From an optimization exercise on the open Yosys and OpenROAD flow, aimed at small area, a short achievable clock period and few clock cycles; shortcuts taken in it are not production practice.
RTL that was checked went through simulation tests only; none was proved equivalent to the original.
Some runs may be left out. An edit can pass the tests and still lose a function that they never use.
The RTL of runs 3 to 6 was laid out without a check of its function.
Power figures rest on the tool's default switching activity, not on a simulated workload.

==> flow/flow/run.sh <==
#!/bin/bash
# Standard ORFS layout, with repair_timing asked to leave a setup margin so
# that the resizer works on the paths that set the achieved period.
set -euo pipefail
bash standard.sh SETUP_SLACK_MARGIN=26 finish > make_finish.log 2>&1
==> flow/standard.sh <==
#!/bin/bash
# synth_recipe.tcl (not shown) runs the flow's synth.tcl, then flattens the netlist and writes it again
# the make line also repeats each setting of config.mk as NAME=value (left out here)
make -C /OpenROAD-flow-scripts/flow DESIGN_CONFIG=/design/flow/config.mk WORK_HOME=/design/flow/orfs CLKGATE_MAP_FILE= SYNTH_SCRIPT=/design/flow/synth_recipe.tcl "${@:-finish}"
==> flow/config.mk <==
export PLATFORM = sky130hd
export DESIGN_NAME = datapath
export DESIGN_NICKNAME = datapath
export VERILOG_FILES = /design/flow/design.v
export SDC_FILE = /design/flow/constraint.sdc
export NUM_CORES = 8
export LEC_CHECK = 0
export CAP_MARGIN = 20
export CORE_MARGIN = 2
export CORE_UTILIZATION = 40
export SETUP_SLACK_MARGIN = 3
export SLEW_MARGIN = 20
==> flow/constraint.sdc <==
create_clock -name core_clock -period 35.0 [get_ports {Clk}]
set_input_delay 7.0000 -clock core_clock [delete_from_list [all_inputs] [get_ports {Clk}]]
set_output_delay 7.0000 -clock core_clock [all_outputs]
set_load 0.01 [all_outputs]
==> flow/design.v <==
`timescale 1ns / 1ps
module datapath(Clk,Rst,imem_addr,imem_rdata,dmem_addr,dmem_wdata,dmem_we,dmem_re,dmem_rdata);
input Clk,Rst;
output [31:0] imem_addr;
input  [31:0] imem_rdata;
output [31:0] dmem_addr;
output [31:0] dmem_wdata;
output dmem_we;
output dmem_re;
input  [31:0] dmem_rdata;
reg  [9:0]  pc;           
reg  [31:0] ir;           
reg         xv;           
reg         xpred;        
reg  [9:0]  xpc1;         
reg  [1:0]  mstep;        
reg  [31:0] m_res;        
reg  [9:0]  m_addr;       
reg  [4:0]  m_rd;         
reg         m_lw, m_sw;
reg  [31:0] rf [1:31];
assign imem_addr  = {20'b0, pc, 2'b0};
assign dmem_addr  = {20'b0, m_addr, 2'b0};
assign dmem_wdata = m_res;
assign dmem_we    = m_sw;
assign dmem_re    = m_lw;
wire [9:0] pc1      = pc + 10'd1;
wire       f_pred   = (imem_rdata[31:26] == 6'h05) & imem_rdata[15];
wire [9:0] f_target = pc1 + imem_rdata[9:0];
wire [5:0] op = ir[31:26];
wire [5:0] fn = ir[5:0];
wire [4:0] rs = ir[25:21];
wire [4:0] rt = ir[20:16];
wire [4:0] rd = ir[15:11];
wire [4:0] sh = ir[10:6];
wire op_r   = (op == 6'h00);
wire op_s2  = (op == 6'h1c);
wire i_add  = op_r  & (fn == 6'h20);
wire i_sub  = op_r  & (fn == 6'h22);
wire i_and  = op_r  & (fn == 6'h24);
wire i_or   = op_r  & (fn == 6'h25);
wire i_slt  = op_r  & (fn == 6'h2a);
wire i_sll  = op_r  & (fn == 6'h00);
wire i_srl  = op_r  & (fn == 6'h02);
wire i_mul  = op_s2 & (fn == 6'h02);
wire i_clz  = op_s2 & (fn == 6'h20);
wire i_clo  = op_s2 & (fn == 6'h21);
wire i_addi = (op == 6'h08);
wire i_ori  = (op == 6'h0d);
wire i_lw   = (op == 6'h23);
wire i_sw   = (op == 6'h2b);
wire i_bne  = (op == 6'h05);
wire wr_rd  = i_add | i_sub | i_and | i_or | i_slt | i_sll | i_srl | i_mul | i_clz | i_clo;
wire wr_rt  = i_addi | i_ori | i_lw;
wire [4:0] dest = (xv & wr_rd) ? rd : (xv & wr_rt) ? rt : 5'd0;
wire [31:0] rf_a = (rs == 5'd0) ? 32'd0 : rf[rs];
wire [31:0] rf_b = (rt == 5'd0) ? 32'd0 : rf[rt];
wire fwd_a = (m_rd != 5'd0) & (m_rd == rs);
wire fwd_b = (m_rd != 5'd0) & (m_rd == rt);
wire [31:0] a = fwd_a ? m_res : rf_a;
wire [31:0] b = fwd_b ? m_res : rf_b;
wire [31:0] imm = {{16{ir[15]}}, ir[15:0]};
wire use_imm = i_addi | i_ori | i_lw | i_sw;
wire [31:0] bo  = use_imm ? imm : b;
wire        subt = i_sub | i_slt;
wire [32:0] sum  = {1'b0, a} + {1'b0, subt ? ~b : bo} + {32'd0, subt};
wire        ltu  = ~sum[32];
wire [31:0] lz_in = i_clo ? ~a : a;
reg  [5:0]  lz;
integer k;
always @(*) begin
    lz = 6'd32;
    for (k = 0; k < 32; k = k + 1)
        if (lz_in[k]) lz = 6'd31 - k[5:0];
end
wire [7:0]  mchunk = (mstep == 2'd0) ? b[31:24] :
                     (mstep == 2'd1) ? b[23:16] :
                     (mstep == 2'd2) ? b[15:8]  : b[7:0];
wire [31:0] macc   = (mstep == 2'd0) ? 32'd0 : {m_res[23:0], 8'd0};
wire [31:0] mout   = macc + a * mchunk;
reg [31:0] res;
always @(*) begin
    res = sum[31:0];
    if (i_and)         res = a & b;
    if (i_or | i_ori)  res = a | bo;
    if (i_slt)         res = {31'd0, ltu};
    if (i_sll)         res = b << sh;
    if (i_srl)         res = b >> sh;
    if (i_clz | i_clo) res = {26'd0, lz};
    if (i_mul)         res = mout;
    if (i_sw)          res = b;
end
wire ldstall  = xv & m_lw & (m_rd != 5'd0) & ((m_rd == rs) | (m_rd == rt));
wire mul_go   = xv & i_mul & ~ldstall;
wire mulstall = mul_go & (mstep != 2'd3);
wire stall    = ldstall | mulstall;
wire taken    = i_bne & (a != b);
wire redirect = xv & i_bne & ~ldstall & (taken != xpred);
wire [9:0] x_target = xpc1 + ir[9:0];
always @(posedge Clk) begin
    if (Rst) begin
        pc    <= 10'd0;
        xv    <= 1'b0;
        mstep <= 2'd0;
        m_rd  <= 5'd0;
        m_lw  <= 1'b0;
        m_sw  <= 1'b0;
    end else begin
        if (redirect) begin
            pc <= taken ? x_target : xpc1;
            xv <= 1'b0;
        end else if (!stall) begin
            pc    <= f_pred ? f_target : pc1;
            xv    <= 1'b1;
        end
        if (mul_go) mstep <= mstep + 2'd1;
        if (stall) begin
            m_rd <= 5'd0;
            m_lw <= 1'b0;
            m_sw <= 1'b0;
        end else begin
            m_rd <= dest;
            m_lw <= xv & i_lw;
            m_sw <= xv & i_sw;
        end
    end
end
always @(posedge Clk) begin
    if (!stall && !redirect) begin
        ir    <= imem_rdata;
        xpred <= f_pred;
        xpc1  <= pc1;
    end
    m_res  <= res;
    m_addr <= sum[11:2];
    if (m_rd != 5'd0)
        rf[m_rd] <= m_lw ? dmem_rdata : m_res;
end
endmodule
==> run_1/final_worst_path.png <==
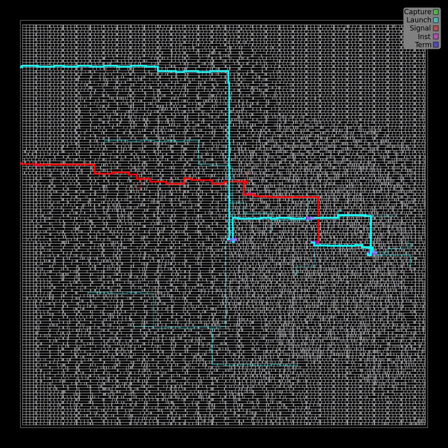
Final Critical Period: 8990 ps
Finished Core Util: 0.460
non-filler instance count after layout: 7458

==> run_1/metal_stack.png <==
The bar under the picture is 100 um long.
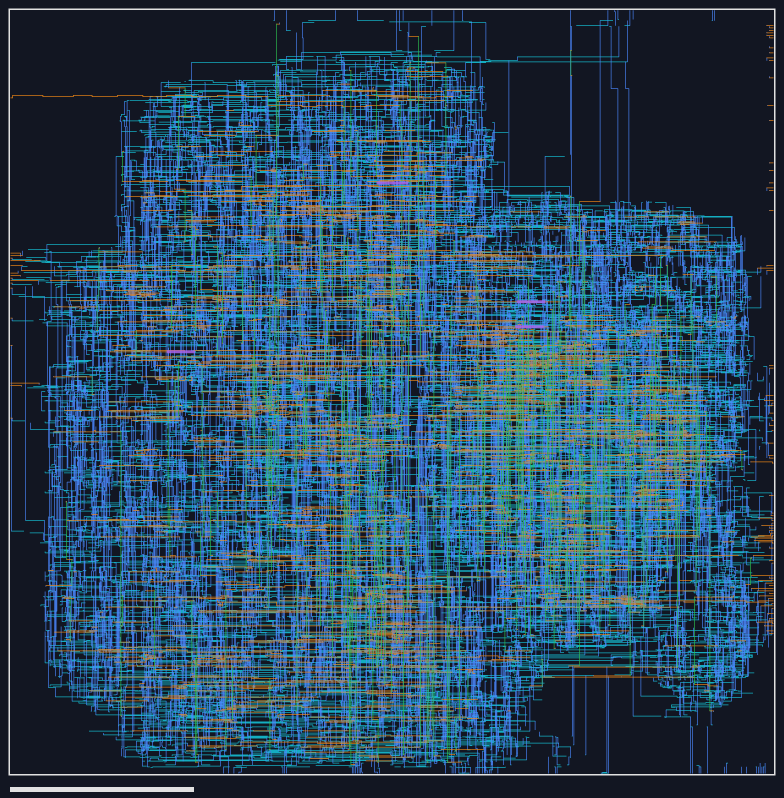
- purple: met5 (wire length 57.0 um)
- orange: met3 (wire length 26.3 mm)
- blue: met2 (wire length 115 mm)
- cyan: met1 (wire length 94.6 mm)
- green: met4 (wire length 16000 um)
DRT Wirelength: 252000 um
total number of vias: 48500
Wirelength per Cell: 33.8 um
global-route usage over all layers: 0.284

==> run_1/wire_density.png <==
The die is cut into 21 by 21 equal tiles; dark blue is low, red is high, scaled to the fullest tile. Values are wire area over tile area, all layers added.
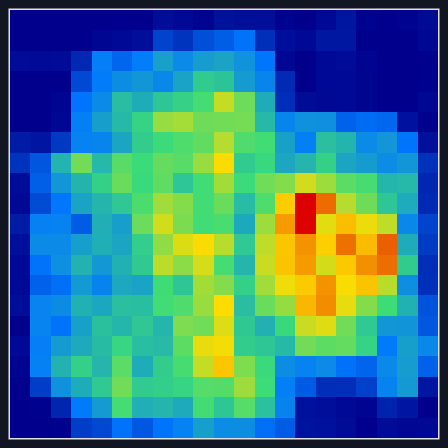
- nearly empty tiles: 17%
- fullest tile: 0.75
- mean over tiles: 0.25
- tiles over half the peak: 27%

run 1: power groups by stage:
stage	Clock (mW)	Combinational [mW]	Sequential (mW)
2_1_floorplan	0	1.31	1.71
3_3_place_gp	0	1.97	1.73
3_5_place_dp	0	1.99	1.73
4_1_cts	1.30	2.03	1.70
5_1_grt	1.35	2.26	1.70
6_report	1.29	2.08	1.70
run 1: cell families (layout without fill, tap and decap cells):
kind of cell | count (synthesis) | in the layout
AOI/OAI and AO/OA | 875 | 875
other | 1 | 49
adders and majority gates | 313 | 313
muxes | 839 | 839
DFF | 1107 | 1107
buffers and inverters | 624 | 822
xor gates and xnor gates | 94 | 94
and+or+nand+nor | 1154 | 1155
run 1: what timing repair did:
action | 4_1_cts | 5_1_grt
cloned | 9 | 8
buffers inserted | 20 | 34
pin swaps | 2 | 11
hold buffers | 0 | 0
setup endpoints to repair | 36 | 13
hold endpoints to repair | 0 | 0
gates resized for setup | 124 | 39
run 1: layout make-up:
type	count	area, sq um
fillers	14700	90500
multi-input cells	3320	33000
flip-flops and latches	1107	32600
repair buffers	374	3970
clock buffers	138	3050
well taps	2204	2760
clock inverters	86	890
inverters	224	848
diodes	5	12.5
==> reports/qor.csv, run 1 <==
stage;metric;value;unit
run_status;outcome;no timing/DRC/antenna violations;
clock_tree;worstSkewPairLatency;790;ps
global_route;grt_overflow_total;0;
hold_path;hold_depth;2;
placement;dp_cells;7158;
timing;finalSetupViolCount;0;
floorplan;io_pins;164;
yosys;synthFlopType;edfxtp_1;
routing;met1_length;94600;um
yosys;synth_simple_gate_area_share;0.0774;
timing;drv_slew;0;
placement;portBuffers;119;
yosys;synthAdderAreaFrac;0.0782;
timing;clock.fmax;111;MHz
global_route;grt_use_met3;0.0637;
hold_path;min_to;pc[8]$_SDFFE_PP0P_;
clock_tree;cts-root-buf;clkbuf_16;
final_layout;design_area;0.0771;sq mm
worst_setup_path;r2r_start;m_rd[3]$_SDFF_PP0_;
timing;finalCritPeriodShare;0.257;
final_layout;layout.nets;5524;
worst_setup_path;r2r-end;m_res[31]$_DFF_P_;
placement;gp_congestion;1.03;
clock_tree;clock_sinks;1107;
yosys;yosysMostFrequentCell;edfxtp_1;
worst_setup_path;critPathSlowestCell;clkdlybuf4s50_1;
timing;finalHoldViolCount;0;
timing;tns;0;ps
yosys;synth_top_family_by_area;multiplexers;
power_and_ir_drop;p_per_area;65.8;mW/mm^2
yosys;ys_top_cells_by_count;edfxtp_1, mux4_2, nand2_1;
power_and_ir_drop;power;5.07;mW
worst_setup_path;crit_required;28000;ps
clock_tree;clockBufferDepth;3;
floorplan;die_x;415;um
yosys;synthXorXnorAreaFrac;0.0124;
routing;maxUsedRoutingLayer;met5;
power_and_ir_drop;p_sw;1.90;mW
yosys;yosys.cell_types.count;96;
flow_run;maxCapViolations;0;
clock_tree;cts_tree;yes;
placement;dpl_cell_area;0.0715;sq mm
power_and_ir_drop;clock_power_share;0.254;
worst_setup_path;worst-endpoint-arrival;1990;ps
global_route;grt_pass1_wl;352000;um
worst_setup_path;critPathLaunchType;register;
yosys;synth_edf_count;1035;
worst_setup_path;rr_worst_depth;29;
global_route;met1_usage;0.371;
yosys;yosys.area.top_type;edfxtp_1;
clock_tree;path_clk_slew;70;ps
floorplan;initial_core_util;0.404;
timing;clock_skew;90.7;ps
clock_tree;cts_buffers;118;
power_and_ir_drop;power_frac_seq;0.335;
final_layout;top_regs;rf: 992 flops, ir: 32 flops, m_res: 32 flops;
timing;grt_setup_unrepaired;yes;
timing;setup_slack;26010;ps
global_route;grt_pass1_vias;47000;
power_and_ir_drop;combPwrFrac;0.411;
worst_setup_path;cpPeakStageDelay;570;ps
yosys;synth_warnings;1;
routing;postRouteAntennaNets;0;
floorplan;fp.dieH;415;um
worst_setup_path;critPathLaunch;m_res[18]$_DFF_P_;
timing;tightest_slew;1160;ps
yosys;yosys-top-cells-area;edfxtp_1, mux4_2, fa_1, mux2i_1, ha_1;
worst_setup_path;cp_max_fo;5;
worst_setup_path;crit_end;dmem_wdata[18];
worst_setup_path;crit_path_end_kind;output pin;
clock_tree;cts_max_level;3;
floorplan;dieArea;0.173;sq mm
final_layout;syn_to_final_growth;13.9;%
hold_path;holdCritPathClass;register to register;
worst_setup_path;cp.depth;2;
yosys;yosysTopAreaCellShare;0.459;
worst_setup_path;critical-path-top-delay-family;buffers and inverters;
global_route;antenna_found_initial;11;
placement;place_ws;23480;ps
power_and_ir_drop;ir_drop;91.1;uV
global_route;grtUsageMet2;0.444;
routing;wl_met2;115000;um
worst_setup_path;timing.critical_path.buf_inv;2;
Testbench counts for the RTL of run 1, summed over its fixed seeds: cycles 213,222.
==> run 2, diff against run 1 <==
==> flow/run.sh (new file) <==
#!/bin/bash
# synth_recipe.tcl (not shown) runs the flow's synth.tcl, then flattens the netlist and writes it again
# the make line also repeats each setting of config.mk as NAME=value (left out here)
make -C /OpenROAD-flow-scripts/flow DESIGN_CONFIG=/design/flow/config.mk WORK_HOME=/design/flow/orfs CLKGATE_MAP_FILE= SYNTH_SCRIPT=/design/flow/synth_recipe.tcl finish
removed: flow/flow/run.sh
removed: flow/standard.sh
==> run_2/metal_stack.png <==
The bar under the picture is 100 um long.
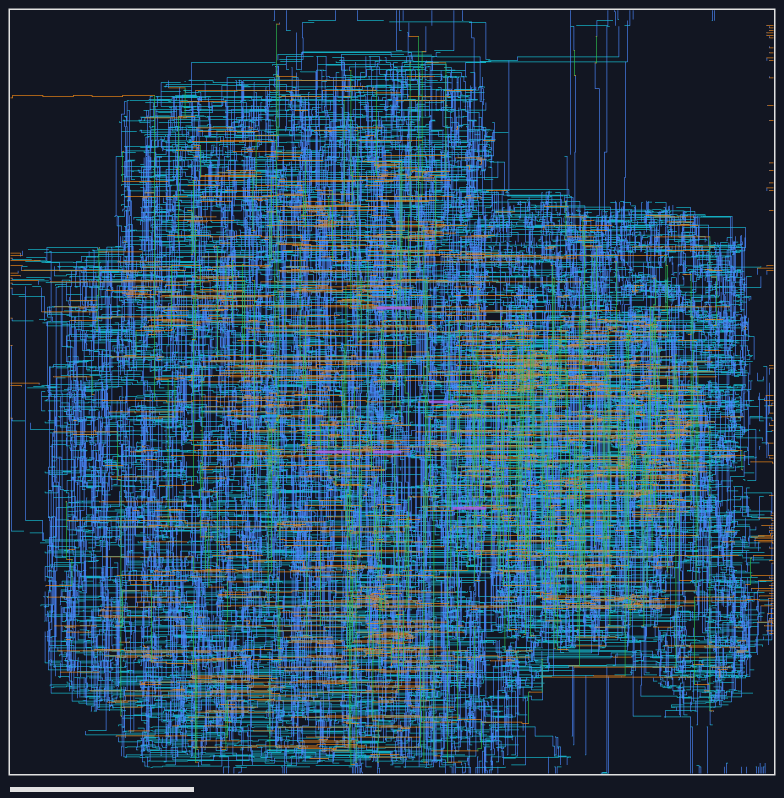
- orange: met3 (wire length 24.3 mm)
- green: met4 (wire length 14700 um)
- purple: met5 (wire length 78.0 um)
- blue: met2 (wire length 111 mm)
- cyan: met1 (wire length 93.0 mm)

==> run_2/clock_map.png <==
The bar under the picture is 100 um long.
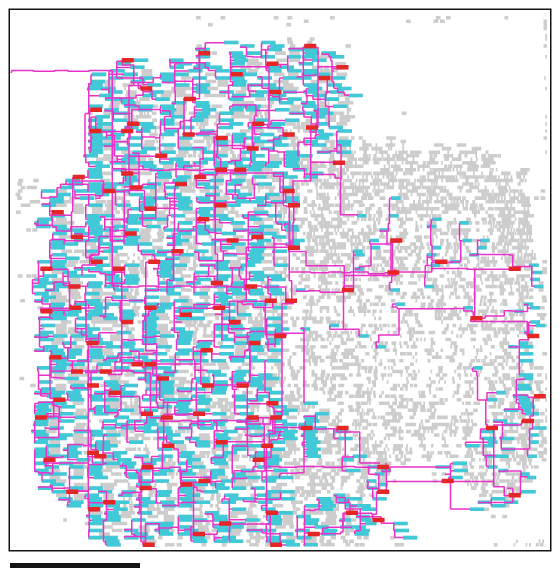
- cyan: flip-flops (count 1107)
- magenta: clock wires (length 14600 um)
- red: cells driving clock nets (count 118)
- routed clock nets: 119

==> run_2/final_worst_path.png <==
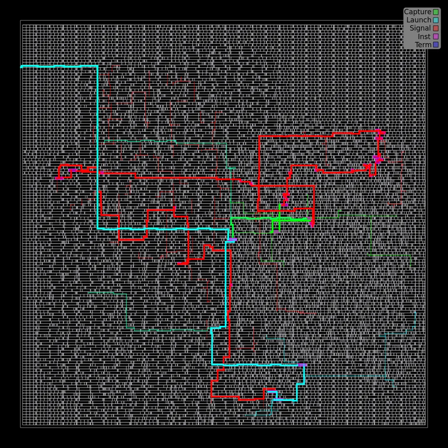
setup ws final: 23500 ps
non-filler instance count after layout: 7385
Finished Core Util: 0.450

==> run 2 against run 1 <==
Still clean. Maximum frequency decreased by 22%. Sequential power about the same. Die area unchanged. Synthesized cell count unchanged. Combinational power down 3%. Critical path depth increased by 30. Sequential share of layout area increased by 0.88 points. Final cell count is 0.98% lower. Final area shrank 2.1%. Worst setup slack lost 2500 ps. Worst hold slack improved by 1.8 ps. Largest cell class unchanged. Highest routed layer unchanged.
==> reports/qor.csv, run 2 <==
stage;metric;value;unit
run_status;outcome;no timing/DRC/antenna violations;
hold_path;min_to;pc[8]$_SDFFE_PP0P_;
timing;finalSetupViolCount;0;
power_and_ir_drop;clock_power_share;0.257;
yosys;yosys.area.top_type;edfxtp_1;
floorplan;row_count;150;
worst_setup_path;cp.depth;32;
power_and_ir_drop;p_sw;1.87;mW
floorplan;initial_core_util;0.404;
worst_setup_path;rr_worst_depth;32;
power_and_ir_drop;combPwrFrac;0.404;
power_and_ir_drop;largestPowerGroup;combinational logic;
placement;dp_hpwl;153000;um
worst_setup_path;crit_required;35520;ps
floorplan;io_pins;164;
global_route;grt_overflow_total;0;
timing;tightest_slew;1180;ps
routing;postRouteAntennaNets;0;
timing;grt_setup_unrepaired;no;
routing;routedWlPerCell;33.0;um
global_route;grt_usage;0.278;
final_layout;ff_latch_area;0.0326;sq mm
yosys;yosysTopAreaCellShare;0.459;
clock_tree;cts-root-buf;clkbuf_16;
worst_setup_path;r2r-end;m_res[29]$_DFF_P_;
clock_tree;post-cts-setup-buffer-count;0;
timing;finalCritPeriodShare;0.329;
hold_path;hold_depth;2;
yosys;synthXorXnorAreaFrac;0.0124;
hold_path;holdCritPathClass;register to register;
worst_setup_path;cp_max_fo;44;
clock_tree;cts_resized;0;
worst_setup_path;crit_end;m_res[29]$_DFF_P_;
power_and_ir_drop;p_leak;26.4;nW
worst_setup_path;crit_path_end_kind;register;
routing;avgViaCountPerCell;6.44;
yosys;synth_compound_area_frac;0.0868;
worst_setup_path;worst-endpoint-arrival;12020;ps
yosys;async_flop_share;0;
global_route;grt_pass1_wl;346000;um
clock_tree;cts_max_level;3;
power_and_ir_drop;power_frac_seq;0.340;
yosys;synth_top_family_by_area;multiplexers;
final_layout;layout.nets;5453;
yosys;synth_simple_gate_area_share;0.0774;
power_and_ir_drop;p_seq;1.70;mW
final_layout;multi_input_area;0.0327;sq mm
floorplan;dieArea;0.173;sq mm
yosys;yosysMostFrequentCell;edfxtp_1;
placement;portBuffers;119;
timing;fin_crit;11500;ps
final_layout;syn_to_final_growth;11.5;%
yosys;synth_edf_count;1035;
yosys;synth_warnings;1;
timing;clock.fmax;87.0;MHz
yosys;ys_top_cells_by_count;edfxtp_1, mux4_2, nand2_1;
timing;tns;0;ps
clock_tree;clockBufferDepth;3;
floorplan;fp.dieH;415;um
global_route;grt_pass1_vias;46500;
final_layout;top_regs;rf: 992 flops, ir: 32 flops, m_res: 32 flops;
power_and_ir_drop;p_clk;1.28;mW
routing;dr_total_vias;47500;
clock_tree;hold_buffers;0;
yosys;yosys.cell_types.count;96;
clock_tree;clock_sinks;1107;
final_layout;regMostFlops;rf;
flow_run;maxCapViolations;0;
clock_tree;cts_tree;yes;
timing;drv_slew;0;
yosys;synthFlopType;edfxtp_1;
final_layout;largest_reg_flops;992;
clock_tree;worstSkewPairLatency;790;ps
final_layout;drive_above_1_share;0.204;
power_and_ir_drop;ir_drop;90.8;uV
global_route;antenna_found_initial;7;
clock_tree;path_clk_slew;70;ps
power_and_ir_drop;powerComb;2.02;mW
worst_setup_path;cpPeakStageDelay;820;ps
clock_tree;cts_buffers;118;
floorplan;core_area;0.168;sq mm
hold_path;min_from;pc[8]$_SDFFE_PP0P_;
worst_setup_path;critPathLaunchType;register;
timing;clock_skew;92.7;ps
yosys;yosys-top-cells-area;edfxtp_1, mux4_2, fa_1, mux2i_1, ha_1;
worst_setup_path;critical-path-top-delay-family;buffers and inverters;
placement;dp_cells;7158;
yosys;synthAdderAreaFrac;0.0782;
routing;totalWireLength;243000;um
worst_setup_path;critPathSlowestCell;buf_4;
final_layout;nFillCells;14900;
placement;gp_congestion;1.03;
timing;finalHoldViolCount;0;
power_and_ir_drop;p_per_area;66.3;mW/mm^2
worst_setup_path;timing.critical_path.buf_inv;7;
floorplan;die_x;415;um
routing;firstDrtPassIters;6;
yosys;postSynthAreaPerCell;13.5;sq um
-- run 2: cell count changes in the layout (fill, tap and decap cells not counted), sizes merged, moves of 2 or more --
cell and delta:
buf -56, clkbuf -7, bufbuf -7, inv +2, diode -2, clkinvlp -2
-- run 2: area by class of cell --
cell class	count	share of cell area
Antenna cell	3	0.0000995
Clock buffer	138	0.0404
Timing Repair Buffer	304	0.0348
Tap cell	2204	0.0365
Sequential cell	1107	0.432
Multi-Input combinational cell	3319	0.434
Clock inverter	86	0.0118
Inverter	224	0.0111
-- run 2: logic make-up after synthesis --
group           Yosys count
compound gates          875
xor+xnor                 94
fa+ha+maj               313
buf+inv                 624
flops                  1107
mux                     839
other cells               1
simple gates           1154
-- run 2: metal layers --
layer  part of all wire  GRT usage  vias to the layer above
met2               0.46      0.435                     2828
met4              0.060      0.142                       10
met3               0.10     0.0608                      675
li1                   -          -                    19400
met5            0.00032          0                        -
met1               0.38      0.366                    24600
-- run 2: through the flow --
stage	worst slack, ps	instance area, sq um	total power [mW]	hold WS [ps]
finish	23500	75500	5.00	540
global route	22810	75400	5.25	595
floorplan	26000	67800	3.02	489
detailed placement	23480	71500	3.71	531
global placement	23670	71500	3.70	534
CTS	23390	75400	4.99	540
--- run 3 (changed files replaced; the others as in run 2) ---
removed: flow/run.sh
==> flow/design.v <==
`timescale 1ns / 1ps
module datapath(Clk,Rst,imem_addr,imem_rdata,dmem_addr,dmem_wdata,dmem_we,dmem_re,dmem_rdata);
input Clk,Rst;
output [31:0] imem_addr;
input  [31:0] imem_rdata;
output [31:0] dmem_addr;
output [31:0] dmem_wdata;
output dmem_we;
output dmem_re;
input  [31:0] dmem_rdata;
reg  [9:0]  pc;           
reg  [31:0] ir;           
reg  [31:1] oh_rs;        
reg  [31:1] oh_rt;        
reg         xv;           
reg         xpred;        
reg         mbusy;        
reg  [1:0]  mstep;        
reg  [31:0] m_res;        
reg  [9:0]  m_addr;       
reg  [4:0]  m_rd;         
reg         m_lw, m_sw;
reg  [31:0] rf [1:31];
assign imem_addr  = {20'b0, pc, 2'b0};
assign dmem_addr  = {20'b0, m_addr, 2'b0};
assign dmem_wdata = m_res;
assign dmem_we    = m_sw;
assign dmem_re    = m_lw;
wire [9:0] pc1      = pc + 10'd1;
wire       f_pred   = (imem_rdata[31:26] == 6'h05) & imem_rdata[15];
wire [9:0] f_target = pc1 + imem_rdata[9:0];
wire [5:0] op = ir[31:26];
wire [5:0] fn = ir[5:0];
wire [4:0] rs = ir[25:21];
wire [4:0] rt = ir[20:16];
wire [4:0] rd = ir[15:11];
wire [4:0] sh = ir[10:6];
wire op_r   = (op == 6'h00);
wire op_s2  = (op == 6'h1c);
wire i_add  = op_r  & (fn == 6'h20);
wire i_sub  = op_r  & (fn == 6'h22);
wire i_and  = op_r  & (fn == 6'h24);
wire i_or   = op_r  & (fn == 6'h25);
wire i_slt  = op_r  & (fn == 6'h2a);
wire i_sll  = op_r  & (fn == 6'h00);
wire i_srl  = op_r  & (fn == 6'h02);
wire i_mul  = op_s2 & (fn == 6'h02);
wire i_clz  = op_s2 & (fn == 6'h20);
wire i_clo  = op_s2 & (fn == 6'h21);
wire i_addi = (op == 6'h08);
wire i_ori  = (op == 6'h0d);
wire i_lw   = (op == 6'h23);
wire i_sw   = (op == 6'h2b);
wire i_bne  = (op == 6'h05);
wire wr_rd  = i_add | i_sub | i_and | i_or | i_slt | i_sll | i_srl | i_mul | i_clz | i_clo;
wire wr_rt  = i_addi | i_ori | i_lw;
wire [4:0] dest = (xv & wr_rd) ? rd : (xv & wr_rt) ? rt : 5'd0;
reg  [31:0] rf_a, rf_b;
integer q;
always @(*) begin
    rf_a = 32'd0;
    rf_b = 32'd0;
    for (q = 1; q < 32; q = q + 1) begin
        rf_a = rf_a | (rf[q] & {32{oh_rs[q]}});
        rf_b = rf_b | (rf[q] & {32{oh_rt[q]}});
    end
end
wire fwd_a = (m_rd != 5'd0) & (m_rd == rs);
wire fwd_b = (m_rd != 5'd0) & (m_rd == rt);
wire [31:0] a = fwd_a ? m_res : rf_a;
wire [31:0] b = fwd_b ? m_res : rf_b;
wire [31:0] imm = {{16{ir[15]}}, ir[15:0]};
wire use_imm = i_addi | i_ori | i_lw | i_sw;
wire [31:0] bo  = use_imm ? imm : b;
wire        subt = i_sub | i_slt | i_bne;
wire [32:0] sum  = {1'b0, a} + {1'b0, subt ? ~b : bo} + {32'd0, subt};
wire        ltu  = ~sum[32];
wire        ne   = |sum[31:0];
wire [31:0] lz_in = i_clo ? ~a : a;
reg  [5:0]  lz;
integer k;
always @(*) begin
    lz = 6'd32;
    for (k = 0; k < 32; k = k + 1)
        if (lz_in[k]) lz = 6'd31 - k[5:0];
end
wire        i_sh   = i_sll | i_srl;
wire        m_op   = i_mul | i_sh;
wire [31:0] b_rev;
genvar g;
generate for (g = 0; g < 32; g = g + 1) begin : rev
    assign b_rev[g]    = b[31-g];
    assign mout_rev[g] = mout[31-g];
end endgenerate
wire [31:0] mx     = i_mul ? a : i_srl ? b_rev : b;
wire [1:0]  mslice = mbusy ? mstep : (i_mul ? 2'd3 : sh[4:3]);
wire [8:0]  bc     = (mslice == 2'd3) ? b[31:23] :
                     (mslice == 2'd2) ? b[23:15] :
                     (mslice == 2'd1) ? b[15:7]  : {b[7:0], 1'b0};
wire [31:0] macc   = mbusy ? {m_res[23:0], 8'd0} : 32'd0;
reg  [31:0] pp [0:3];
reg  [3:0]  ng;
reg  [2:0]  bt;
reg         one, two;
integer j;
always @(*) begin
    for (j = 0; j < 4; j = j + 1) begin
        bt    = bc[2*j +: 3];
        if (i_mul) begin
            ng[j] = bt[2] & ~(bt[1] & bt[0]);
            one   = bt[0] ^ bt[1];
            two   = (bt[2] & ~bt[1] & ~bt[0]) | (~bt[2] & bt[1] & bt[0]);
        end else begin
            ng[j] = 1'b0;
            one   = ~mbusy & (sh[2:1] == j) & ~sh[0];
            two   = ~mbusy & (sh[2:1] == j) &  sh[0];
        end
        pp[j] = (({32{one}} & mx) | ({32{two}} & {mx[30:0], 1'b0})) ^ {32{ng[j]}};
    end
end
wire [31:0] mout_rev;
wire [31:0] mout = macc + pp[0] + {pp[1][29:0], 2'b0} + {pp[2][27:0], 4'b0} + {pp[3][25:0], 6'b0}
                 + {25'd0, ng[3], 1'b0, ng[2], 1'b0, ng[1], 1'b0, ng[0]};
wire ldstall  = xv & m_lw & (m_rd != 5'd0) & ((m_rd == rs) | (m_rd == rt));
wire m_go     = xv & m_op & ~ldstall;
wire mulstall = m_go & (mslice != 2'd0);
wire stall    = ldstall | mulstall;
reg [31:0] res;
always @(*) begin
    res = sum[31:0];
    if (i_and)         res = a & b;
    if (i_or | i_ori)  res = a | bo;
    if (i_slt)         res = {31'd0, ltu};
    if (i_clz | i_clo) res = {26'd0, lz};
    if (m_op)          res = (i_srl & ~mulstall) ? mout_rev : mout;
    if (i_sw)          res = b;
end
wire taken    = i_bne & ne;
wire redirect = xv & i_bne & ~ldstall & (taken != xpred);
wire [9:0] x_redir = pc + (xpred ? (~ir[9:0] + 10'd1) : ir[9:0]);
wire [4:0] n_rs = stall ? rs : imem_rdata[25:21];
wire [4:0] n_rt = stall ? rt : imem_rdata[20:16];
always @(posedge Clk) begin
    if (Rst) begin
        pc    <= 10'd0;
        xv    <= 1'b0;
        mbusy <= 1'b0;
        m_rd  <= 5'd0;
        m_lw  <= 1'b0;
        m_sw  <= 1'b0;
    end else begin
        if (redirect) begin
            pc <= x_redir;
            xv <= 1'b0;
        end else if (!stall) begin
            pc <= f_pred ? f_target : pc1;
            xv <= 1'b1;
        end
        if (m_go) begin
            mbusy <= mulstall;
            mstep <= mslice - 2'd1;
        end
        if (stall) begin
            m_rd <= 5'd0;
            m_lw <= 1'b0;
            m_sw <= 1'b0;
        end else begin
            m_rd <= dest;
            m_lw <= xv & i_lw;
            m_sw <= xv & i_sw;
        end
    end
end
integer r;
always @(posedge Clk) begin
    if (!stall) begin
        ir    <= imem_rdata;
        xpred <= f_pred;
    end
    for (r = 1; r < 32; r = r + 1) begin
        oh_rs[r] <= (n_rs == r);
        oh_rt[r] <= (n_rt == r);
    end
    m_res  <= res;
    m_addr <= sum[11:2];
    if (m_rd != 5'd0)
        rf[m_rd] <= m_lw ? dmem_rdata : m_res;
end
endmodule
==> flow/flow/run.sh <==
#!/bin/bash
# Standard ORFS layout, with repair_timing asked to leave a setup margin so
# that the resizer works on the paths that set the achieved period.
set -euo pipefail
bash standard.sh SETUP_SLACK_MARGIN=26.5 finish > make_finish.log 2>&1
==> flow/standard.sh <==
#!/bin/bash
# synth_recipe.tcl (not shown) runs the flow's synth.tcl, then flattens the netlist and writes it again
# the make line also repeats each setting of config.mk as NAME=value (left out here)
make -C /OpenROAD-flow-scripts/flow DESIGN_CONFIG=/design/flow/config.mk WORK_HOME=/design/flow/orfs CLKGATE_MAP_FILE= SYNTH_SCRIPT=/design/flow/synth_recipe.tcl "${@:-finish}"
==> run_3/metal_stack.png <==
The bar under the picture is 100 um long.
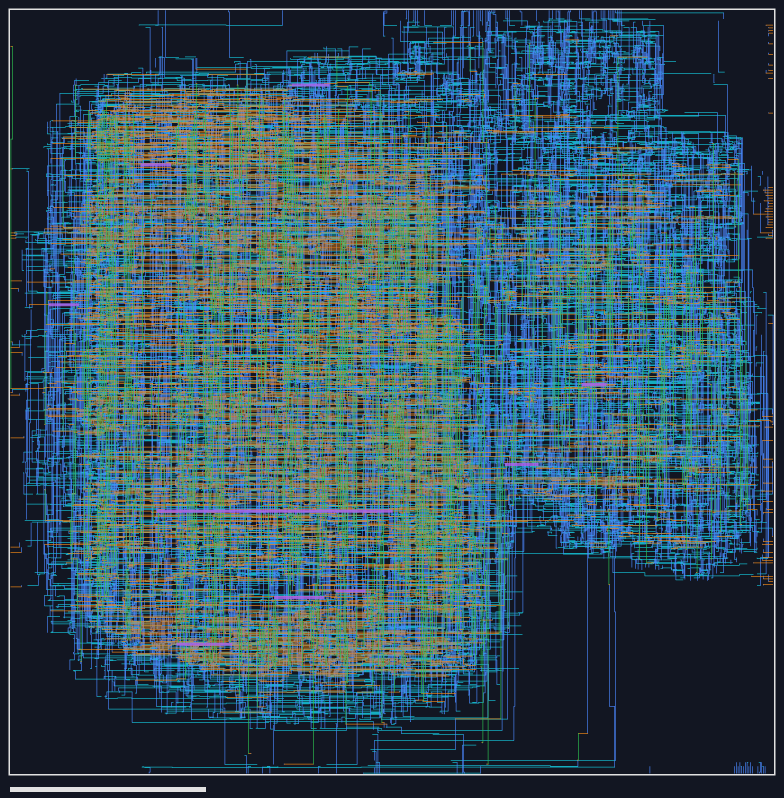
- green: met4 (wire length 30.3 mm)
- cyan: met1 (wire length 101 mm)
- blue: met2 (wire length 123 mm)
- purple: met5 (wire length 255 um)
- orange: met3 (wire length 53.2 mm)
global-route usage over all layers: 0.390
Wirelength per Cell: 42.2 um

==> run_3/clock_map.png <==
The bar under the picture is 100 um long.
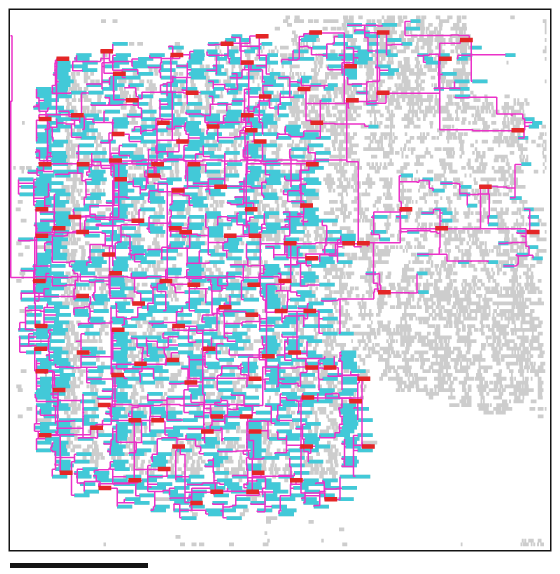
clock skew: 69.7 ps
Clock net power: 1.29 mW
Clock Power Share: 0.319
later-pin clock latency in the skew report: 800 ps

==> run_3/wire_density.png <==
The die is cut into 39 by 39 equal tiles; dark blue is low, red is high, scaled to the fullest tile. Values are wire area over tile area, all layers added.
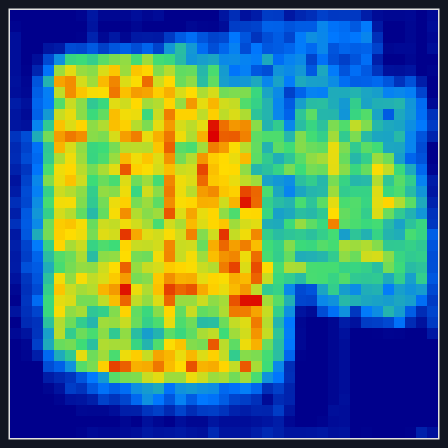
- nearly empty tiles: 17%
- mean over tiles: 0.38
- densest ninth of the die: center
- fullest tile: 1.0

==> run 3 against run 2 <==
Still clean. Die area shrank 12%. First-iteration DRC count grew 100%. Critical path depth shrank 2. Clock skew shrank 23 ps. Critical endpoint is now m_res[31]$_DFF_P_. Largest cell class is now registers. Highest routed layer unchanged.
==> reports/qor.csv, run 3 <==
stage;metric;value;unit
yosys;synthFlopType;edfxtp_1;
final_layout;largest_reg_flops;992;
clock_tree;cts_resized;267;
placement;portBuffers;119;
worst_setup_path;critPathLaunch;oh_rs[22]$_DFF_P_;
final_layout;drive_above_1_share;0.155;
yosys;ys_top_cells_by_count;edfxtp_1, a22oi_1, nor2_1;
placement;dpl_cell_area;0.0640;sq mm
timing;tns;0;ps
worst_setup_path;r2r-end;m_res[31]$_DFF_P_;
power_and_ir_drop;power_frac_seq;0.433;
yosys;async_flop_share;0;
power_and_ir_drop;p_leak;23.9;nW
global_route;grt_pass1_wl;411000;um
final_layout;fin_util;0.472;
clock_tree;path_clk_slew;70;ps
placement;gp_congestion;0.980;
yosys;yosysMostFrequentCell;edfxtp_1;
final_layout;regMostFlops;rf;
clock_tree;cts_tree;yes;
flow_run;maxCapViolations;0;
routing;totalWireLength;307000;um
yosys;yosys.cell_types.count;96;
clock_tree;hold_buffers;0;
clock_tree;clockBufferDepth;3;
global_route;grt_overflow_total;0;
power_and_ir_drop;p_per_area;57.8;mW/mm^2
power_and_ir_drop;combPwrFrac;0.248;
power_and_ir_drop;power;4.04;mW
yosys;yosys-top-cells-area;edfxtp_1, a22oi_1, dfxtp_1, a221oi_1, fa_1;
yosys;postSynthAreaPerCell;12.0;sq um
hold_path;min_from;pc[8]$_SDFFE_PP0P_;
hold_path;holdCritPathClass;register to register;
timing;finalSetupViolCount;0;
timing;fin_crit;8600;ps
power_and_ir_drop;p_seq;1.75;mW
routing;avgViaCountPerCell;7.46;
placement;place_ws;24940;ps
run_status;outcome;no timing/DRC/antenna violations;
placement;dp_cells;6922;
global_route;antenna_found_initial;21;
floorplan;initial_core_util;0.404;
worst_setup_path;rr_worst_depth;30;
routing;firstDrtPassIters;12;
hold_path;min_to;pc[8]$_SDFFE_PP0P_;
worst_setup_path;crit_path_end_kind;register;
worst_setup_path;r2r_start;oh_rs[22]$_DFF_P_;
worst_setup_path;worst-endpoint-arrival;9250;ps
yosys;synth_edf_count;1027;
timing;finalHoldViolCount;0;
## run 3: cell type report
class,instances,area [sq um]
Clock buffer,146,3150
Timing Repair Buffer,437,4120
Tap cell,1930,2410
Fill cell,13200,78000
Multi-Input combinational cell,3360,25300
Clock inverter,69,708
Antenna cell,34,85.1
Sequential cell,1150,33500
Inverter,151,574
## run 3: worst max-delay path, delay by kind of cell, from the launching register on
| family | cells | cell delay [ps] |
|---|---|---|
| xor+xnor | 2 | 400 |
| flops | 1 | 1010 |
| simple gates | 6 | 1390 |
| fa+ha+maj | 4 | 1530 |
| compound gates | 16 | 3430 |
| buf+inv | 2 | 640 |
## run 3: logic make-up (layout without fill, tap and decap cells)
| kind of cell | Yosys count | in the layout | share of synthesized area |
|---|---|---|---|
| AOI/OAI and AO/OA | 1670 | 1671 | 0.210 |
| DFF | 1150 | 1150 | 0.558 |
| and+or+nand+nor | 1132 | 1133 | 0.0931 |
| buffers and inverters | 525 | 803 | 0.0375 |
| xor gates and xnor gates | 212 | 212 | 0.0317 |
| adders and majority gates | 179 | 179 | 0.0477 |
| muxes | 121 | 121 | 0.0215 |
| other | 1 | 78 | 0.0000628 |
==> run 4, diff against run 3 <==
--- a/flow/design.v
+++ b/flow/design.v
@@ -12,8 +12,11 @@
 reg  [31:0] ir;           
 reg  [31:1] oh_rs;        
 reg  [31:1] oh_rt;        
+reg         fw_rs;        
+reg         fw_rt;        
 reg         xv;           
 reg         xpred;        
+reg  [1:0]  fctr;         
 reg         mbusy;        
 reg  [1:0]  mstep;        
 reg  [31:0] m_res;        
@@ -27,7 +30,7 @@
 assign dmem_we    = m_sw;
 assign dmem_re    = m_lw;
 wire [9:0] pc1      = pc + 10'd1;
-wire       f_pred   = (imem_rdata[31:26] == 6'h05) & imem_rdata[15];
+wire       f_pred   = (imem_rdata[31:26] == 6'h05) & (imem_rdata[15] | fctr[1]);
 wire [9:0] f_target = pc1 + imem_rdata[9:0];
 wire [5:0] op = ir[31:26];
 wire [5:0] fn = ir[5:0];
@@ -65,16 +68,16 @@
         rf_b = rf_b | (rf[q] & {32{oh_rt[q]}});
     end
 end
-wire fwd_a = (m_rd != 5'd0) & (m_rd == rs);
-wire fwd_b = (m_rd != 5'd0) & (m_rd == rt);
-wire [31:0] a = fwd_a ? m_res : rf_a;
-wire [31:0] b = fwd_b ? m_res : rf_b;
+wire [31:0] a = rf_a | (m_res & {32{fw_rs}});
+wire [31:0] b = rf_b | (m_res & {32{fw_rt}});
 wire [31:0] imm = {{16{ir[15]}}, ir[15:0]};
 wire use_imm = i_addi | i_ori | i_lw | i_sw;
 wire [31:0] bo  = use_imm ? imm : b;
 wire        subt = i_sub | i_slt | i_bne;
 wire [32:0] sum  = {1'b0, a} + {1'b0, subt ? ~b : bo} + {32'd0, subt};
-wire        ltu  = ~sum[32];
+wire [31:0] ca = (m_lw & fw_rs) ? dmem_rdata : a;
+wire [31:0] cb = (m_lw & fw_rt) ? dmem_rdata : b;
+wire        ltu  = ca < cb;
 wire        ne   = |sum[31:0];
 wire [31:0] lz_in = i_clo ? ~a : a;
 reg  [5:0]  lz;
@@ -121,7 +124,7 @@
 wire [31:0] mout_rev;
 wire [31:0] mout = macc + pp[0] + {pp[1][29:0], 2'b0} + {pp[2][27:0], 4'b0} + {pp[3][25:0], 6'b0}
                  + {25'd0, ng[3], 1'b0, ng[2], 1'b0, ng[1], 1'b0, ng[0]};
-wire ldstall  = xv & m_lw & (m_rd != 5'd0) & ((m_rd == rs) | (m_rd == rt));
+wire ldstall  = xv & ~i_slt & m_lw & (fw_rs | fw_rt);
 wire m_go     = xv & m_op & ~ldstall;
 wire mulstall = m_go & (mslice != 2'd0);
 wire stall    = ldstall | mulstall;
@@ -140,11 +143,15 @@
 wire [9:0] x_redir = pc + (xpred ? (~ir[9:0] + 10'd1) : ir[9:0]);
 wire [4:0] n_rs = stall ? rs : imem_rdata[25:21];
 wire [4:0] n_rt = stall ? rt : imem_rdata[20:16];
+wire [4:0] n_rd = stall ? 5'd0 : dest;
+wire       n_fs = (n_rd != 5'd0) & (n_rd == n_rs);
+wire       n_ft = (n_rd != 5'd0) & (n_rd == n_rt);
 always @(posedge Clk) begin
     if (Rst) begin
         pc    <= 10'd0;
         xv    <= 1'b0;
         mbusy <= 1'b0;
+        fctr  <= 2'b01;
         m_rd  <= 5'd0;
         m_lw  <= 1'b0;
         m_sw  <= 1'b0;
@@ -156,6 +163,9 @@
             pc <= f_pred ? f_target : pc1;
             xv <= 1'b1;
         end
+        if (xv & i_bne & ~ldstall & ~ir[15])
+            fctr <= taken ? (fctr == 2'b11 ? 2'b11 : fctr + 2'b01)
+                          : (fctr == 2'b00 ? 2'b00 : fctr - 2'b01);
         if (m_go) begin
             mbusy <= mulstall;
             mstep <= mslice - 2'd1;
@@ -165,7 +175,7 @@
             m_lw <= 1'b0;
             m_sw <= 1'b0;
         end else begin
-            m_rd <= dest;
+            m_rd <= n_rd;
             m_lw <= xv & i_lw;
             m_sw <= xv & i_sw;
         end
@@ -178,9 +188,11 @@
         xpred <= f_pred;
     end
     for (r = 1; r < 32; r = r + 1) begin
-        oh_rs[r] <= (n_rs == r);
-        oh_rt[r] <= (n_rt == r);
-    end
+        oh_rs[r] <= (n_rs == r) & ~n_fs;
+        oh_rt[r] <= (n_rt == r) & ~n_ft;
+    end
+    fw_rs <= n_fs;
+    fw_rt <= n_ft;
     m_res  <= res;
     m_addr <= sum[11:2];
     if (m_rd != 5'd0)
==> run_4/wire_density.png <==
The die is cut into 39 by 39 equal tiles; dark blue is low, red is high, scaled to the fullest tile. Values are wire area over tile area, all layers added.
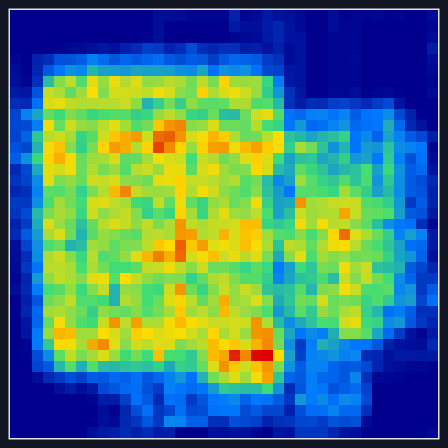
Wirelength per Cell: 41.6 um
global-route usage over all layers: 0.388
total number of vias: 56900
DRT Wirelength: 316000 um

==> run_4/final_worst_path.png <==
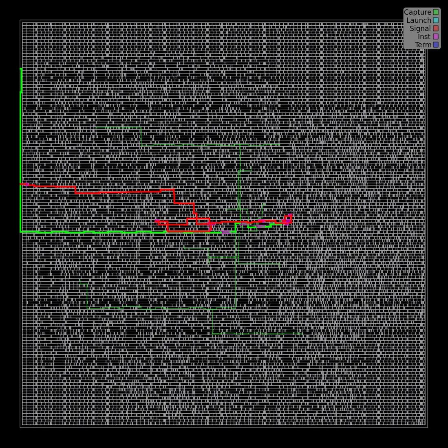
Final Critical Period: 8630 ps
setup TNS: 0 ps
Finished Core Util: 0.467
setup ws final: 26370 ps

==> run_4/metal_stack.png <==
The bar under the picture is 100 um long.
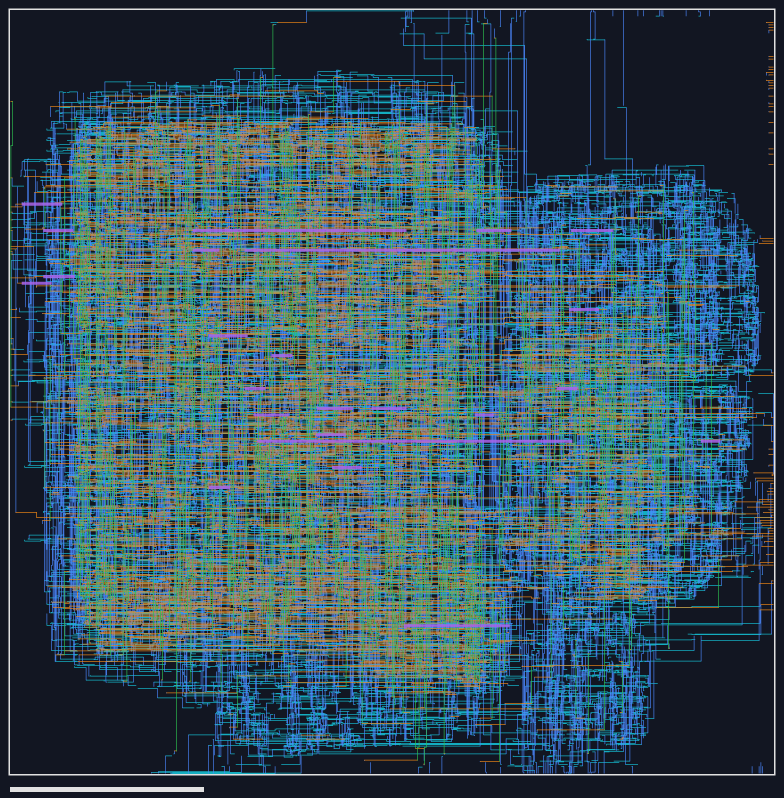
- purple: met5 (wire length 758 um)
- blue: met2 (wire length 124 mm)
- green: met4 (wire length 31.0 mm)
- orange: met3 (wire length 58.1 mm)
- cyan: met1 (wire length 103 mm)

==> run 4 against run 3 <==
Clock power about the same. Critical path depth down 22. Worst setup slack worse by 34 ps. Critical endpoint is now m_res[0]$_DFF_P_. Largest power group unchanged. Highest routed layer unchanged.
==> reports/qor.csv, run 4 <==
stage;metric;value;unit
hold_path;holdCritPathClass;register to register;
routing;wl_met2;124000;um
worst_setup_path;timing.critical_path.buf_inv;1;
power_and_ir_drop;p_seq;1.78;mW
yosys;synth_warnings;2;
clock_tree;cts_max_level;3;
worst_setup_path;critPathLaunch;dmem_rdata[4];
yosys;yosys-top-cells-area;edfxtp_1, a22oi_1, dfxtp_1, nand4_1, fa_1;
power_and_ir_drop;p_sw;1.36;mW
final_layout;fin_cells;7613;
yosys;ys_top_cells_by_count;edfxtp_1, a22oi_1, nand2_1;
global_route;grt_use_met3;0.200;
placement;dp_hpwl;178000;um
yosys;synthXorXnorAreaFrac;0.0308;
power_and_ir_drop;p_clk;1.31;mW
worst_setup_path;critical-path-top-delay-family;simple AND/OR/NAND/NOR gates;
yosys;synthAdderAreaFrac;0.0529;
final_layout;nFillCells;13700;
final_layout;design_area;0.0707;sq mm
worst_setup_path;r2r_start;oh_rs[10]$_DFF_P_;
power_and_ir_drop;ir_drop;42.6;uV
hold_path;min_from;fctr[1]$_SDFFE_PP0P_;
global_route;met1_usage;0.457;
yosys;synth_mux_area_frac;0.0103;
run_status;outcome;no timing/DRC/antenna violations;
hold_path;hold_depth;2;
floorplan;initial_core_util;0.402;
placement;dp_cells;7280;
timing;finalCritPeriodShare;0.247;
power_and_ir_drop;largestPowerGroup;sequential cells;
timing;drv_slew;0;
worst_setup_path;worst-endpoint-arrival;9190;ps
power_and_ir_drop;powerComb;1.01;mW
placement;dpl_cell_area;0.0651;sq mm
final_layout;largest_reg_flops;992;
placement;place_ws;24930;ps
yosys;synthFlopType;edfxtp_1;
yosys;synth_compound_area_frac;0.212;
final_layout;drive_above_1_share;0.155;
timing;holdWs;502;ps
routing;wl_met3;58100;um
final_layout;regMostFlops;rf;
yosys;yosysMostFrequentCell;edfxtp_1;
yosys;synth_top_family_by_area;compound AO/OA/AOI/OAI gates;
timing;finalSetupViolCount;0;
global_route;grtUsageMet2;0.537;
global_route;busiest_layer;met2;
global_route;grt_pass1_vias;52000;
global_route;grt_overflow_total;0;
floorplan;core_area;0.152;sq mm
worst_setup_path;crit_path_end_kind;register;
timing;clock_skew;108;ps
yosys;synth_edf_count;1027;
final_layout;multi_input_area;0.0262;sq mm
yosys;synth_simple_gate_area_share;0.104;
clock_tree;clock_sinks;1154;
power_and_ir_drop;power;4.10;mW
routing;postRouteAntennaNets;0;
power_and_ir_drop;p_leak;23.9;nW
placement;gp_congestion;1.02;
yosys;yosys.cell_types.count;103;
routing;maxUsedRoutingLayer;met5;
routing;firstDrtPassIters;10;
floorplan;dieArea;0.155;sq mm
final_layout;top_regs;rf: 992 flops, ir: 32 flops, m_res: 32 flops;
clock_tree;cts_tree;yes;
worst_setup_path;crit_required;35560;ps
yosys;yosysTopAreaCellShare;0.506;
yosys;postSynthAreaPerCell;11.5;sq um
hold_path;min_to;fctr[1]$_SDFFE_PP0P_;
worst_setup_path;cp.depth;8;
routing;avgViaCountPerCell;7.47;
clock_tree;path_clk_slew;70;ps
floorplan;die_x;394;um
clock_tree;clockBufferDepth;3;
timing;clock.fmax;116;MHz
floorplan;io_pins;164;
final_layout;ff_latch_area;0.0336;sq mm
worst_setup_path;crit_end;m_res[0]$_DFF_P_;
yosys;yosys.area.top_type;edfxtp_1;
clock_tree;hold_buffers;0;
timing;grt_setup_unrepaired;yes;
worst_setup_path;critPathSlowestCell;dlygate4sd2_1;
-- run 4: cell types whose count changed after synthesis, moves of 58 or more --
cell,previous run,this run
buf_2,24,86
a222oi_1,64,0
a22o_1,181,18
o21ai_0,112,206
a221oi_1,191,20
a21oi_1,165,223
a22oi_1,652,1009
nand4_1,122,262
nor3_1,111,51
mux2i_1,78,20
nand2_1,228,293
o22ai_1,22,130
-- run 4: timing repair --
action | CTS | global route
pin swaps | 13 | 74
cloned | 0 | 3
setup endpoints to repair | 97 | 32
resized for setup | 294 | 179
buffers inserted | 45 | 39
-- run 4: cell families after synthesis --
group	after synthesis
multiplexers	57
AO/OA/AOI/OAI	1866
other	1
adder cells (fa/ha/maj)	209
XOR/XNOR	210
AND/OR/NAND/NOR	1205
flip-flops	1154
buffers and inverters	574
-- run 4: final cells by class --
cell class	instances	share of cell area
antenna	26	0.000920
clock buffer	141	0.0443
clock inverter	79	0.0114
inverter	184	0.00993
multi-input combinational	3591	0.370
sequential	1154	0.475
tap	2030	0.0359
timing repair buffer	408	0.0522
-- run 4: tightest hold or removal path, stage by stage (launching register included) --
cell     delay [ps]
dfxtp_1         340
nand2_1          60
a21oi_1          50
==> run 5, diff against run 4 <==
--- a/flow/config.mk
+++ b/flow/config.mk
@@ -7,6 +7,5 @@
 export LEC_CHECK = 0
 export CAP_MARGIN = 20
 export CORE_MARGIN = 2
-export CORE_UTILIZATION = 40
-export SETUP_SLACK_MARGIN = 3
+export CORE_UTILIZATION = 55
 export SLEW_MARGIN = 20
==> run_5/final_worst_path.png <==
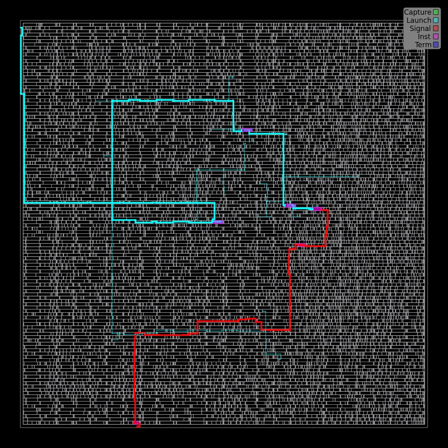
setup ws final: 26480 ps
Finished Core Util: 0.636

==> run_5/metal_stack.png <==
The bar under the picture is 100 um long.
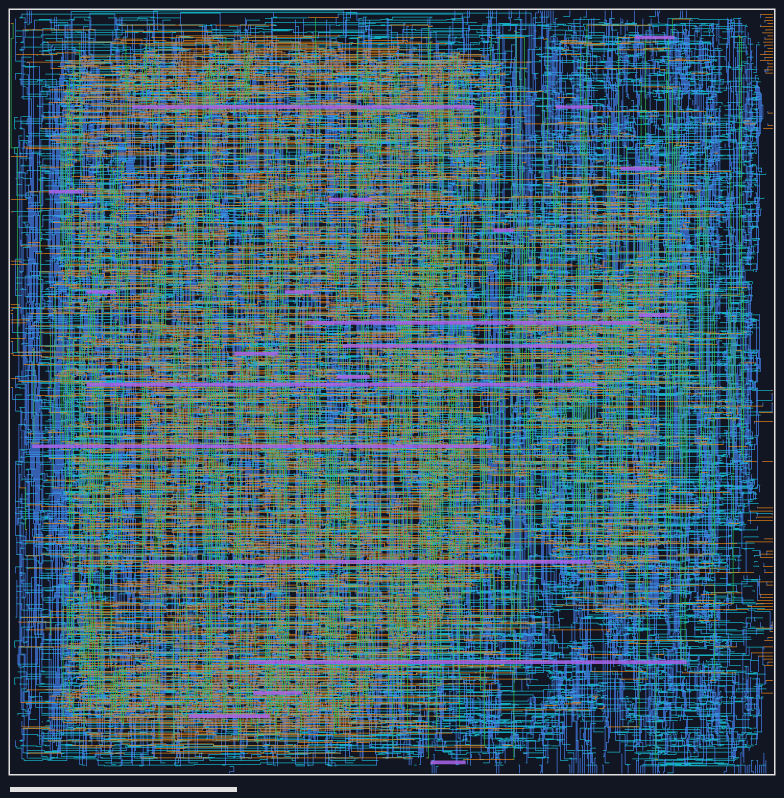
- orange: met3 (wire length 58.0 mm)
- purple: met5 (wire length 1440 um)
- blue: met2 (wire length 120 mm)
- cyan: met1 (wire length 96.9 mm)
- green: met4 (wire length 32.7 mm)

==> run_5/clock_map.png <==
The bar under the picture is 100 um long.
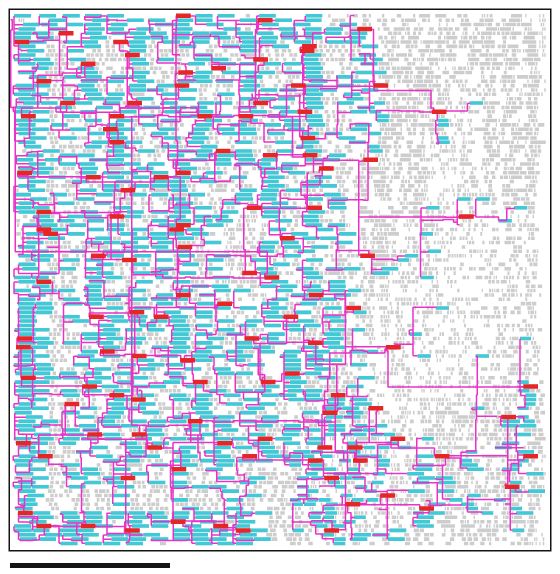
clock skew: 43.0 ps
Clock net power: 1.35 mW

==> run 5 against run 4 <==
Clock-buffer cell count did not move. Final area shrank 0.82%. Maximum frequency rose by 1.3%. Synthesized area is the same. Clock skew fell by 65 ps. Still clean on timing, DRC and antenna. Largest power group unchanged. Critical endpoint is now dmem_wdata[31].
==> reports/qor.csv, run 5 <==
stage;metric;value;unit
final_layout;layout.nets;5736;
yosys;async_flop_share;0;
final_layout;design_area;0.0701;sq mm
yosys;yosys-top-cells-area;edfxtp_1, a22oi_1, dfxtp_1, nand4_1, fa_1;
routing;wl_met3;58000;um
timing;finalHoldViolCount;0;
floorplan;row_count;122;
global_route;busiest_layer;met2;
routing;dr_total_vias;56700;
floorplan;die_x;337;um
placement;dpl_cell_area;0.0646;sq mm
floorplan;fp.dieH;337;um
clock_tree;path_clk_slew;70;ps
yosys;synth_mux_area_frac;0.0103;
timing;grt_setup_unrepaired;no;
worst_setup_path;critPathLaunchType;register;
worst_setup_path;crit_required;28000;ps
routing;routedWlPerCell;43.7;um
global_route;grt_use_met3;0.281;
routing;totalWireLength;309000;um
yosys;yosys.area.top_type;edfxtp_1;
timing;drv_slew;0;
routing;wl_met2;120000;um
power_and_ir_drop;power;4.11;mW
placement;dp_cells;6756;
yosys;synth_top_family_by_area;compound AO/OA/AOI/OAI gates;
power_and_ir_drop;ir_drop;51.0;uV
worst_setup_path;cpPeakStageDelay;370;ps
yosys;synthAdderAreaFrac;0.0529;
yosys;postSynthAreaPerCell;11.5;sq um
floorplan;initial_core_util;0.553;
timing;finalCritPeriodShare;0.243;
placement;gp_congestion;1.03;
clock_tree;worstSkewPairLatency;760;ps
timing;tns;0;ps
floorplan;core_area;0.110;sq mm
yosys;synth_simple_gate_area_share;0.104;
final_layout;drive_above_1_share;0.159;
clock_tree;clockBufferDepth;3;
yosys;yosysTopAreaCellShare;0.506;
yosys;yosysMostFrequentCell;edfxtp_1;
yosys;synthXorXnorAreaFrac;0.0308;
hold_path;holdCritPathClass;register to register;
placement;dp_hpwl;179000;um
floorplan;dieArea;0.113;sq mm
flow_run;maxCapViolations;0;
final_layout;fin_cells;7074;
run_status;outcome;no timing/DRC/antenna violations;
global_route;met1_usage;0.625;
worst_setup_path;r2r_start;oh_rt[30]$_DFF_P_;
global_route;grt_pass1_vias;51700;
routing;postRouteAntennaNets;0;
timing;clock.fmax;117;MHz
hold_path;min_from;fctr[1]$_SDFFE_PP0P_;
placement;place_ws;25040;ps
global_route;grt_usage;0.531;
yosys;synth_compound_area_frac;0.212;
worst_setup_path;critPathSlowestCell;dfxtp_2;
final_layout;regMostFlops;rf;
yosys;synthFlopType;edfxtp_1;
clock_tree;cts_max_level;3;
final_layout;syn_to_final_growth;15.1;%
timing;fin_crit;8520;ps
worst_setup_path;crit_path_end_kind;output pin;
timing;tightest_slew;1230;ps
power_and_ir_drop;p_per_area;58.7;mW/mm^2
routing;maxUsedRoutingLayer;met5;
routing;firstDrtPassIters;12;
final_layout;top_regs;rf: 992 flops, ir: 32 flops, m_res: 32 flops;
clock_tree;hold_buffers;0;
floorplan;io_pins;164;
global_route;antenna_found_initial;23;
placement;portBuffers;119;
routing;avgViaCountPerCell;8.02;
timing;holdWs;504;ps
power_and_ir_drop;p_leak;24.0;nW
clock_tree;cts_tree;yes;
clock_tree;cts_buffers;116;
worst_setup_path;worst-endpoint-arrival;1520;ps
yosys;synth_warnings;2;
timing;finalSetupViolCount;0;
yosys;yosys.cell_types.count;103;
clock_tree;clock_sinks;1154;
yosys;synth_edf_count;1027;
global_route;grtUsageMet2;0.721;
## run 5: worst paths after layout
| path | slack (ps) | depth (start not counted) | end |
|---|---|---|---|
| worst max-delay path | 26480 | 2 | dmem_wdata[31] |
| worst min-delay path | 500 | 2 | fctr[1]$_SDFFE_PP0P_ |
| worst max register to register | 26520 | 32 | m_res[31]$_DFF_P_ |
| worst min register to register | 500 | 2 | fctr[1]$_SDFFE_PP0P_ |
## run 5: timing repair
action	4_1_cts	5_1_grt
cloned	0	5
endpoints found under the setup margin	97	34
pin swaps	28	60
setup buffers	36	32
resized for setup	265	171
## run 5: area by class of cell
type                    count  area (sq um)  share of cell area
inverters                 184           698             0.00996
diodes                     22          55.1            0.000785
well taps                1488          1860              0.0266
flip-flops and latches   1154         33600               0.479
clock inverters            80           997              0.0142
multi-input cells        3592         26300               0.375
repair buffers            413          3550              0.0506
clock buffers             141          3080              0.0439
## run 5: report_power, final
group	total, mW	internal [mW]	switching, mW
sequential	1.77	1.71	0.0605
combinational	0.991	0.279	0.711
clock	1.35	0.777	0.572
total	4.11	2.77	1.34
## run 5: critical path, delay by kind of cell, from the launching register on
| family | cells | cell delay (ps) |
|---|---|---|
| buffers and inverters | 2 | 410 |
| flip-flops | 1 | 370 |
==> run 6, diff against run 5 <==
==> flow/flow/run.sh (replaced) <==
#!/bin/bash
# Standard ORFS layout, with repair_timing asked to leave a setup margin so
# that the resizer works on the paths that set the achieved period, and the
# port buffers made with a plain buffer cell.
set -euo pipefail
bash standard.sh SETUP_SLACK_MARGIN=26.5 'BUFFER_PORTS_ARGS=-buffer_cell sky130_fd_sc_hd__buf_2' finish > make_finish.log 2>&1
--- a/flow/config.mk
+++ b/flow/config.mk
@@ -7,5 +7,6 @@
 export LEC_CHECK = 0
 export CAP_MARGIN = 20
 export CORE_MARGIN = 2
-export CORE_UTILIZATION = 55
+export CORE_UTILIZATION = 40
+export SETUP_SLACK_MARGIN = 3
 export SLEW_MARGIN = 20
==> run_6/metal_stack.png <==
The bar under the picture is 100 um long.
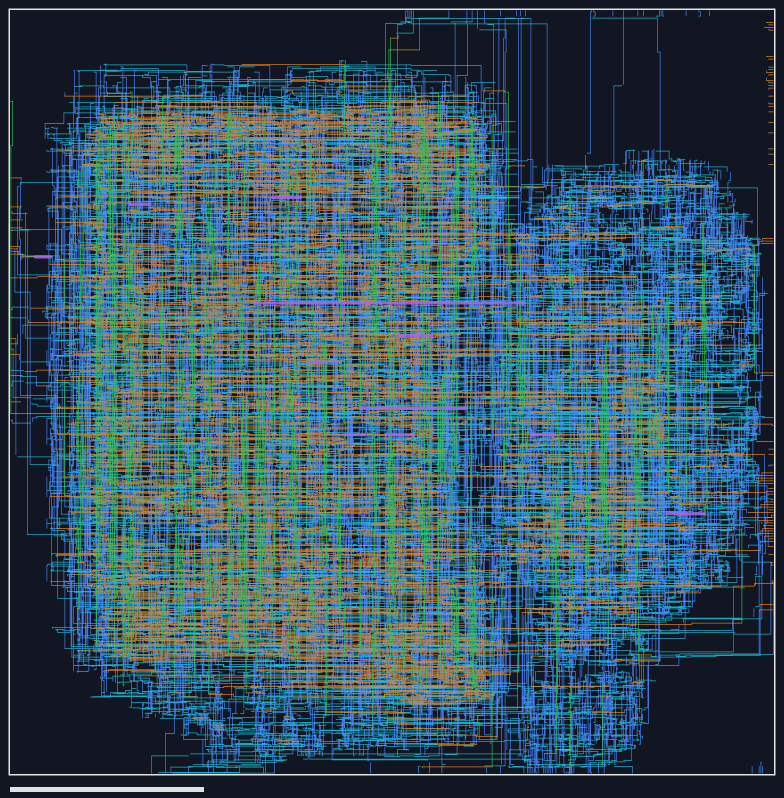
DRT Wirelength: 319000 um
Wirelength per Cell: 42.0 um
global-route usage over all layers: 0.393
total number of vias: 56300

==> run_6/zoom.png <==
Window x 286 to 306, y 286 to 306 um. Cells in gray, sequential cells in the stronger gray; small squares are vias.
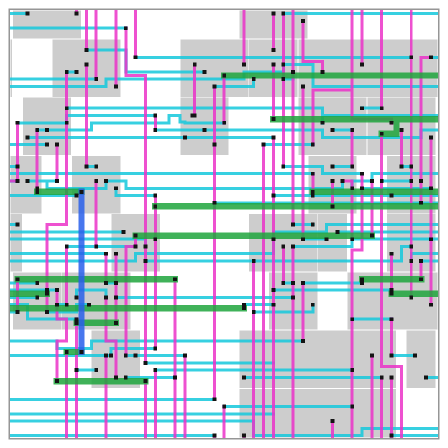
- blue: met4
- magenta: met2
- green: met3
- cyan: met1
- sequential cells in the window: 0
- cells with their middle in the window: 24
- most frequent: o22ai_1 (12), xnor2_1 (5), fa_1 (4)

==> run_6/final_worst_path.png <==
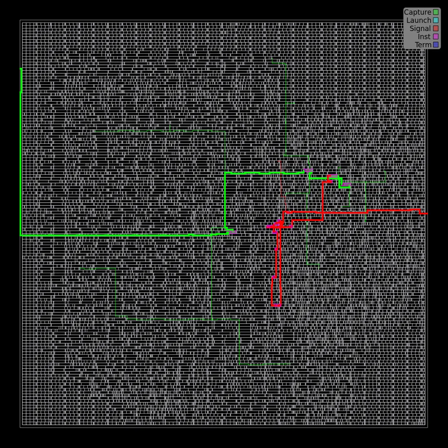
Finished Core Util: 0.463
Final Critical Period: 8540 ps
setup ws final: 26460 ps

==> run 6 against run 5 <==
Worst setup slack got worse by 14 ps. Die area increased by 37%. Maximum frequency decreased by 0.17%. Routed wire length increased by 3.1%. Final cell count increased by 7.2%. Register-to-register slack about the same. Global-route usage decreased by 14 points. First-iteration DRC count decreased by 4.5%. Final area increased by 0.13%. Clock power about the same. Synthesized cell count unchanged. Synthesized area unchanged. Critical endpoint is now m_res[0]$_DFF_P_. Highest routed layer unchanged.
==> reports/qor.csv, run 6 <==
stage;metric;value;unit
worst_setup_path;critPathLaunch;dmem_rdata[24];
yosys;ys_top_cells_by_count;edfxtp_1, a22oi_1, nand2_1;
clock_tree;post-cts-setup-buffer-count;17;
run_status;outcome;no timing/DRC/antenna violations;
final_layout;nFillCells;13700;
timing;finalCritPeriodShare;0.244;
worst_setup_path;critPathSlowestCell;mux2_2;
floorplan;die_x;394;um
yosys;yosysTopAreaCellShare;0.506;
yosys;postSynthAreaPerCell;11.5;sq um
yosys;async_flop_share;0;
clock_tree;cts_tree;yes;
power_and_ir_drop;combPwrFrac;0.227;
timing;finalHoldViolCount;0;
worst_setup_path;r2r_start;oh_rt[30]$_DFF_P_;
yosys;yosys-top-cells-area;edfxtp_1, a22oi_1, dfxtp_1, nand4_1, fa_1;
power_and_ir_drop;p_per_area;58.1;mW/mm^2
floorplan;dieArea;0.155;sq mm
yosys;yosysMostFrequentCell;edfxtp_1;
power_and_ir_drop;powerComb;0.925;mW
clock_tree;path_clk_slew;60;ps
worst_setup_path;critPathLaunchType;input pin;
timing;clock_skew;75.4;ps
yosys;synthFlopType;edfxtp_1;
global_route;grt_pass1_vias;51500;
final_layout;design_area;0.0702;sq mm
timing;tns;0;ps
floorplan;io_pins;164;
worst_setup_path;timing.critical_path.buf_inv;2;
clock_tree;cts-root-buf;clkbuf_16;
placement;gp_congestion;1.00;
timing;drv_slew;0;
placement;place_ws;25230;ps
placement;dpl_cell_area;0.0645;sq mm
global_route;grtUsageMet2;0.554;
global_route;grt_use_met3;0.176;
floorplan;core_area;0.152;sq mm
clock_tree;clock_sinks;1154;
final_layout;fin_cells;7586;
power_and_ir_drop;p_leak;23.7;nW
power_and_ir_drop;p_clk;1.34;mW
final_layout;syn_to_final_growth;15.2;%
global_route;grt_pass1_wl;425000;um
placement;dp_cells;7277;
worst_setup_path;crit_path_end_kind;register;
clock_tree;cts_resized;140;
yosys;yosys.area.top_type;edfxtp_1;
hold_path;min_to;fctr[1]$_SDFFE_PP0P_;
worst_setup_path;crit_end;m_res[0]$_DFF_P_;
global_route;grt_overflow_total;0;
timing;tightest_slew;1260;ps
final_layout;regMostFlops;rf;
hold_path;holdCritPathClass;register to register;
clock_tree;hold_buffers;0;
worst_setup_path;rr_worst_depth;31;
clock_tree;cts_max_level;3;
power_and_ir_drop;p_sw;1.35;mW
floorplan;fp.dieH;394;um
global_route;antenna_found_initial;20;
power_and_ir_drop;clock_power_share;0.329;
worst_setup_path;critical-path-top-delay-family;compound AO/OA/AOI/OAI gates;
flow_run;maxCapViolations;0;
placement;dp_hpwl;185000;um
clock_tree;cts_buffers;121;
==> run 6: cell counts after synthesis <==
Identical to the previous run, type by type.
==> run 6: final cells by class <==
type,count,area [sq um],share of cell area
Inverter,184,699,0.00996
Timing Repair Buffer,380,3080,0.0438
Clock buffer,143,3190,0.0455
Multi-Input combinational cell,3592,26200,0.373
Antenna cell,17,42.5,0.000606
Tap cell,2030,2540,0.0362
Sequential cell,1154,33600,0.478
Clock inverter,86,925,0.0132
==> run 6: per-layer routing <==
metal | share of wire | wire [um]
met1 | 0.33 | 105000
met2 | 0.40 | 127000
met3 | 0.18 | 55900
met4 | 0.095 | 30300
met5 | 0.00098 | 311
==> run 6: kinds of logic after synthesis <==
group           after synthesis  share of synthesized area
simple gates               1205                      0.104
compound gates             1866                      0.212
flops                      1154                      0.548
other cells                   1                  0.0000615
buf+inv                     574                     0.0421
xor+xnor                    210                     0.0308
mux                          57                     0.0103
fa+ha+maj                   209                     0.0529
==> run 6: worst min-delay path, delay by kind of cell, from the launching register on <==
family	cells	cell delay (ps)
compound gates	1	60
flops	1	330
simple gates	1	60
==> run 7, diff against run 6 <==
--- a/flow/design.v
+++ b/flow/design.v
@@ -96,11 +96,19 @@
     assign mout_rev[g] = mout[31-g];
 end endgenerate
 wire [31:0] mx     = i_mul ? a : i_srl ? b_rev : b;
-wire [1:0]  mslice = mbusy ? mstep : (i_mul ? 2'd3 : sh[4:3]);
+wire [1:0]  mslice = mbusy ? mstep : (i_mul ? 2'd0 : sh[4:3]);
+wire [31:0] xs     = (mslice == 2'd0) ? mx :
+                     (mslice == 2'd1) ? {mx[23:0], 8'd0} :
+                     (mslice == 2'd2) ? {mx[15:0], 16'd0} : {mx[7:0], 24'd0};
 wire [8:0]  bc     = (mslice == 2'd3) ? b[31:23] :
                      (mslice == 2'd2) ? b[23:15] :
                      (mslice == 2'd1) ? b[15:7]  : {b[7:0], 1'b0};
-wire [31:0] macc   = mbusy ? {m_res[23:0], 8'd0} : 32'd0;
+wire [31:0] macc   = mbusy ? m_res : 32'd0;
+wire [31:0] b_eq   = ~(b ^ {32{b[31]}});
+wire        m_done = ~i_mul | (mslice == 2'd3) |
+                     ((mslice == 2'd2) & (&b_eq[30:23])) |
+                     ((mslice == 2'd1) & (&b_eq[30:15])) |
+                     ((mslice == 2'd0) & (&b_eq[30:7]));
 reg  [31:0] pp [0:3];
 reg  [3:0]  ng;
 reg  [2:0]  bt;
@@ -118,7 +126,7 @@
             one   = ~mbusy & (sh[2:1] == j) & ~sh[0];
             two   = ~mbusy & (sh[2:1] == j) &  sh[0];
         end
-        pp[j] = (({32{one}} & mx) | ({32{two}} & {mx[30:0], 1'b0})) ^ {32{ng[j]}};
+        pp[j] = (({32{one}} & xs) | ({32{two}} & {xs[30:0], 1'b0})) ^ {32{ng[j]}};
     end
 end
 wire [31:0] mout_rev;
@@ -126,7 +134,7 @@
                  + {25'd0, ng[3], 1'b0, ng[2], 1'b0, ng[1], 1'b0, ng[0]};
 wire ldstall  = xv & ~i_slt & m_lw & (fw_rs | fw_rt);
 wire m_go     = xv & m_op & ~ldstall;
-wire mulstall = m_go & (mslice != 2'd0);
+wire mulstall = m_go & ~m_done;
 wire stall    = ldstall | mulstall;
 reg [31:0] res;
 always @(*) begin
@@ -168,7 +176,7 @@
                           : (fctr == 2'b00 ? 2'b00 : fctr - 2'b01);
         if (m_go) begin
             mbusy <= mulstall;
-            mstep <= mslice - 2'd1;
+            mstep <= mslice + 2'd1;
         end
         if (stall) begin
             m_rd <= 5'd0;
==> run_7/wire_density.png <==
The die is cut into 40 by 40 equal tiles; dark blue is low, red is high, scaled to the fullest tile. Values are wire area over tile area, all layers added.
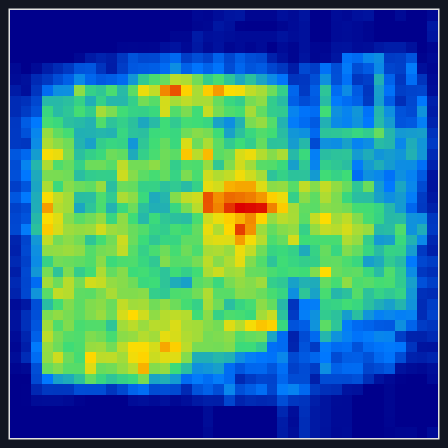
global-route usage over all layers: 0.399
Wirelength per Cell: 42.6 um
DRT Wirelength: 328000 um
total number of vias: 57700

==> run_7/metal_stack.png <==
The bar under the picture is 100 um long.
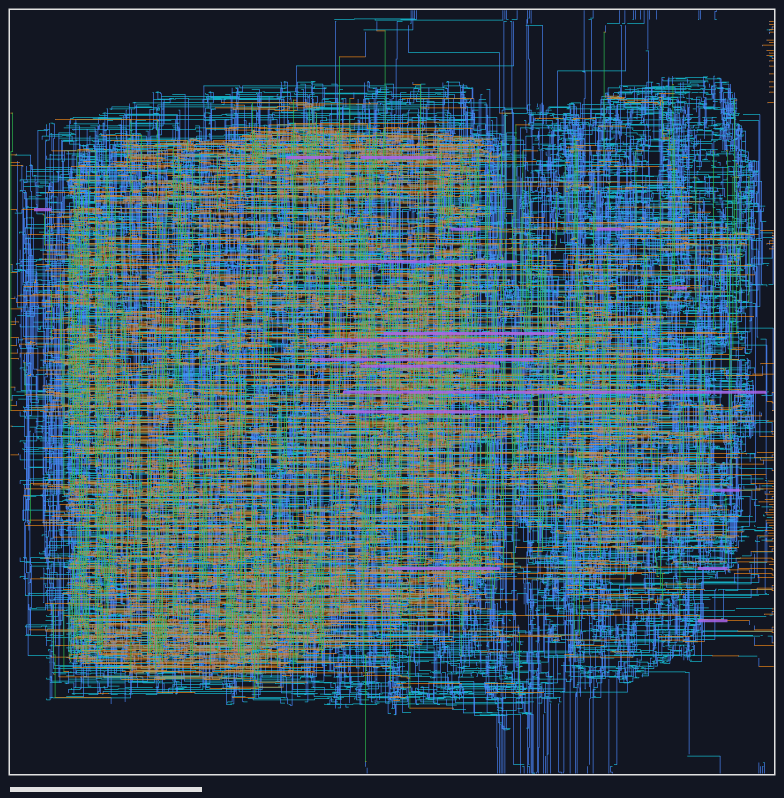
- orange: met3 (wire length 59.7 mm)
- cyan: met1 (wire length 107 mm)
- purple: met5 (wire length 1000 um)
- blue: met2 (wire length 129 mm)
- green: met4 (wire length 30.6 mm)

==> run_7/final_worst_path.png <==
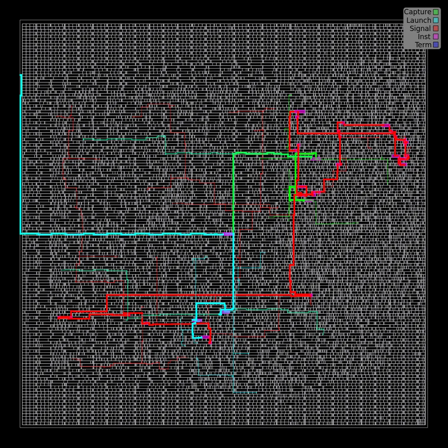
setup ws final: 26270 ps
non-filler instance count after layout: 7691

==> run 7 against run 6 <==
Highest routed layer unchanged. Sequential power hardly changed. Synthesized area grew 2.0%. Via count is 2.5% higher. Die area up 2.0%. Total power fell by 0.27%. First-iteration DRC count grew 2.9%. Combinational power increased by 3.1%. Worst hold slack got worse by 16 ps. Clock-buffer cell count did not move. Still clean.
==> reports/qor.csv, run 7 <==
stage;metric;value;unit
run_status;outcome;no timing/DRC/antenna violations;
power_and_ir_drop;p_sw;1.35;mW
worst_setup_path;r2r_start;oh_rs[10]$_DFF_P_;
yosys;synth_top_family_by_area;compound AO/OA/AOI/OAI gates;
timing;finalHoldViolCount;0;
timing;finalCritPeriodShare;0.250;
yosys;postSynthAreaPerCell;11.6;sq um
power_and_ir_drop;powerComb;0.954;mW
final_layout;layout.nets;5831;
yosys;synthXorXnorAreaFrac;0.0294;
routing;wl_met3;59700;um
worst_setup_path;critical-path-top-delay-family;compound AO/OA/AOI/OAI gates;
final_layout;syn_to_final_growth;14.4;%
floorplan;dieArea;0.159;sq mm
clock_tree;cts-root-buf;clkbuf_16;
timing;finalSetupViolCount;0;
final_layout;regMostFlops;rf;
global_route;grt_overflow_total;0;
placement;place_ws;24970;ps
clock_tree;path_clk_slew;70;ps
power_and_ir_drop;p_leak;24.1;nW
routing;firstDrtPassIters;11;
routing;maxUsedRoutingLayer;met5;
timing;grt_setup_unrepaired;yes;
yosys;synth_warnings;2;
floorplan;initial_core_util;0.403;
power_and_ir_drop;combPwrFrac;0.234;
worst_setup_path;critPathSlowestCell;or4_4;
floorplan;row_count;144;
global_route;grt_pass1_wl;437000;um
yosys;ys_top_cells_by_count;a22oi_1, edfxtp_1, nor2_1;
hold_path;holdCritPathClass;register to register;
routing;avgViaCountPerCell;7.50;
yosys;yosys-top-cells-area;edfxtp_1, a22oi_1, dfxtp_1, ha_1, fa_1;
power_and_ir_drop;clock_power_share;0.325;
yosys;yosysTopAreaCellShare;0.496;
flow_run;maxCapViolations;0;
routing;met1_length;107000;um
yosys;yosys.area.top_type;edfxtp_1;
power_and_ir_drop;ir_drop;52.1;uV
clock_tree;cts_buffers;116;
global_route;met1_usage;0.473;
power_and_ir_drop;p_seq;1.79;mW
routing;wl_met2;129000;um
placement;gp_congestion;1.03;
final_layout;largest_reg_flops;992;
yosys;yosysMostFrequentCell;a22oi_1;
worst_setup_path;crit_path_end_kind;register;
yosys;synthAdderAreaFrac;0.0588;
yosys;async_flop_share;0;
Testbench counts for the RTL of run 7, summed over its fixed seeds: cycles 194,651.
-- run 7: cell types whose count changed after synthesis, moves of 12 or more --
cell,change
inv_1,+54
a22oi_1,+46
nand2_1,-37
o21ai_0,-30
ha_1,+23
o311ai_0,+21
nand3_1,-19
nor2_1,+19
o22ai_1,-19
a31oi_1,-18
a21oi_1,-16
a222oi_1,+14
buf_6,+12
nor4_4,+12
-- run 7: worst paths after layout --
check                         end  slack (ps)  cells past startpoint
min reg2reg  fctr[1]$_SDFFE_PP0P_         500                      2
min          fctr[1]$_SDFFE_PP0P_         500                      2
max             m_res[31]$_DFF_P_       26270                     33
max reg2reg     m_res[31]$_DFF_P_       26270                     33
-- run 7: cell type report --
class	instances	share of cell area
well taps	2044	0.0360
diodes	25	0.000880
repair buffers	409	0.0435
clock inverters	71	0.0115
flip-flops and latches	1154	0.472
clock buffers	143	0.0444
multi-input cells	3609	0.379
inverters	236	0.0128
-- run 7: repair_timing --
| action | 4_1_cts | 5_1_grt |
|---|---|---|
| setup buffers | 21 | 38 |
| endpoints found under the hold margin | 0 | 0 |
| resized for setup | 135 | 66 |
| endpoints found under the setup margin | 69 | 55 |
| pin swaps | 24 | 17 |
==> run 8, diff against run 7 <==
==> flow/flow/run.sh (replaced) <==
#!/bin/bash
# Standard ORFS layout, with repair_timing asked to leave a setup margin so
# that the resizer works on the paths that set the achieved period, and the
# port buffers made with a plain buffer cell.
set -euo pipefail
bash standard.sh SETUP_SLACK_MARGIN=27.5 'BUFFER_PORTS_ARGS=-buffer_cell sky130_fd_sc_hd__buf_2' finish > make_finish.log 2>&1
==> run_8/final_worst_path.png <==
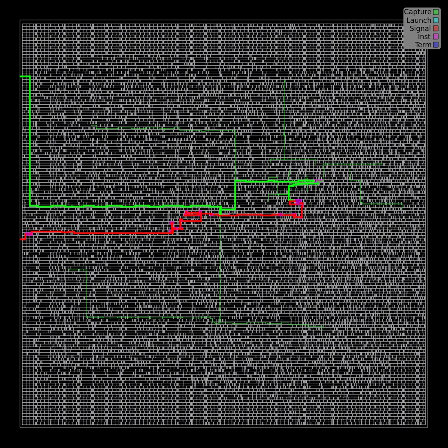
non-filler instance count after layout: 7701
setup ws final: 26200 ps
Final Critical Period: 8800 ps
Finished Core Util: 0.464

==> run_8/metal_stack.png <==
The bar under the picture is 100 um long.
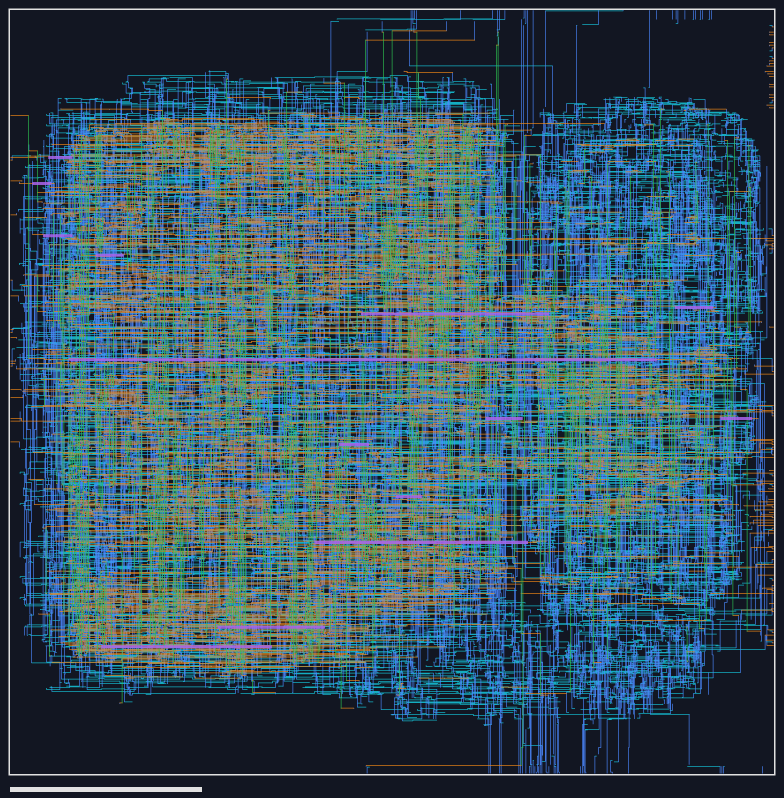
total number of vias: 57600
Wirelength per Cell: 42.4 um
DRT Wirelength: 327000 um
global-route usage over all layers: 0.399

==> run_8/zoom.png <==
Window x 289 to 309, y 289 to 309 um. Cells in gray, sequential cells in the stronger gray; small squares are vias.
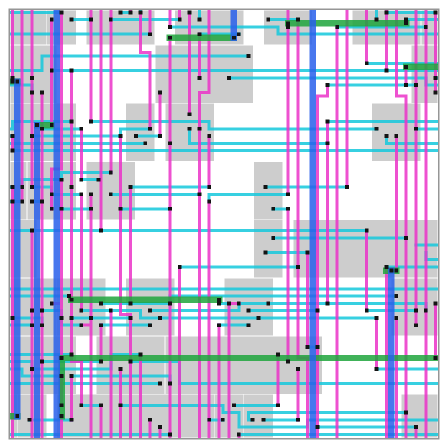
- magenta: met2
- green: met3
- cyan: met1
- blue: met4
- cells with their middle in the window: 30
- most frequent: o22ai_1 (10), xnor2_1 (7), inv_1 (6)
- sequential cells in the window: 0

==> run 8 against run 7 <==
Clock-buffer cell count is 3 lower. Flip-flop and latch count stayed put. Critical path type is now input pin to register. Sequential power hardly changed. Highest routed layer unchanged. Final area is 0.72% higher. Register-to-register slack better by 280 ps. Synthesized cell count stayed put. Synthesized area stayed put. Utilization is 0.33 points higher.
==> reports/qor.csv, run 8 <==
stage;metric;value;unit
power_and_ir_drop;combPwrFrac;0.244;
placement;portBuffers;119;
final_layout;syn_to_final_growth;15.2;%
yosys;yosysMostFrequentCell;a22oi_1;
worst_setup_path;critPathLaunchType;input pin;
final_layout;inverters;236;
routing;met1_length;109000;um
final_layout;bufAreaShareNonClock;0.0458;
worst_setup_path;crit_end;m_res[0]$_DFF_P_;
routing;firstDrtPassIters;12;
timing;tns;0;ps
power_and_ir_drop;p_leak;24.3;nW
final_layout;n_all_buffers;407;
final_layout;design_area;0.0716;sq mm
final_layout;drive_above_1_share;0.175;
final_layout;multi_input_area;0.0273;sq mm
power_and_ir_drop;ir_drop;44.7;uV
power_and_ir_drop;p_sw;1.35;mW
worst_setup_path;critPathLaunch;dmem_rdata[17];
final_layout;n_antenna_cell;31;
routing;wl_met2;129000;um
hold_path;min_to;fctr[1]$_SDFFE_PP0P_;
yosys;synth_warnings;2;
global_route;busiest_layer;met2;
global_route;grtUsageMet2;0.551;
floorplan;die_x;398;um
final_layout;seq-cell-share;0.470;
power_and_ir_drop;p_int;2.71;mW
final_layout;ff_latch_area;0.0336;sq mm
worst_setup_path;worst-endpoint-arrival;9460;ps
power_and_ir_drop;clock_power_share;0.319;
global_route;grt_pass1_wl;436000;um
power_and_ir_drop;power_frac_seq;0.437;
routing;maxUsedRoutingLayer;met5;
run_status;outcome;no timing/DRC/antenna violations;
final_layout;largest_reg_flops;992;
worst_setup_path;rr_worst_depth;31;
global_route;grt_pass1_vias;53000;
final_layout;clkbuf_count;140;
routing;postRouteAntennaNets;0;
worst_setup_path;reg2reg_slack;26550;ps
worst_setup_path;r2r_start;oh_rs[11]$_DFF_P_;
clock_tree;worstSkewPairLatency;800;ps
final_layout;final-clk-cell-share;0.0541;
final_layout;top_regs;rf: 992 flops, ir: 32 flops, m_res: 32 flops;
yosys;yosys-top-cells-area;edfxtp_1, a22oi_1, dfxtp_1, ha_1, fa_1;
global_route;grt_use_met3;0.208;
hold_path;hold_depth;2;
yosys;async_flop_share;0;
global_route;met1_usage;0.472;
power_and_ir_drop;netSwitchingFraction;0.334;
worst_setup_path;cp.depth;17;
worst_setup_path;cp_max_fo;3;
hold_path;holdCritPathClass;register to register;
yosys;ys_top_cells_by_count;a22oi_1, edfxtp_1, nor2_1;
placement;dpl_cell_area;0.0659;sq mm
floorplan;taps;2044;
placement;dp_hpwl;189000;um
worst_setup_path;crit_required;35660;ps
clock_tree;hold_buffers;0;
final_layout;multi_input_area_share;0.381;
final_layout;regMostFlops;rf;
timing;drv_slew;0;
clock_tree;clock_sinks;1154;
yosys;synth_simple_gate_area_share;0.0999;
final_layout;seq_cells;1154;
yosys;synthXorXnorAreaFrac;0.0294;
routing;avgViaCountPerCell;7.47;
timing;finalHoldViolCount;0;
yosys;synthAdderAreaFrac;0.0588;
timing;finalSetupViolCount;0;
final_layout;layout.nets;5831;
floorplan;dieArea;0.159;sq mm
yosys;synth_edf_count;1027;
clock_tree;cts_max_level;3;
worst_setup_path;critPathSlowestCell;ha_1;
worst_setup_path;cpPeakStageDelay;320;ps
yosys;yosys.area.top_type;edfxtp_1;
hold_path;min_from;fctr[1]$_SDFFE_PP0P_;
worst_setup_path;crit_path_end_kind;register;
placement;gp_congestion;0.984;
final_layout;dominant_cells;registers;
floorplan;fp.dieH;398;um
yosys;synth_top_family_by_area;compound AO/OA/AOI/OAI gates;
floorplan;row_count;144;
yosys;synth_compound_area_frac;0.217;
yosys;postSynthAreaPerCell;11.6;sq um
floorplan;core_area;0.154;sq mm
clock_tree;clockBufferDepth;3;
yosys;synth_mux_area_frac;0.0115;
final_layout;nFillCells;14100;
floorplan;initial_core_util;0.403;
run 8: cell counts after synthesis:
Identical to the previous run, type by type.
run 8: power groups by stage:
stage / clock, mW / sequential [mW] / combinational (mW)
floorplan: 0 / 1.76 / 0.453
global placement: 0 / 1.82 / 0.820
detailed placement: 0 / 1.82 / 0.827
CTS: 1.29 / 1.77 / 0.928
global route: 1.34 / 1.77 / 1.02
finish: 1.29 / 1.77 / 0.992
run 8: worst reg2reg max path: cells and delay by family, from the launching register on:
kind / cells / cell delay [ps]
fa+ha+maj: 4 / 1710
buf+inv: 7 / 1640
xor+xnor: 2 / 470
simple gates: 4 / 690
compound gates: 14 / 3430
flops: 1 / 320
run 8: timing repair:
action,4_1_cts,5_1_grt
endpoints found under the hold margin,0,0
gates resized for setup,238,46
setup buffers,56,12
setup endpoints to repair,104,144
cloned,3,0
pin swaps,34,12
run 8: through the flow:
step / hold WS [ps] / setup slack, ps / power (mW) / util
CTS: 504 / 26290 / 3.98 / 0.461
global placement: 495 / 25380 / 2.64 / 0.428
finish: 499 / 26200 / 4.06 / 0.464
detailed placement: 494 / 25330 / 2.65 / 0.428
global route: 557 / 26140 / 4.13 / 0.464
floorplan: 456 / 25960 / 2.22 / -
==> run 9, diff against run 8 <==
==> flow/flow/run.sh (replaced) <==
#!/bin/bash
# Standard ORFS layout, with repair_timing asked to leave a setup margin so
# that the resizer works on the paths that set the achieved period, and the
# port buffers made with a plain buffer cell.
set -euo pipefail
bash standard.sh SETUP_SLACK_MARGIN=26.5 'BUFFER_PORTS_ARGS=-buffer_cell sky130_fd_sc_hd__buf_2' finish > make_finish.log 2>&1
==> flow/config.mk (replaced) <==
export PLATFORM = sky130hd
export DESIGN_NAME = datapath
export DESIGN_NICKNAME = datapath
export VERILOG_FILES = /design/flow/design.v
export SDC_FILE = /design/flow/constraint.sdc
export NUM_CORES = 8
export LEC_CHECK = 0
export CAP_MARGIN = 5
export CORE_MARGIN = 2
export CORE_UTILIZATION = 40
export CTS_BUF_LIST = sky130_fd_sc_hd__clkbuf_8
export CTS_CLUSTER_DIAMETER = 50
export CTS_CLUSTER_SIZE = 16
export SLEW_MARGIN = 5
==> run_9/wire_density.png <==
The die is cut into 40 by 40 equal tiles; dark blue is low, red is high, scaled to the fullest tile. Values are wire area over tile area, all layers added.
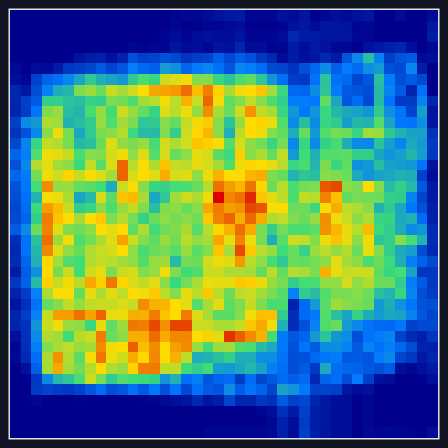
- densest ninth of the die: center
- mean over tiles: 0.40
- tiles over half the peak: 43%
Wirelength per Cell: 42.8 um
total number of vias: 58300
DRT Wirelength: 330000 um

==> run_9/clock_map.png <==
The bar under the picture is 100 um long.
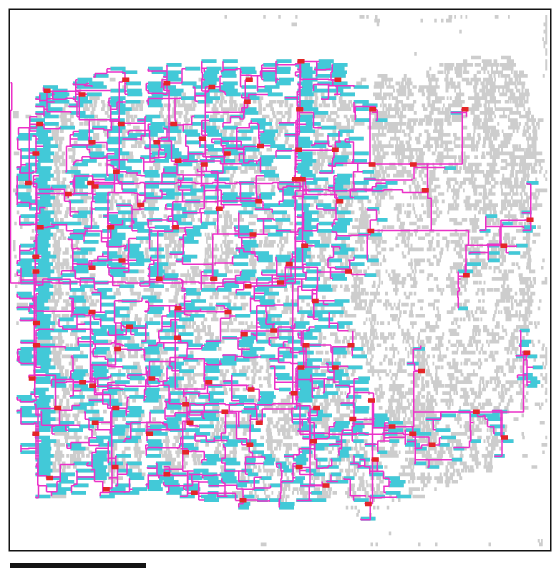
- magenta: clock wires (length 14200 um)
- red: cells driving clock nets (count 112)
- cyan: flip-flops (count 1154)
- routed clock nets: 113
Clock Power Share: 0.262
later-pin clock latency in the skew report: 960 ps
Clock net power: 0.997 mW
clock skew: 122 ps

==> run_9/final_worst_path.png <==
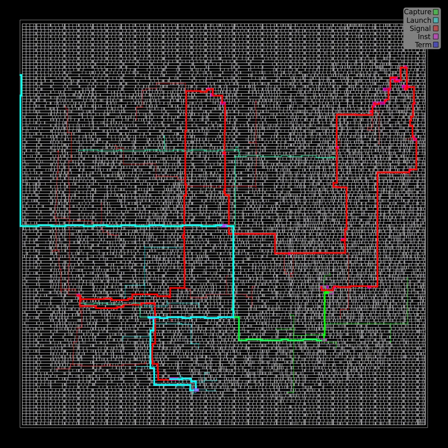
setup ws final: 26180 ps
Final Critical Period: 8820 ps
Finished Core Util: 0.454

==> run 9 against run 8 <==
Clock-buffer cell count decreased by 25. Sequential power is essentially flat. Worst setup slack worse by 17 ps. Highest routed layer unchanged. Synthesized area unchanged. Routed wire length rose by 1.0%. Critical path depth is 9 higher. Worst hold slack lost 3.1 ps.
==> reports/qor.csv, run 9 <==
stage;metric;value;unit
timing;tns;0;ps
worst_setup_path;critPathLaunchType;register;
clock_tree;path_clk_slew;100;ps
final_layout;fin_cells;7717;
global_route;grtUsageMet2;0.555;
hold_path;holdCritPathClass;register to register;
power_and_ir_drop;power;3.81;mW
floorplan;io_pins;164;
yosys;synth_simple_gate_area_share;0.0999;
timing;drv_slew;0;
yosys;synth_mux_area_frac;0.0115;
yosys;yosys-top-cells-area;edfxtp_1, a22oi_1, dfxtp_1, ha_1, fa_1;
floorplan;initial_core_util;0.403;
placement;dp_hpwl;195000;um
placement;dpl_cell_area;0.0658;sq mm
final_layout;top_regs;rf: 992 flops, ir: 32 flops, m_res: 32 flops;
worst_setup_path;crit_end;m_res[12]$_DFF_P_;
floorplan;die_x;398;um
yosys;ys_top_cells_by_count;a22oi_1, edfxtp_1, nor2_1;
routing;wl_met3;60600;um
floorplan;fp.dieH;398;um
yosys;synthAdderAreaFrac;0.0588;
yosys;synth_seq_cells;1154;
run_status;outcome;no timing/DRC/antenna violations;
routing;avgViaCountPerCell;7.56;
routing;maxUsedRoutingLayer;met5;
worst_setup_path;worst-endpoint-arrival;9570;ps
final_layout;design_area;0.0700;sq mm
yosys;yosys.cell_types.count;99;
placement;portBuffers;119;
power_and_ir_drop;netSwitchingFraction;0.357;
global_route;antenna_found_initial;28;
final_layout;layout.nets;5851;
global_route;grt_use_met3;0.213;
clock_tree;clockBufferDepth;3;
power_and_ir_drop;largestPowerGroup;sequential cells;
routing;postRouteAntennaNets;0;
timing;finalHoldViolCount;0;
power_and_ir_drop;p_int;2.45;mW
worst_setup_path;r2r-end;m_res[12]$_DFF_P_;
worst_setup_path;crit_path_end_kind;register;
yosys;yosys.area.top_type;edfxtp_1;
flow_run;maxCapViolations;0;
timing;finalSetupViolCount;0;
routing;firstDrtPassIters;11;
power_and_ir_drop;p_sw;1.36;mW
placement;gp_congestion;1.03;
worst_setup_path;critPathLaunch;oh_rs[19]$_DFF_P_;
global_route;busiest_layer;met2;
final_layout;drive_above_1_share;0.172;
power_and_ir_drop;p_leak;23.7;nW
yosys;synth_warnings;2;
worst_setup_path;reg2reg_slack;26180;ps
power_and_ir_drop;combPwrFrac;0.275;
global_route;grt_pass1_wl;438000;um
global_route;grt_usage;0.401;
yosys;synth_edf_count;1027;
hold_path;min_to;fctr[1]$_SDFFE_PP0P_;
yosys;postSynthAreaPerCell;11.6;sq um
power_and_ir_drop;p_per_area;54.4;mW/mm^2
worst_setup_path;rr_worst_depth;26;
placement;dp_cells;7392;
final_layout;largest_reg_flops;992;
power_and_ir_drop;power_frac_seq;0.463;
routing;wl_met2;129000;um
final_layout;syn_to_final_growth;12.7;%
yosys;yosysMostFrequentCell;a22oi_1;
worst_setup_path;r2r_start;oh_rs[19]$_DFF_P_;
routing;met1_length;108000;um
power_and_ir_drop;p_seq;1.76;mW
floorplan;dieArea;0.159;sq mm
clock_tree;cts_tree;yes;
yosys;yosysTopAreaCellShare;0.496;
clock_tree;cts-root-buf;clkbuf_8;
yosys;synthXorXnorAreaFrac;0.0294;
worst_setup_path;crit_required;35760;ps
hold_path;hold_depth;2;
worst_setup_path;cp_max_fo;23;
timing;grt_setup_unrepaired;yes;
global_route;grt_overflow_total;0;
placement;place_ws;24990;ps
clock_tree;cts_buffers;112;
## run 9: cell counts after synthesis
Identical to the previous run, type by type.
## run 9: critical path, stage by stage (launching register included)
cell      delay [ps]
dfxtp_2          750
buf_4            780
a22oi_1          210
nand4_1          160
nor4_2            80
buf_4            180
inv_1            300
o221ai_1         450
o22ai_1          720
inv_1            230
o22ai_1          210
xnor2_1          110
fa_1             520
inv_1             50
fa_1             460
fa_1             500
inv_1             40
ha_1             340
nand4_1          220
nor2_1           250
a21boi_4         100
a21oi_1          330
nand2_1          110
xor2_1           180
o21ai_0          780
a221oi_1         270
a21oi_1          220
## run 9: area by class of cell
| class | instances | area (sq um) |
|---|---|---|
| fillers | 14200 | 84200 |
| flip-flops and latches | 1154 | 33600 |
| multi-input cells | 3609 | 26900 |
| repair buffers | 433 | 3370 |
| well taps | 2044 | 2560 |
| clock buffers | 115 | 1580 |
| clock inverters | 86 | 1030 |
| inverters | 236 | 908 |
| diodes | 40 | 100 |
## run 9: timing repair
action	CTS	global route
buffers inserted	51	32
setup endpoints to repair	78	52
endpoints found under the hold margin	0	0
resized for setup	183	49
cloned	0	1
pin swaps	15	17
==> run 10, diff against run 9 <==
--- a/flow/design.v
+++ b/flow/design.v
@@ -12,6 +12,8 @@
 reg  [31:0] ir;           
 reg  [31:1] oh_rs;        
 reg  [31:1] oh_rt;        
+reg  [31:1] ol_rs;        
+reg  [31:1] ol_rt;        
 reg         fw_rs;        
 reg         fw_rt;        
 reg         xv;           
@@ -64,12 +66,12 @@
     rf_a = 32'd0;
     rf_b = 32'd0;
     for (q = 1; q < 32; q = q + 1) begin
-        rf_a = rf_a | (rf[q] & {32{oh_rs[q]}});
-        rf_b = rf_b | (rf[q] & {32{oh_rt[q]}});
-    end
-end
-wire [31:0] a = rf_a | (m_res & {32{fw_rs}});
-wire [31:0] b = rf_b | (m_res & {32{fw_rt}});
+        rf_a = rf_a | (rf[q] & {{16{oh_rs[q]}}, {16{ol_rs[q]}}});
+        rf_b = rf_b | (rf[q] & {{16{oh_rt[q]}}, {16{ol_rt[q]}}});
+    end
+end
+wire [31:0] a = {rf_a[31:16] | (m_res[31:16] & {16{fw_rs}}), fw_rs ? m_res[15:0] : rf_a[15:0]};
+wire [31:0] b = {rf_b[31:16] | (m_res[31:16] & {16{fw_rt}}), fw_rt ? m_res[15:0] : rf_b[15:0]};
 wire [31:0] imm = {{16{ir[15]}}, ir[15:0]};
 wire use_imm = i_addi | i_ori | i_lw | i_sw;
 wire [31:0] bo  = use_imm ? imm : b;
@@ -141,7 +143,7 @@
     res = sum[31:0];
     if (i_and)         res = a & b;
     if (i_or | i_ori)  res = a | bo;
-    if (i_slt)         res = {31'd0, ltu};
+    if (i_slt)         res = 32'd0;
     if (i_clz | i_clo) res = {26'd0, lz};
     if (m_op)          res = (i_srl & ~mulstall) ? mout_rev : mout;
     if (i_sw)          res = b;
@@ -198,10 +200,12 @@
     for (r = 1; r < 32; r = r + 1) begin
         oh_rs[r] <= (n_rs == r) & ~n_fs;
         oh_rt[r] <= (n_rt == r) & ~n_ft;
+        ol_rs[r] <= (n_rs == r);
+        ol_rt[r] <= (n_rt == r);
     end
     fw_rs <= n_fs;
     fw_rt <= n_ft;
-    m_res  <= res;
+    m_res  <= {res[31:1], i_slt ? ltu : res[0]};
     m_addr <= sum[11:2];
     if (m_rd != 5'd0)
         rf[m_rd] <= m_lw ? dmem_rdata : m_res;
--- a/flow/config.mk
+++ b/flow/config.mk
@@ -7,7 +7,7 @@
 export LEC_CHECK = 0
 export CAP_MARGIN = 5
 export CORE_MARGIN = 2
-export CORE_UTILIZATION = 40
+export CORE_UTILIZATION = 50
 export CTS_BUF_LIST = sky130_fd_sc_hd__clkbuf_8
 export CTS_CLUSTER_DIAMETER = 50
 export CTS_CLUSTER_SIZE = 16
==> run_10/final_worst_path.png <==
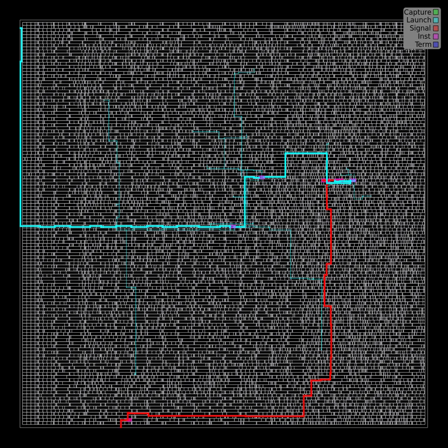
setup ws final: 26440 ps
Finished Core Util: 0.559

==> run_10/metal_stack.png <==
The bar under the picture is 100 um long.
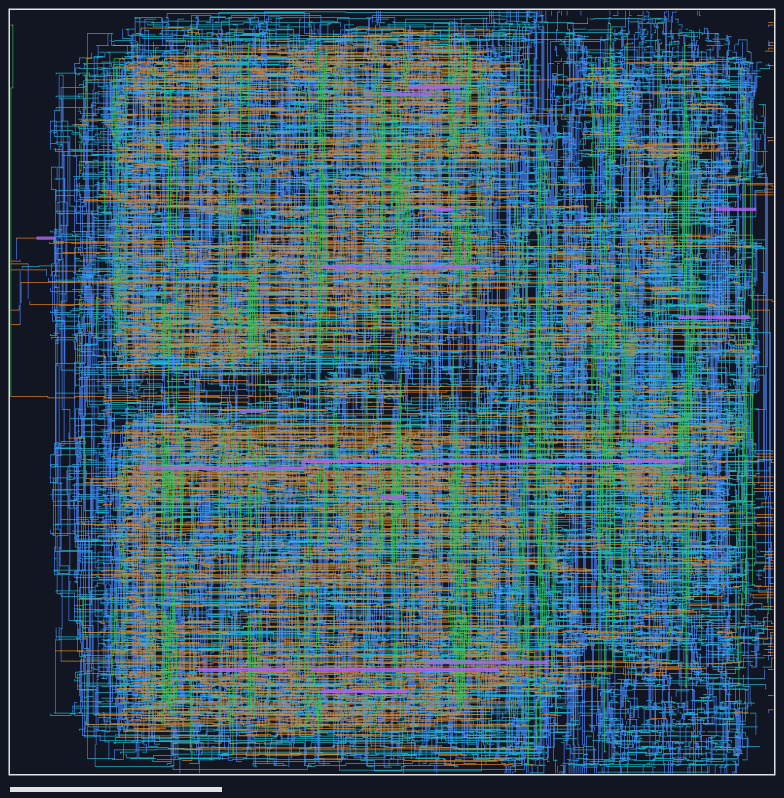
- cyan: met1 (wire length 104 mm)
- purple: met5 (wire length 708 um)
- orange: met3 (wire length 59.4 mm)
- blue: met2 (wire length 125 mm)
- green: met4 (wire length 31.5 mm)
total number of vias: 58200
Wirelength per Cell: 43.0 um
DRT Wirelength: 321000 um

==> run_10/zoom.png <==
Window x 261 to 281, y 261 to 281 um. Cells in gray, sequential cells in the stronger gray; small squares are vias.
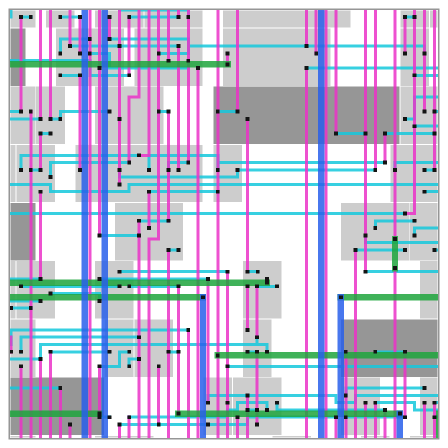
- cyan: met1
- green: met3
- magenta: met2
- blue: met4
- sequential cells in the window: 3
- netlist names of flops here include: `m_res` (3)
- most frequent: a21oi_1 (5), nor2_1 (4)
- cells with their middle in the window: 27

==> run 10 against run 9 <==
The layout now fails its checks (max-capacitance violations, max-slew violations). Register-to-register slack better by 460 ps. Maximum frequency is 3.0% higher. Non-clock buffer count is 14 higher. Largest power group unchanged.
==> reports/qor.csv, run 10 <==
stage;metric;value;unit
run_status;outcome;failed layout checks;
run_status;layout.failed_checks;max-capacitance violations, max-slew violations;
global_route;grt_usage;0.474;
routing;firstDrtPassIters;11;
power_and_ir_drop;combPwrFrac;0.252;
clock_tree;cts_tree;yes;
floorplan;die_x;361;um
timing;clock_skew;60.5;ps
power_and_ir_drop;p_sw;1.34;mW
final_layout;ff_latch_area;0.0348;sq mm
final_layout;bufAreaShareNonClock;0.0470;
clock_tree;hold_buffers;0;
power_and_ir_drop;p_seq;1.85;mW
yosys;synth_seq_cells;1216;
global_route;grt_use_met3;0.245;
final_layout;inverters;188;
timing;fin_crit;8560;ps
clock_tree;cts_max_level;3;
clock_tree;cts-root-buf;clkbuf_8;
final_layout;drive_above_1_share;0.163;
final_layout;seq-cell-share;0.489;
final_layout;syn_to_final_growth;11.4;%
yosys;synth_compound_area_frac;0.213;
final_layout;clkbuf_count;120;
power_and_ir_drop;p_leak;24.9;nW
power_and_ir_drop;powerComb;0.960;mW
power_and_ir_drop;clock_power_share;0.263;
yosys;synth_edf_count;1027;
final_layout;n_antenna_cell;21;
floorplan;initial_core_util;0.502;
floorplan;dieArea;0.130;sq mm
power_and_ir_drop;ir_drop;37.3;uV
yosys;ys_top_cells_by_count;edfxtp_1, a22oi_1, clkbuf_1;
clock_tree;cts_resized;125;
global_route;busiest_layer;met2;
worst_setup_path;r2r-end;m_res[2]$_DFF_P_;
global_route;met1_usage;0.568;
global_route;antenna_found_initial;21;
final_layout;seq_cells;1216;
final_layout;final-clk-cell-share;0.0370;
final_layout;regMostFlops;rf;
floorplan;core_area;0.127;sq mm
global_route;grt_pass1_vias;52500;
floorplan;taps;1662;
global_route;grt_pass1_wl;427000;um
yosys;yosys.area.top_type;edfxtp_1;
routing;wl_met3;59400;um
worst_setup_path;crit_end;dmem_wdata[4];
power_and_ir_drop;p_clk;0.999;mW
timing;finalHoldViolCount;0;
floorplan;fp.dieH;361;um
global_route;grt_overflow_total;0;
timing;clock.fmax;117;MHz
yosys;synthXorXnorAreaFrac;0.0302;
worst_setup_path;critPathLaunchType;register;
placement;gp_congestion;1.04;
yosys;synthAdderAreaFrac;0.0573;
power_and_ir_drop;p_int;2.47;mW
yosys;async_flop_share;0;
hold_path;holdCritPathClass;register to register;
final_layout;largest_reg_flops;992;
worst_setup_path;r2r_start;ol_rs[13]$_DFF_P_;
placement;dp_hpwl;185000;um
floorplan;row_count;131;
yosys;yosys-top-cells-area;edfxtp_1, a22oi_1, dfxtp_1, ha_1, fa_1;
timing;finalCritPeriodShare;0.244;
yosys;synth_mux_area_frac;0.0166;
flow_run;maxCapViolations;1;
floorplan;io_pins;164;
timing;tightest_slew;1560;ps
final_layout;dominant_cells;registers;
timing;finalSetupViolCount;0;
timing;drv_slew;2;
final_layout;nFillCells;10600;
routing;wl_met2;125000;um
yosys;postSynthAreaPerCell;11.5;sq um
timing;tns;0;ps
Testbench counts for the RTL of run 10, summed over its fixed seeds: cycles 194,651.
[run 10: worst min-delay path by stage]
stage	startpoint	end	slack, ps	cells after the start
after floorplan	fctr[1]$_SDFFE_PP0P_	fctr[1]$_SDFFE_PP0P_	490	2
after global placement	fctr[1]$_SDFFE_PP0P_	fctr[1]$_SDFFE_PP0P_	500	2
after detailed placement	fctr[1]$_SDFFE_PP0P_	fctr[1]$_SDFFE_PP0P_	520	2
after CTS	fctr[1]$_SDFFE_PP0P_	fctr[1]$_SDFFE_PP0P_	530	2
after global routing	fctr[1]$_SDFFE_PP0P_	fctr[1]$_SDFFE_PP0P_	580	2
final	fctr[1]$_SDFFE_PP0P_	fctr[1]$_SDFFE_PP0P_	530	2
[run 10: metrics by stage]
step	setup slack, ps	std cells	area (sq um)	power, mW	hold WS [ps]
6_report	26440	7450	71100	3.81	529
2_1_floorplan	26060	5606	64100	2.30	486
4_1_cts	26410	7381	70200	3.72	527
5_1_grt	26400	7434	71000	3.87	582
3_5_place_dp	25120	7133	66900	2.70	516
3_3_place_gp	25220	7133	66900	2.69	505
[run 10: critical path, stage by stage, from the launching register on]
cell and delay (ps):
dfxtp_2 370, buf_12 160, buf_6 120
==> run 11, diff against run 10 <==
--- a/flow/config.mk
+++ b/flow/config.mk
@@ -7,7 +7,7 @@
 export LEC_CHECK = 0
 export CAP_MARGIN = 5
 export CORE_MARGIN = 2
-export CORE_UTILIZATION = 50
+export CORE_UTILIZATION = 40
 export CTS_BUF_LIST = sky130_fd_sc_hd__clkbuf_8
 export CTS_CLUSTER_DIAMETER = 50
 export CTS_CLUSTER_SIZE = 16
==> run_11/final_worst_path.png <==
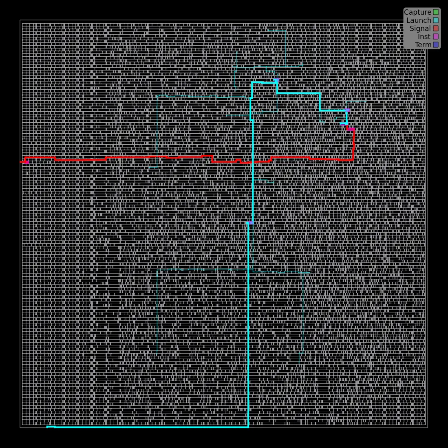
non-filler instance count after layout: 7881
setup ws final: 26490 ps
Finished Core Util: 0.451
Final Critical Period: 8510 ps

==> run_11/metal_stack.png <==
The bar under the picture is 100 um long.
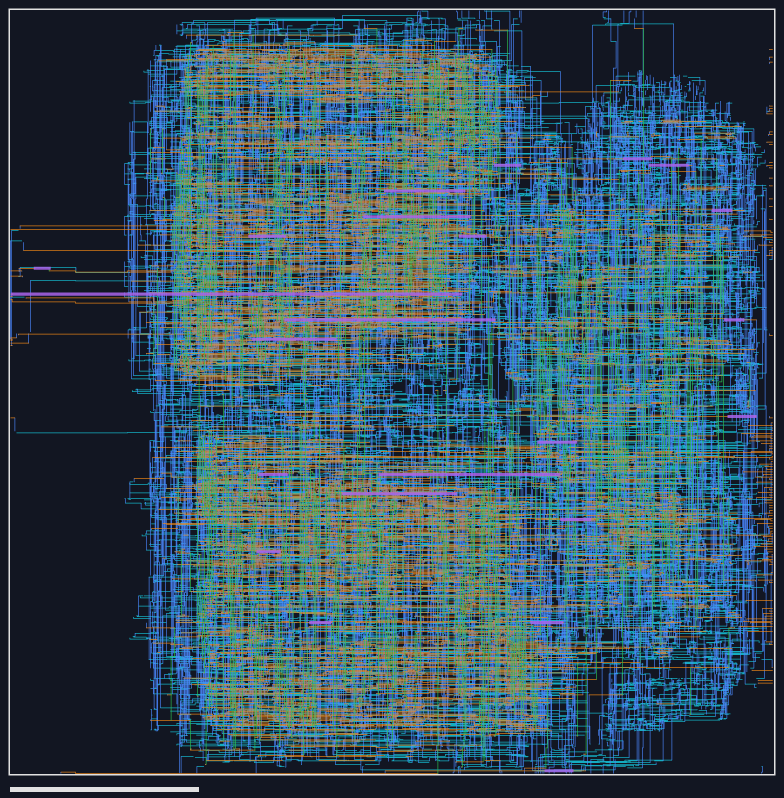
- purple: met5 (wire length 854 um)
- cyan: met1 (wire length 107 mm)
- orange: met3 (wire length 56.4 mm)
- green: met4 (wire length 29.8 mm)
- blue: met2 (wire length 131 mm)
total number of vias: 58100
Wirelength per Cell: 41.2 um
DRT Wirelength: 325000 um

==> run_11/zoom.png <==
Window x 292 to 312, y 292 to 312 um. Cells in gray, sequential cells in the stronger gray; small squares are vias.
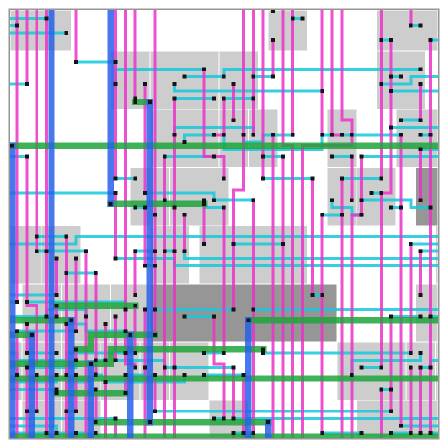

==> run 11 against run 10 <==
Sequential power hardly changed. Die area increased by 25%. First-iteration DRC count grew 0.16%. Largest power group unchanged. Worst setup slack gained 49 ps. Synthesized cell count stayed put. Final area is 0.60% higher. Now clean on timing, DRC and antenna. Synthesized area stayed put.
==> reports/qor.csv, run 11 <==
stage;metric;value;unit
routing;firstDrtPassIters;10;
global_route;grt_overflow_total;0;
yosys;synth_seq_cells;1216;
timing;clock_skew;78.7;ps
floorplan;initial_core_util;0.403;
global_route;antenna_found_initial;42;
final_layout;n_all_buffers;460;
yosys;yosys.area.top_type;edfxtp_1;
routing;postRouteAntennaNets;0;
final_layout;design_area;0.0715;sq mm
worst_setup_path;critPathSlowestCell;dfxtp_2;
clock_tree;hold_buffers;0;
floorplan;taps;2072;
yosys;yosys-top-cells-area;edfxtp_1, a22oi_1, dfxtp_1, ha_1, fa_1;
yosys;async_flop_share;0;
power_and_ir_drop;powerComb;0.967;mW
yosys;synthFlopType;edfxtp_1;
final_layout;drive_above_1_share;0.163;
power_and_ir_drop;netSwitchingFraction;0.348;
placement;dp_hpwl;197000;um
final_layout;multi_input_area_share;0.384;
worst_setup_path;critPathLaunch;m_res[6]$_DFF_P_;
power_and_ir_drop;p_clk;0.939;mW
hold_path;min_to;fctr[1]$_SDFFE_PP0P_;
power_and_ir_drop;combPwrFrac;0.258;
placement;place_ws;24960;ps
timing;finalHoldViolCount;0;
yosys;synth_edf_count;1027;
final_layout;clkbuf_count;112;
worst_setup_path;critPathLaunchType;register;
timing;finalCritPeriodShare;0.243;
final_layout;largest_reg_flops;992;
worst_setup_path;cp.depth;2;
worst_setup_path;crit_path_end_kind;output pin;
worst_setup_path;r2r-end;m_res[2]$_DFF_P_;
hold_path;hold_depth;2;
clock_tree;cts-root-buf;clkbuf_8;
timing;finalSetupViolCount;0;
final_layout;syn_to_final_growth;12.1;%
floorplan;io_pins;164;
floorplan;fp.dieH;403;um
placement;dpl_cell_area;0.0674;sq mm
hold_path;holdCritPathClass;register to register;
final_layout;seq_cells;1216;
worst_setup_path;critical-path-top-delay-family;flip-flops;
final_layout;multi_input_area;0.0274;sq mm
worst_setup_path;crit_chain;buf_12 -> buf_6;
yosys;yosys.cell_types.count;97;
clock_tree;clockBufferDepth;3;
clock_tree;cts_buffers;110;
worst_setup_path;cp_max_fo;3;
run_status;outcome;no timing/DRC/antenna violations;
timing;tightest_slew;1390;ps
worst_setup_path;worst-endpoint-arrival;1510;ps
power_and_ir_drop;power_frac_seq;0.491;
clock_tree;worstSkewPairLatency;930;ps
global_route;grt_pass1_wl;435000;um
yosys;postSynthAreaPerCell;11.5;sq um
final_layout;bufAreaShareNonClock;0.0484;
power_and_ir_drop;p_sw;1.30;mW
worst_setup_path;rr_worst_depth;29;
global_route;grt_pass1_vias;52800;
hold_path;min_from;fctr[1]$_SDFFE_PP0P_;
global_route;grt_usage;0.384;
## run 11: cell count changes in the layout (fill, tap and decap cells not counted), moves of 7 or more
cell,before,now
clkbuf_8,121,114
clkinv_4,14,4
diode_2,21,40
buf_4,305,314
inv_8,4,11
dfxtp_2,34,25
inv_6,19,9
## run 11: routing by layer
layer / vias up / part of all wire / track usage
met5: - / 0.0026 / 0.0199
met4: 48 / 0.092 / 0.264
met3: 1869 / 0.17 / 0.183
met2: 6243 / 0.40 / 0.545
met1: 27900 / 0.33 / 0.458
li1: 22000 / - / -
## run 11: cells by family after synthesis
group                    share of synthesized area
AND/OR/NAND/NOR                             0.0962
adder cells (fa/ha/maj)                     0.0573
other                                    0.0000588
buffers and inverters                       0.0435
flip-flops                                   0.543
XOR/XNOR                                    0.0302
AO/OA/AOI/OAI                                0.213
multiplexers                                0.0166
## run 11: timing repair
action | in CTS | in global routing
endpoints found under the setup margin | 84 | 44
buffers inserted | 51 | 35
gates resized for setup | 140 | 75
cloned | 5 | 2
hold endpoints to repair | 0 | 0
pin swaps | 14 | 25
==> run 12, diff against run 11 <==
==> flow/config.mk (replaced) <==
export PLATFORM = sky130hd
export DESIGN_NAME = datapath
export DESIGN_NICKNAME = datapath
export VERILOG_FILES = /design/flow/design.v
export SDC_FILE = /design/flow/constraint.sdc
export NUM_CORES = 8
export LEC_CHECK = 0
export CAP_MARGIN = 20
export CORE_MARGIN = 2
export CORE_UTILIZATION = 40
export SETUP_SLACK_MARGIN = 3
export SLEW_MARGIN = 20
==> run_12/final_worst_path.png <==
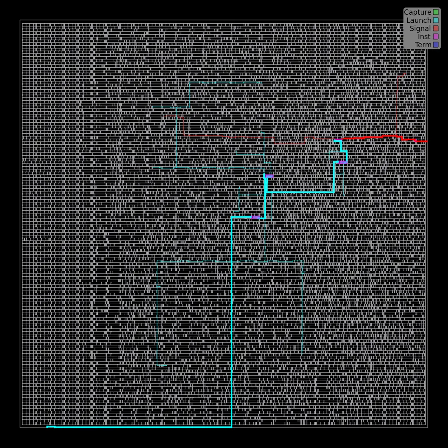
Finished Core Util: 0.459
setup ws final: 26470 ps
Final Critical Period: 8530 ps
non-filler instance count after layout: 7847

==> run_12/clock_map.png <==
The bar under the picture is 100 um long.
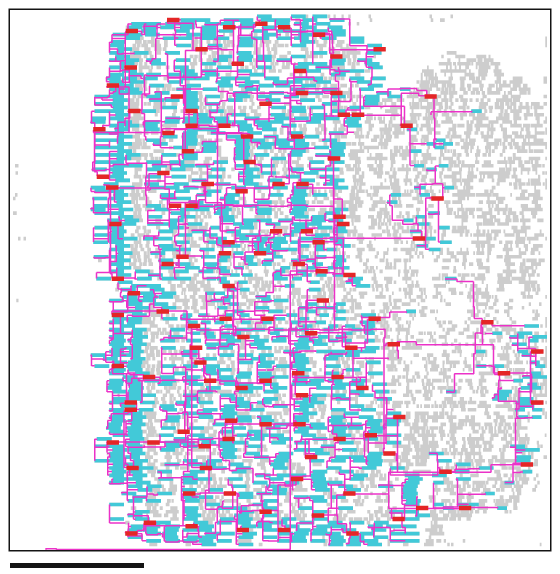
Clock Power Share: 0.327
later-pin clock latency in the skew report: 810 ps
clock skew: 88.1 ps

==> run_12/zoom.png <==
Window x 292 to 312, y 292 to 312 um. Cells in gray, sequential cells in the stronger gray; small squares are vias.
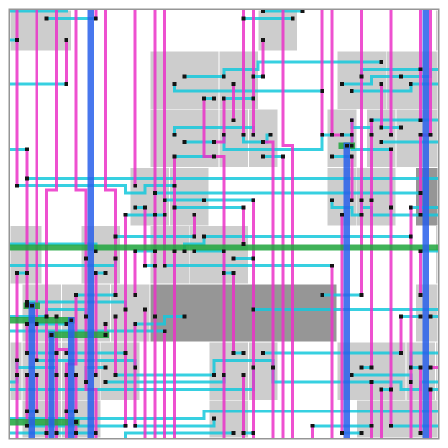
- cyan: met1
- magenta: met2
- blue: met4
- green: met3
- most frequent: a21oi_1 (9), o21ai_0 (6), nor2_1 (4)
- sequential cells in the window: 1
- netlist names of flops here include: `m_res` (1)
- cells with their middle in the window: 34

==> run 12 against run 11 <==
Still clean. Synthesized area stayed put. Worst setup slack worse by 21 ps. Global-route usage is 0.080 points lower. Utilization is 0.80 points higher. Routed wire length is 0.30% lower. Largest cell class unchanged. Highest routed layer unchanged.
==> reports/qor.csv, run 12 <==
stage;metric;value;unit
clock_tree;path_clk_slew;60;ps
timing;finalSetupViolCount;0;
timing;finalCritPeriodShare;0.244;
global_route;grt_usage;0.384;
hold_path;min_to;fctr[1]$_SDFFE_PP0P_;
yosys;synthXorXnorAreaFrac;0.0302;
power_and_ir_drop;powerComb;0.902;mW
yosys;synth_compound_area_frac;0.213;
timing;clock.fmax;117;MHz
worst_setup_path;crit_chain;buf_2;
hold_path;hold_depth;2;
floorplan;fp.dieH;403;um
power_and_ir_drop;power;4.11;mW
global_route;grt_pass1_vias;53300;
yosys;yosysTopAreaCellShare;0.484;
worst_setup_path;worst-endpoint-arrival;1530;ps
timing;drv_slew;0;
final_layout;ff_latch_area;0.0347;sq mm
power_and_ir_drop;largestPowerGroup;sequential cells;
placement;portBuffers;119;
yosys;postSynthAreaPerCell;11.5;sq um
yosys;synthAdderAreaFrac;0.0573;
worst_setup_path;critPathLaunchType;register;
yosys;synth_top_family_by_area;compound AO/OA/AOI/OAI gates;
power_and_ir_drop;p_leak;25.3;nW
worst_setup_path;r2r_start;fw_rt$_DFF_P_;
yosys;synth_simple_gate_area_share;0.0962;
worst_setup_path;critical-path-top-delay-family;flip-flops;
timing;grt_setup_unrepaired;yes;
global_route;antenna_found_initial;33;
floorplan;initial_core_util;0.403;
clock_tree;clockBufferDepth;3;
worst_setup_path;cp.depth;1;
global_route;grt_max_degree;66;
worst_setup_path;cp_max_fo;5;
power_and_ir_drop;p_seq;1.86;mW
clock_tree;cts_tree;yes;
yosys;synth_edf_count;1027;
global_route;grt_pass1_wl;435000;um
final_layout;top_regs;rf: 992 flops, ir: 32 flops, m_res: 32 flops;
placement;dp_cells;7551;
routing;totalWireLength;324000;um
routing;routedWlPerCell;41.3;um
yosys;synthFlopType;edfxtp_1;
worst_setup_path;timing.critical_path.buf_inv;1;
yosys;async_flop_share;0;
floorplan;dieArea;0.163;sq mm
floorplan;die_x;403;um
final_layout;multi_input_area;0.0276;sq mm
worst_setup_path;cpPeakStageDelay;580;ps
final_layout;largest_reg_flops;992;
placement;place_ws;25000;ps
worst_setup_path;critPathSlowestCell;dfxtp_2;
worst_setup_path;crit_end;dmem_wdata[19];
timing;holdWs;552;ps
yosys;yosys.cell_types.count;97;
worst_setup_path;r2r-end;pc[9]$_SDFFE_PP0P_;
yosys;synth_warnings;2;
run_status;outcome;no timing/DRC/antenna violations;
worst_setup_path;critPathLaunch;m_res[19]$_DFF_P_;
worst_setup_path;crit_required;28000;ps
yosys;yosys.area.top_type;edfxtp_1;
power_and_ir_drop;p_int;2.77;mW
power_and_ir_drop;p_per_area;56.5;mW/mm^2
placement;gp_congestion;1.04;
worst_setup_path;rr_worst_depth;27;
power_and_ir_drop;p_clk;1.34;mW
clock_tree;cts-root-buf;clkbuf_16;
power_and_ir_drop;p_sw;1.33;mW
final_layout;nFillCells;14400;
routing;postRouteAntennaNets;0;
hold_path;holdCritPathClass;register to register;
power_and_ir_drop;netSwitchingFraction;0.325;
final_layout;layout.nets;5950;
yosys;ys_top_cells_by_count;edfxtp_1, a22oi_1, clkbuf_1;
final_layout;drive_above_1_share;0.156;
hold_path;min_from;fctr[1]$_SDFFE_PP0P_;
clock_tree;cts_max_level;3;
clock_tree;clock_sinks;1216;
placement;dp_hpwl;197000;um
timing;tns;0;ps
clock_tree;hold_buffers;0;
yosys;synth_seq_cells;1216;
routing;dr_total_vias;58000;
power_and_ir_drop;ir_drop;43.4;uV
worst_setup_path;reg2reg_slack;26550;ps
routing;avgViaCountPerCell;7.38;
timing;finalHoldViolCount;0;
routing;firstDrtPassIters;10;
floorplan;row_count;146;
yosys;yosys-top-cells-area;edfxtp_1, a22oi_1, dfxtp_1, ha_1, fa_1;
power_and_ir_drop;power_frac_seq;0.454;
floorplan;core_area;0.158;sq mm
floorplan;io_pins;164;
routing;drt-initial-drc-count;12400;
final_layout;syn_to_final_growth;14.1;%
power_and_ir_drop;combPwrFrac;0.220;
worst_setup_path;crit_path_end_kind;output pin;
yosys;yosysMostFrequentCell;edfxtp_1;
timing;tightest_slew;1320;ps
global_route;grt_overflow_total;0;
flow_run;maxCapViolations;0;
final_layout;regMostFlops;rf;
clock_tree;cts_buffers;120;
## run 12: changes by cell type in the layout (fill, tap and decap cells not counted), sizes merged
cell and change:
buf -49, o21ai -1, clkbuf +38, clkinv +24, bufinv +3, inv -40
clkinvlp +5, diode -14
## run 12: timing repair
item,in CTS,in global routing
gates cloned,3,3
resized for setup,103,90
endpoints found under the setup margin,70,47
pin swaps,24,33
buffers inserted,23,14
## run 12: worst min-delay path, cell delays in order, from the launching register on
cell and delay (ps):
dfxtp_1 350, o21ai_0 90, a21oi_1 70
## run 12: layer usage
layer  global-route usage  vias up  wire, um
li1                     -    22000         -
met1                0.459    27800    107000
met2                0.545     6249    130000
met3                0.179     1944     56600
met4                0.261       28     29800
met5               0.0211        -       570
## run 12: area by class of cell
type / instances / area share
diodes: 26 / 0.000894
inverters: 188 / 0.00999
clock inverters: 78 / 0.0113
flip-flops and latches: 1216 / 0.477
clock buffers: 148 / 0.0437
well taps: 2072 / 0.0356
multi-input cells: 3706 / 0.379
repair buffers: 413 / 0.0425
## run 12: metrics by stage
stage	util	instance area [sq um]
finish	0.459	72700
CTS	0.455	72100
detailed placement	0.426	67500
global placement	0.426	67400
global route	0.459	72700
floorplan	-	64100
==> run 13, diff against run 12 <==
==> flow/flow/run.sh (replaced) <==
#!/bin/bash
# Standard ORFS layout, with repair_timing asked to leave a setup margin so
# that the resizer works on the paths that set the achieved period, and the
# port buffers made with a plain buffer cell.
set -euo pipefail
bash standard.sh SETUP_SLACK_MARGIN=27.0 'BUFFER_PORTS_ARGS=-buffer_cell sky130_fd_sc_hd__buf_2' finish > make_finish.log 2>&1
==> flow/config.mk (replaced) <==
export PLATFORM = sky130hd
export DESIGN_NAME = datapath
export DESIGN_NICKNAME = datapath
export VERILOG_FILES = /design/flow/design.v
export SDC_FILE = /design/flow/constraint.sdc
export NUM_CORES = 8
export LEC_CHECK = 0
export CAP_MARGIN = 5
export CORE_MARGIN = 2
export CORE_UTILIZATION = 40
export CTS_BUF_LIST = sky130_fd_sc_hd__clkbuf_8
export CTS_CLUSTER_DIAMETER = 50
export CTS_CLUSTER_SIZE = 16
export SLEW_MARGIN = 5
==> run_13/metal_stack.png <==
The bar under the picture is 100 um long.
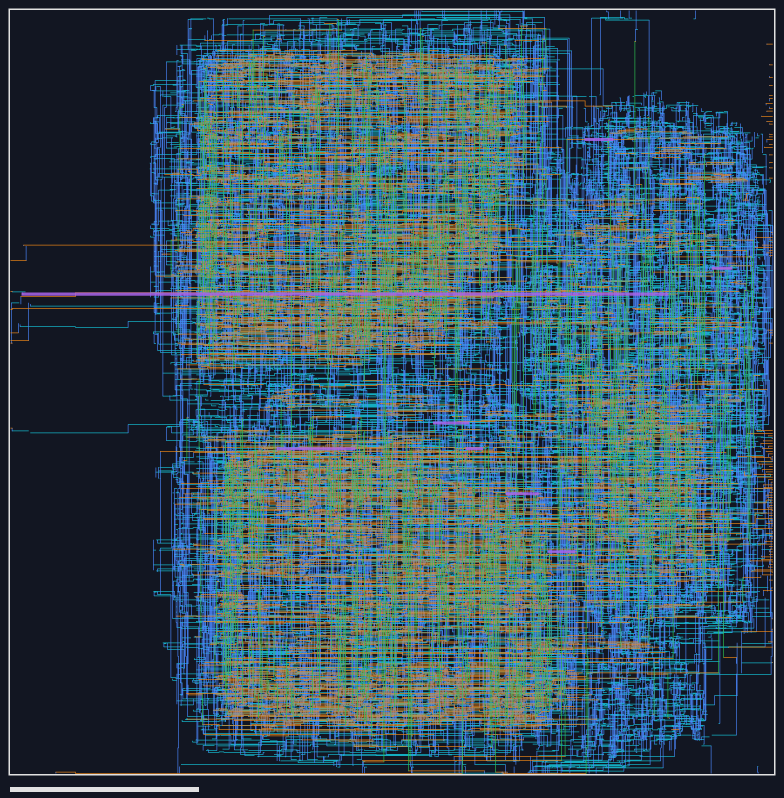
global-route usage over all layers: 0.380
DRT Wirelength: 323000 um
total number of vias: 58700
Wirelength per Cell: 40.8 um

==> run_13/wire_density.png <==
The die is cut into 20 by 20 equal tiles; dark blue is low, red is high, scaled to the fullest tile. Values are wire area over tile area, all layers added.
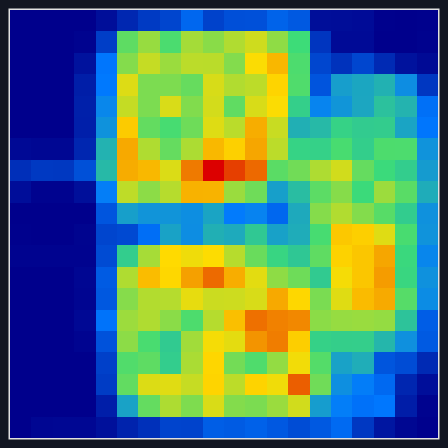

==> run_13/final_worst_path.png <==
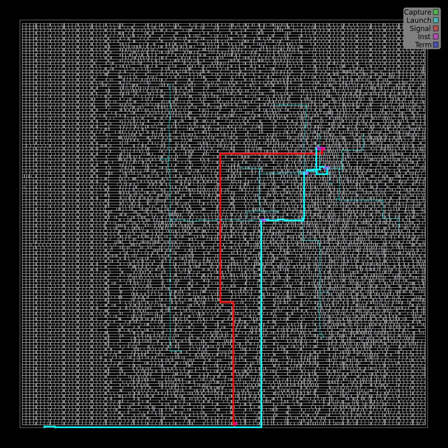
Finished Core Util: 0.461
setup ws final: 26450 ps
Final Critical Period: 8550 ps
non-filler instance count after layout: 7913

==> run 13 against run 12 <==
Routed wire length is 0.41% lower. Critical path depth unchanged. Total power fell by 7.5%. Register-to-register slack better by 130 ps. Worst setup slack got worse by 23 ps. Maximum frequency decreased by 0.27%. Clock power down 29%. Final cell count is 0.84% higher. Synthesized cell count unchanged.
==> reports/qor.csv, run 13 <==
stage;metric;value;unit
power_and_ir_drop;power;3.80;mW
routing;avgViaCountPerCell;7.42;
yosys;yosys.area.top_type;edfxtp_1;
placement;place_ws;25390;ps
power_and_ir_drop;p_leak;25.4;nW
yosys;async_flop_share;0;
yosys;synth_mux_area_frac;0.0166;
clock_tree;cts_buffers;111;
final_layout;seq_cells;1216;
clock_tree;cts_tree;yes;
floorplan;initial_core_util;0.403;
worst_setup_path;critPathLaunchType;register;
worst_setup_path;crit_required;28000;ps
floorplan;die_x;403;um
final_layout;clkbuf_count;114;
run_status;outcome;no timing/DRC/antenna violations;
floorplan;taps;2072;
routing;firstDrtPassIters;11;
final_layout;seq-cell-share;0.476;
yosys;yosys-top-cells-area;edfxtp_1, a22oi_1, dfxtp_1, ha_1, fa_1;
floorplan;io_pins;164;
yosys;synth_top_family_by_area;compound AO/OA/AOI/OAI gates;
power_and_ir_drop;combPwrFrac;0.267;
worst_setup_path;crit_chain;buf_6;
final_layout;largest_reg_flops;992;
final_layout;layout.nets;6037;
timing;clock.fmax;117;MHz
timing;clock_skew;58.1;ps
yosys;yosysMostFrequentCell;edfxtp_1;
final_layout;multi_input_area;0.0281;sq mm
final_layout;n_all_buffers;509;
worst_setup_path;crit_end;dmem_wdata[0];
global_route;grt_max_degree;66;
floorplan;fp.dieH;403;um
placement;dp_cells;7536;
global_route;grt_use_met3;0.194;
hold_path;hold_depth;2;
yosys;yosys.cell_types.count;97;
power_and_ir_drop;ir_drop;36.2;uV
routing;drt-initial-drc-count;12900;
yosys;yosysTopAreaCellShare;0.484;
final_layout;multi_input_gates;3705;
final_layout;dominant_cells;registers;
global_route;grtUsageMet2;0.529;
power_and_ir_drop;clock_power_share;0.249;
global_route;grt_pass1_wl;431000;um
hold_path;min_from;fctr[1]$_SDFFE_PP0P_;
==> run 13: cell counts after synthesis <==
Identical to the previous run, type by type.
==> run 13: timing repair <==
action | in CTS | in global routing
gates resized for setup | 258 | 151
pin swaps | 42 | 59
cloned | 6 | 8
buffers inserted | 92 | 49
hold buffers | 0 | 0
endpoints found under the setup margin | 99 | 97
==> run 13: worst min-delay path, stage by stage, from the launching register on <==
cell and delay [ps]:
dfxtp_1 350, o21ai_0 90, a21oi_1 60
==> run 13: per-stage QoR <==
step,hold WS [ps],cell area (sq um)
3_5_place_dp,526,67500
3_3_place_gp,505,67500
6_report,542,73100
5_1_grt,588,73000
4_1_cts,540,71700
2_1_floorplan,486,64400
==> run 13: power by group through the flow <==
stage	clock, mW	combinational (mW)	sequential, mW
2_1_floorplan	0	0.459	1.84
3_3_place_gp	0	0.782	1.89
3_5_place_dp	0	0.789	1.89
4_1_cts	0.936	0.921	1.84
5_1_grt	0.990	1.04	1.84
6_report	0.945	1.01	1.84

-- separate check: timing with driven ports --
In the flow no input, the clock included, has a driving cell. The finished layouts below were timed again as built, in two steps.
Step 1, drivers: a clkbuf_16 drives Clk and a buf_2 each remaining input, both assumed.
Step 2 also shifts input and output timing later by t, the mid clock arrival at the registers, as if the neighbouring blocks saw the same clock.
Slacks: ideal ports / drivers / drivers and shift; pairs: ideal ports / drivers.
| run | t (ns) | slack for setup (ns) |
|---|---|---|
| run 1 | 0.836 | 26.006 / 25.914 / 25.398 |
| run 2 | 0.830 | 23.500 / 23.500 / 23.500 |
| run 3 | 0.848 | 26.404 / 26.404 / 25.703 |
| run 4 | 0.834 | 26.370 / 26.424 / 25.596 |
| run 5 | 0.823 | 26.479 / 26.399 / 25.693 |
| run 6 | 0.847 | 26.465 / 26.414 / 25.602 |
| run 7 | 0.857 | 26.265 / 26.265 / 25.514 |
| run 8 | 0.851 | 26.201 / 26.240 / 25.389 |
| run 9 | 0.980 | 26.184 / 26.155 / 25.449 |
| run 10 | 0.967 | 26.443 / 26.373 / 25.598 |
| run 11 | 0.971 | 26.492 / 26.415 / 25.660 |
| run 12 | 0.846 | 26.471 / 26.389 / 25.714 |
| run 13 | 0.957 | 26.448 / 26.367 / 25.694 |
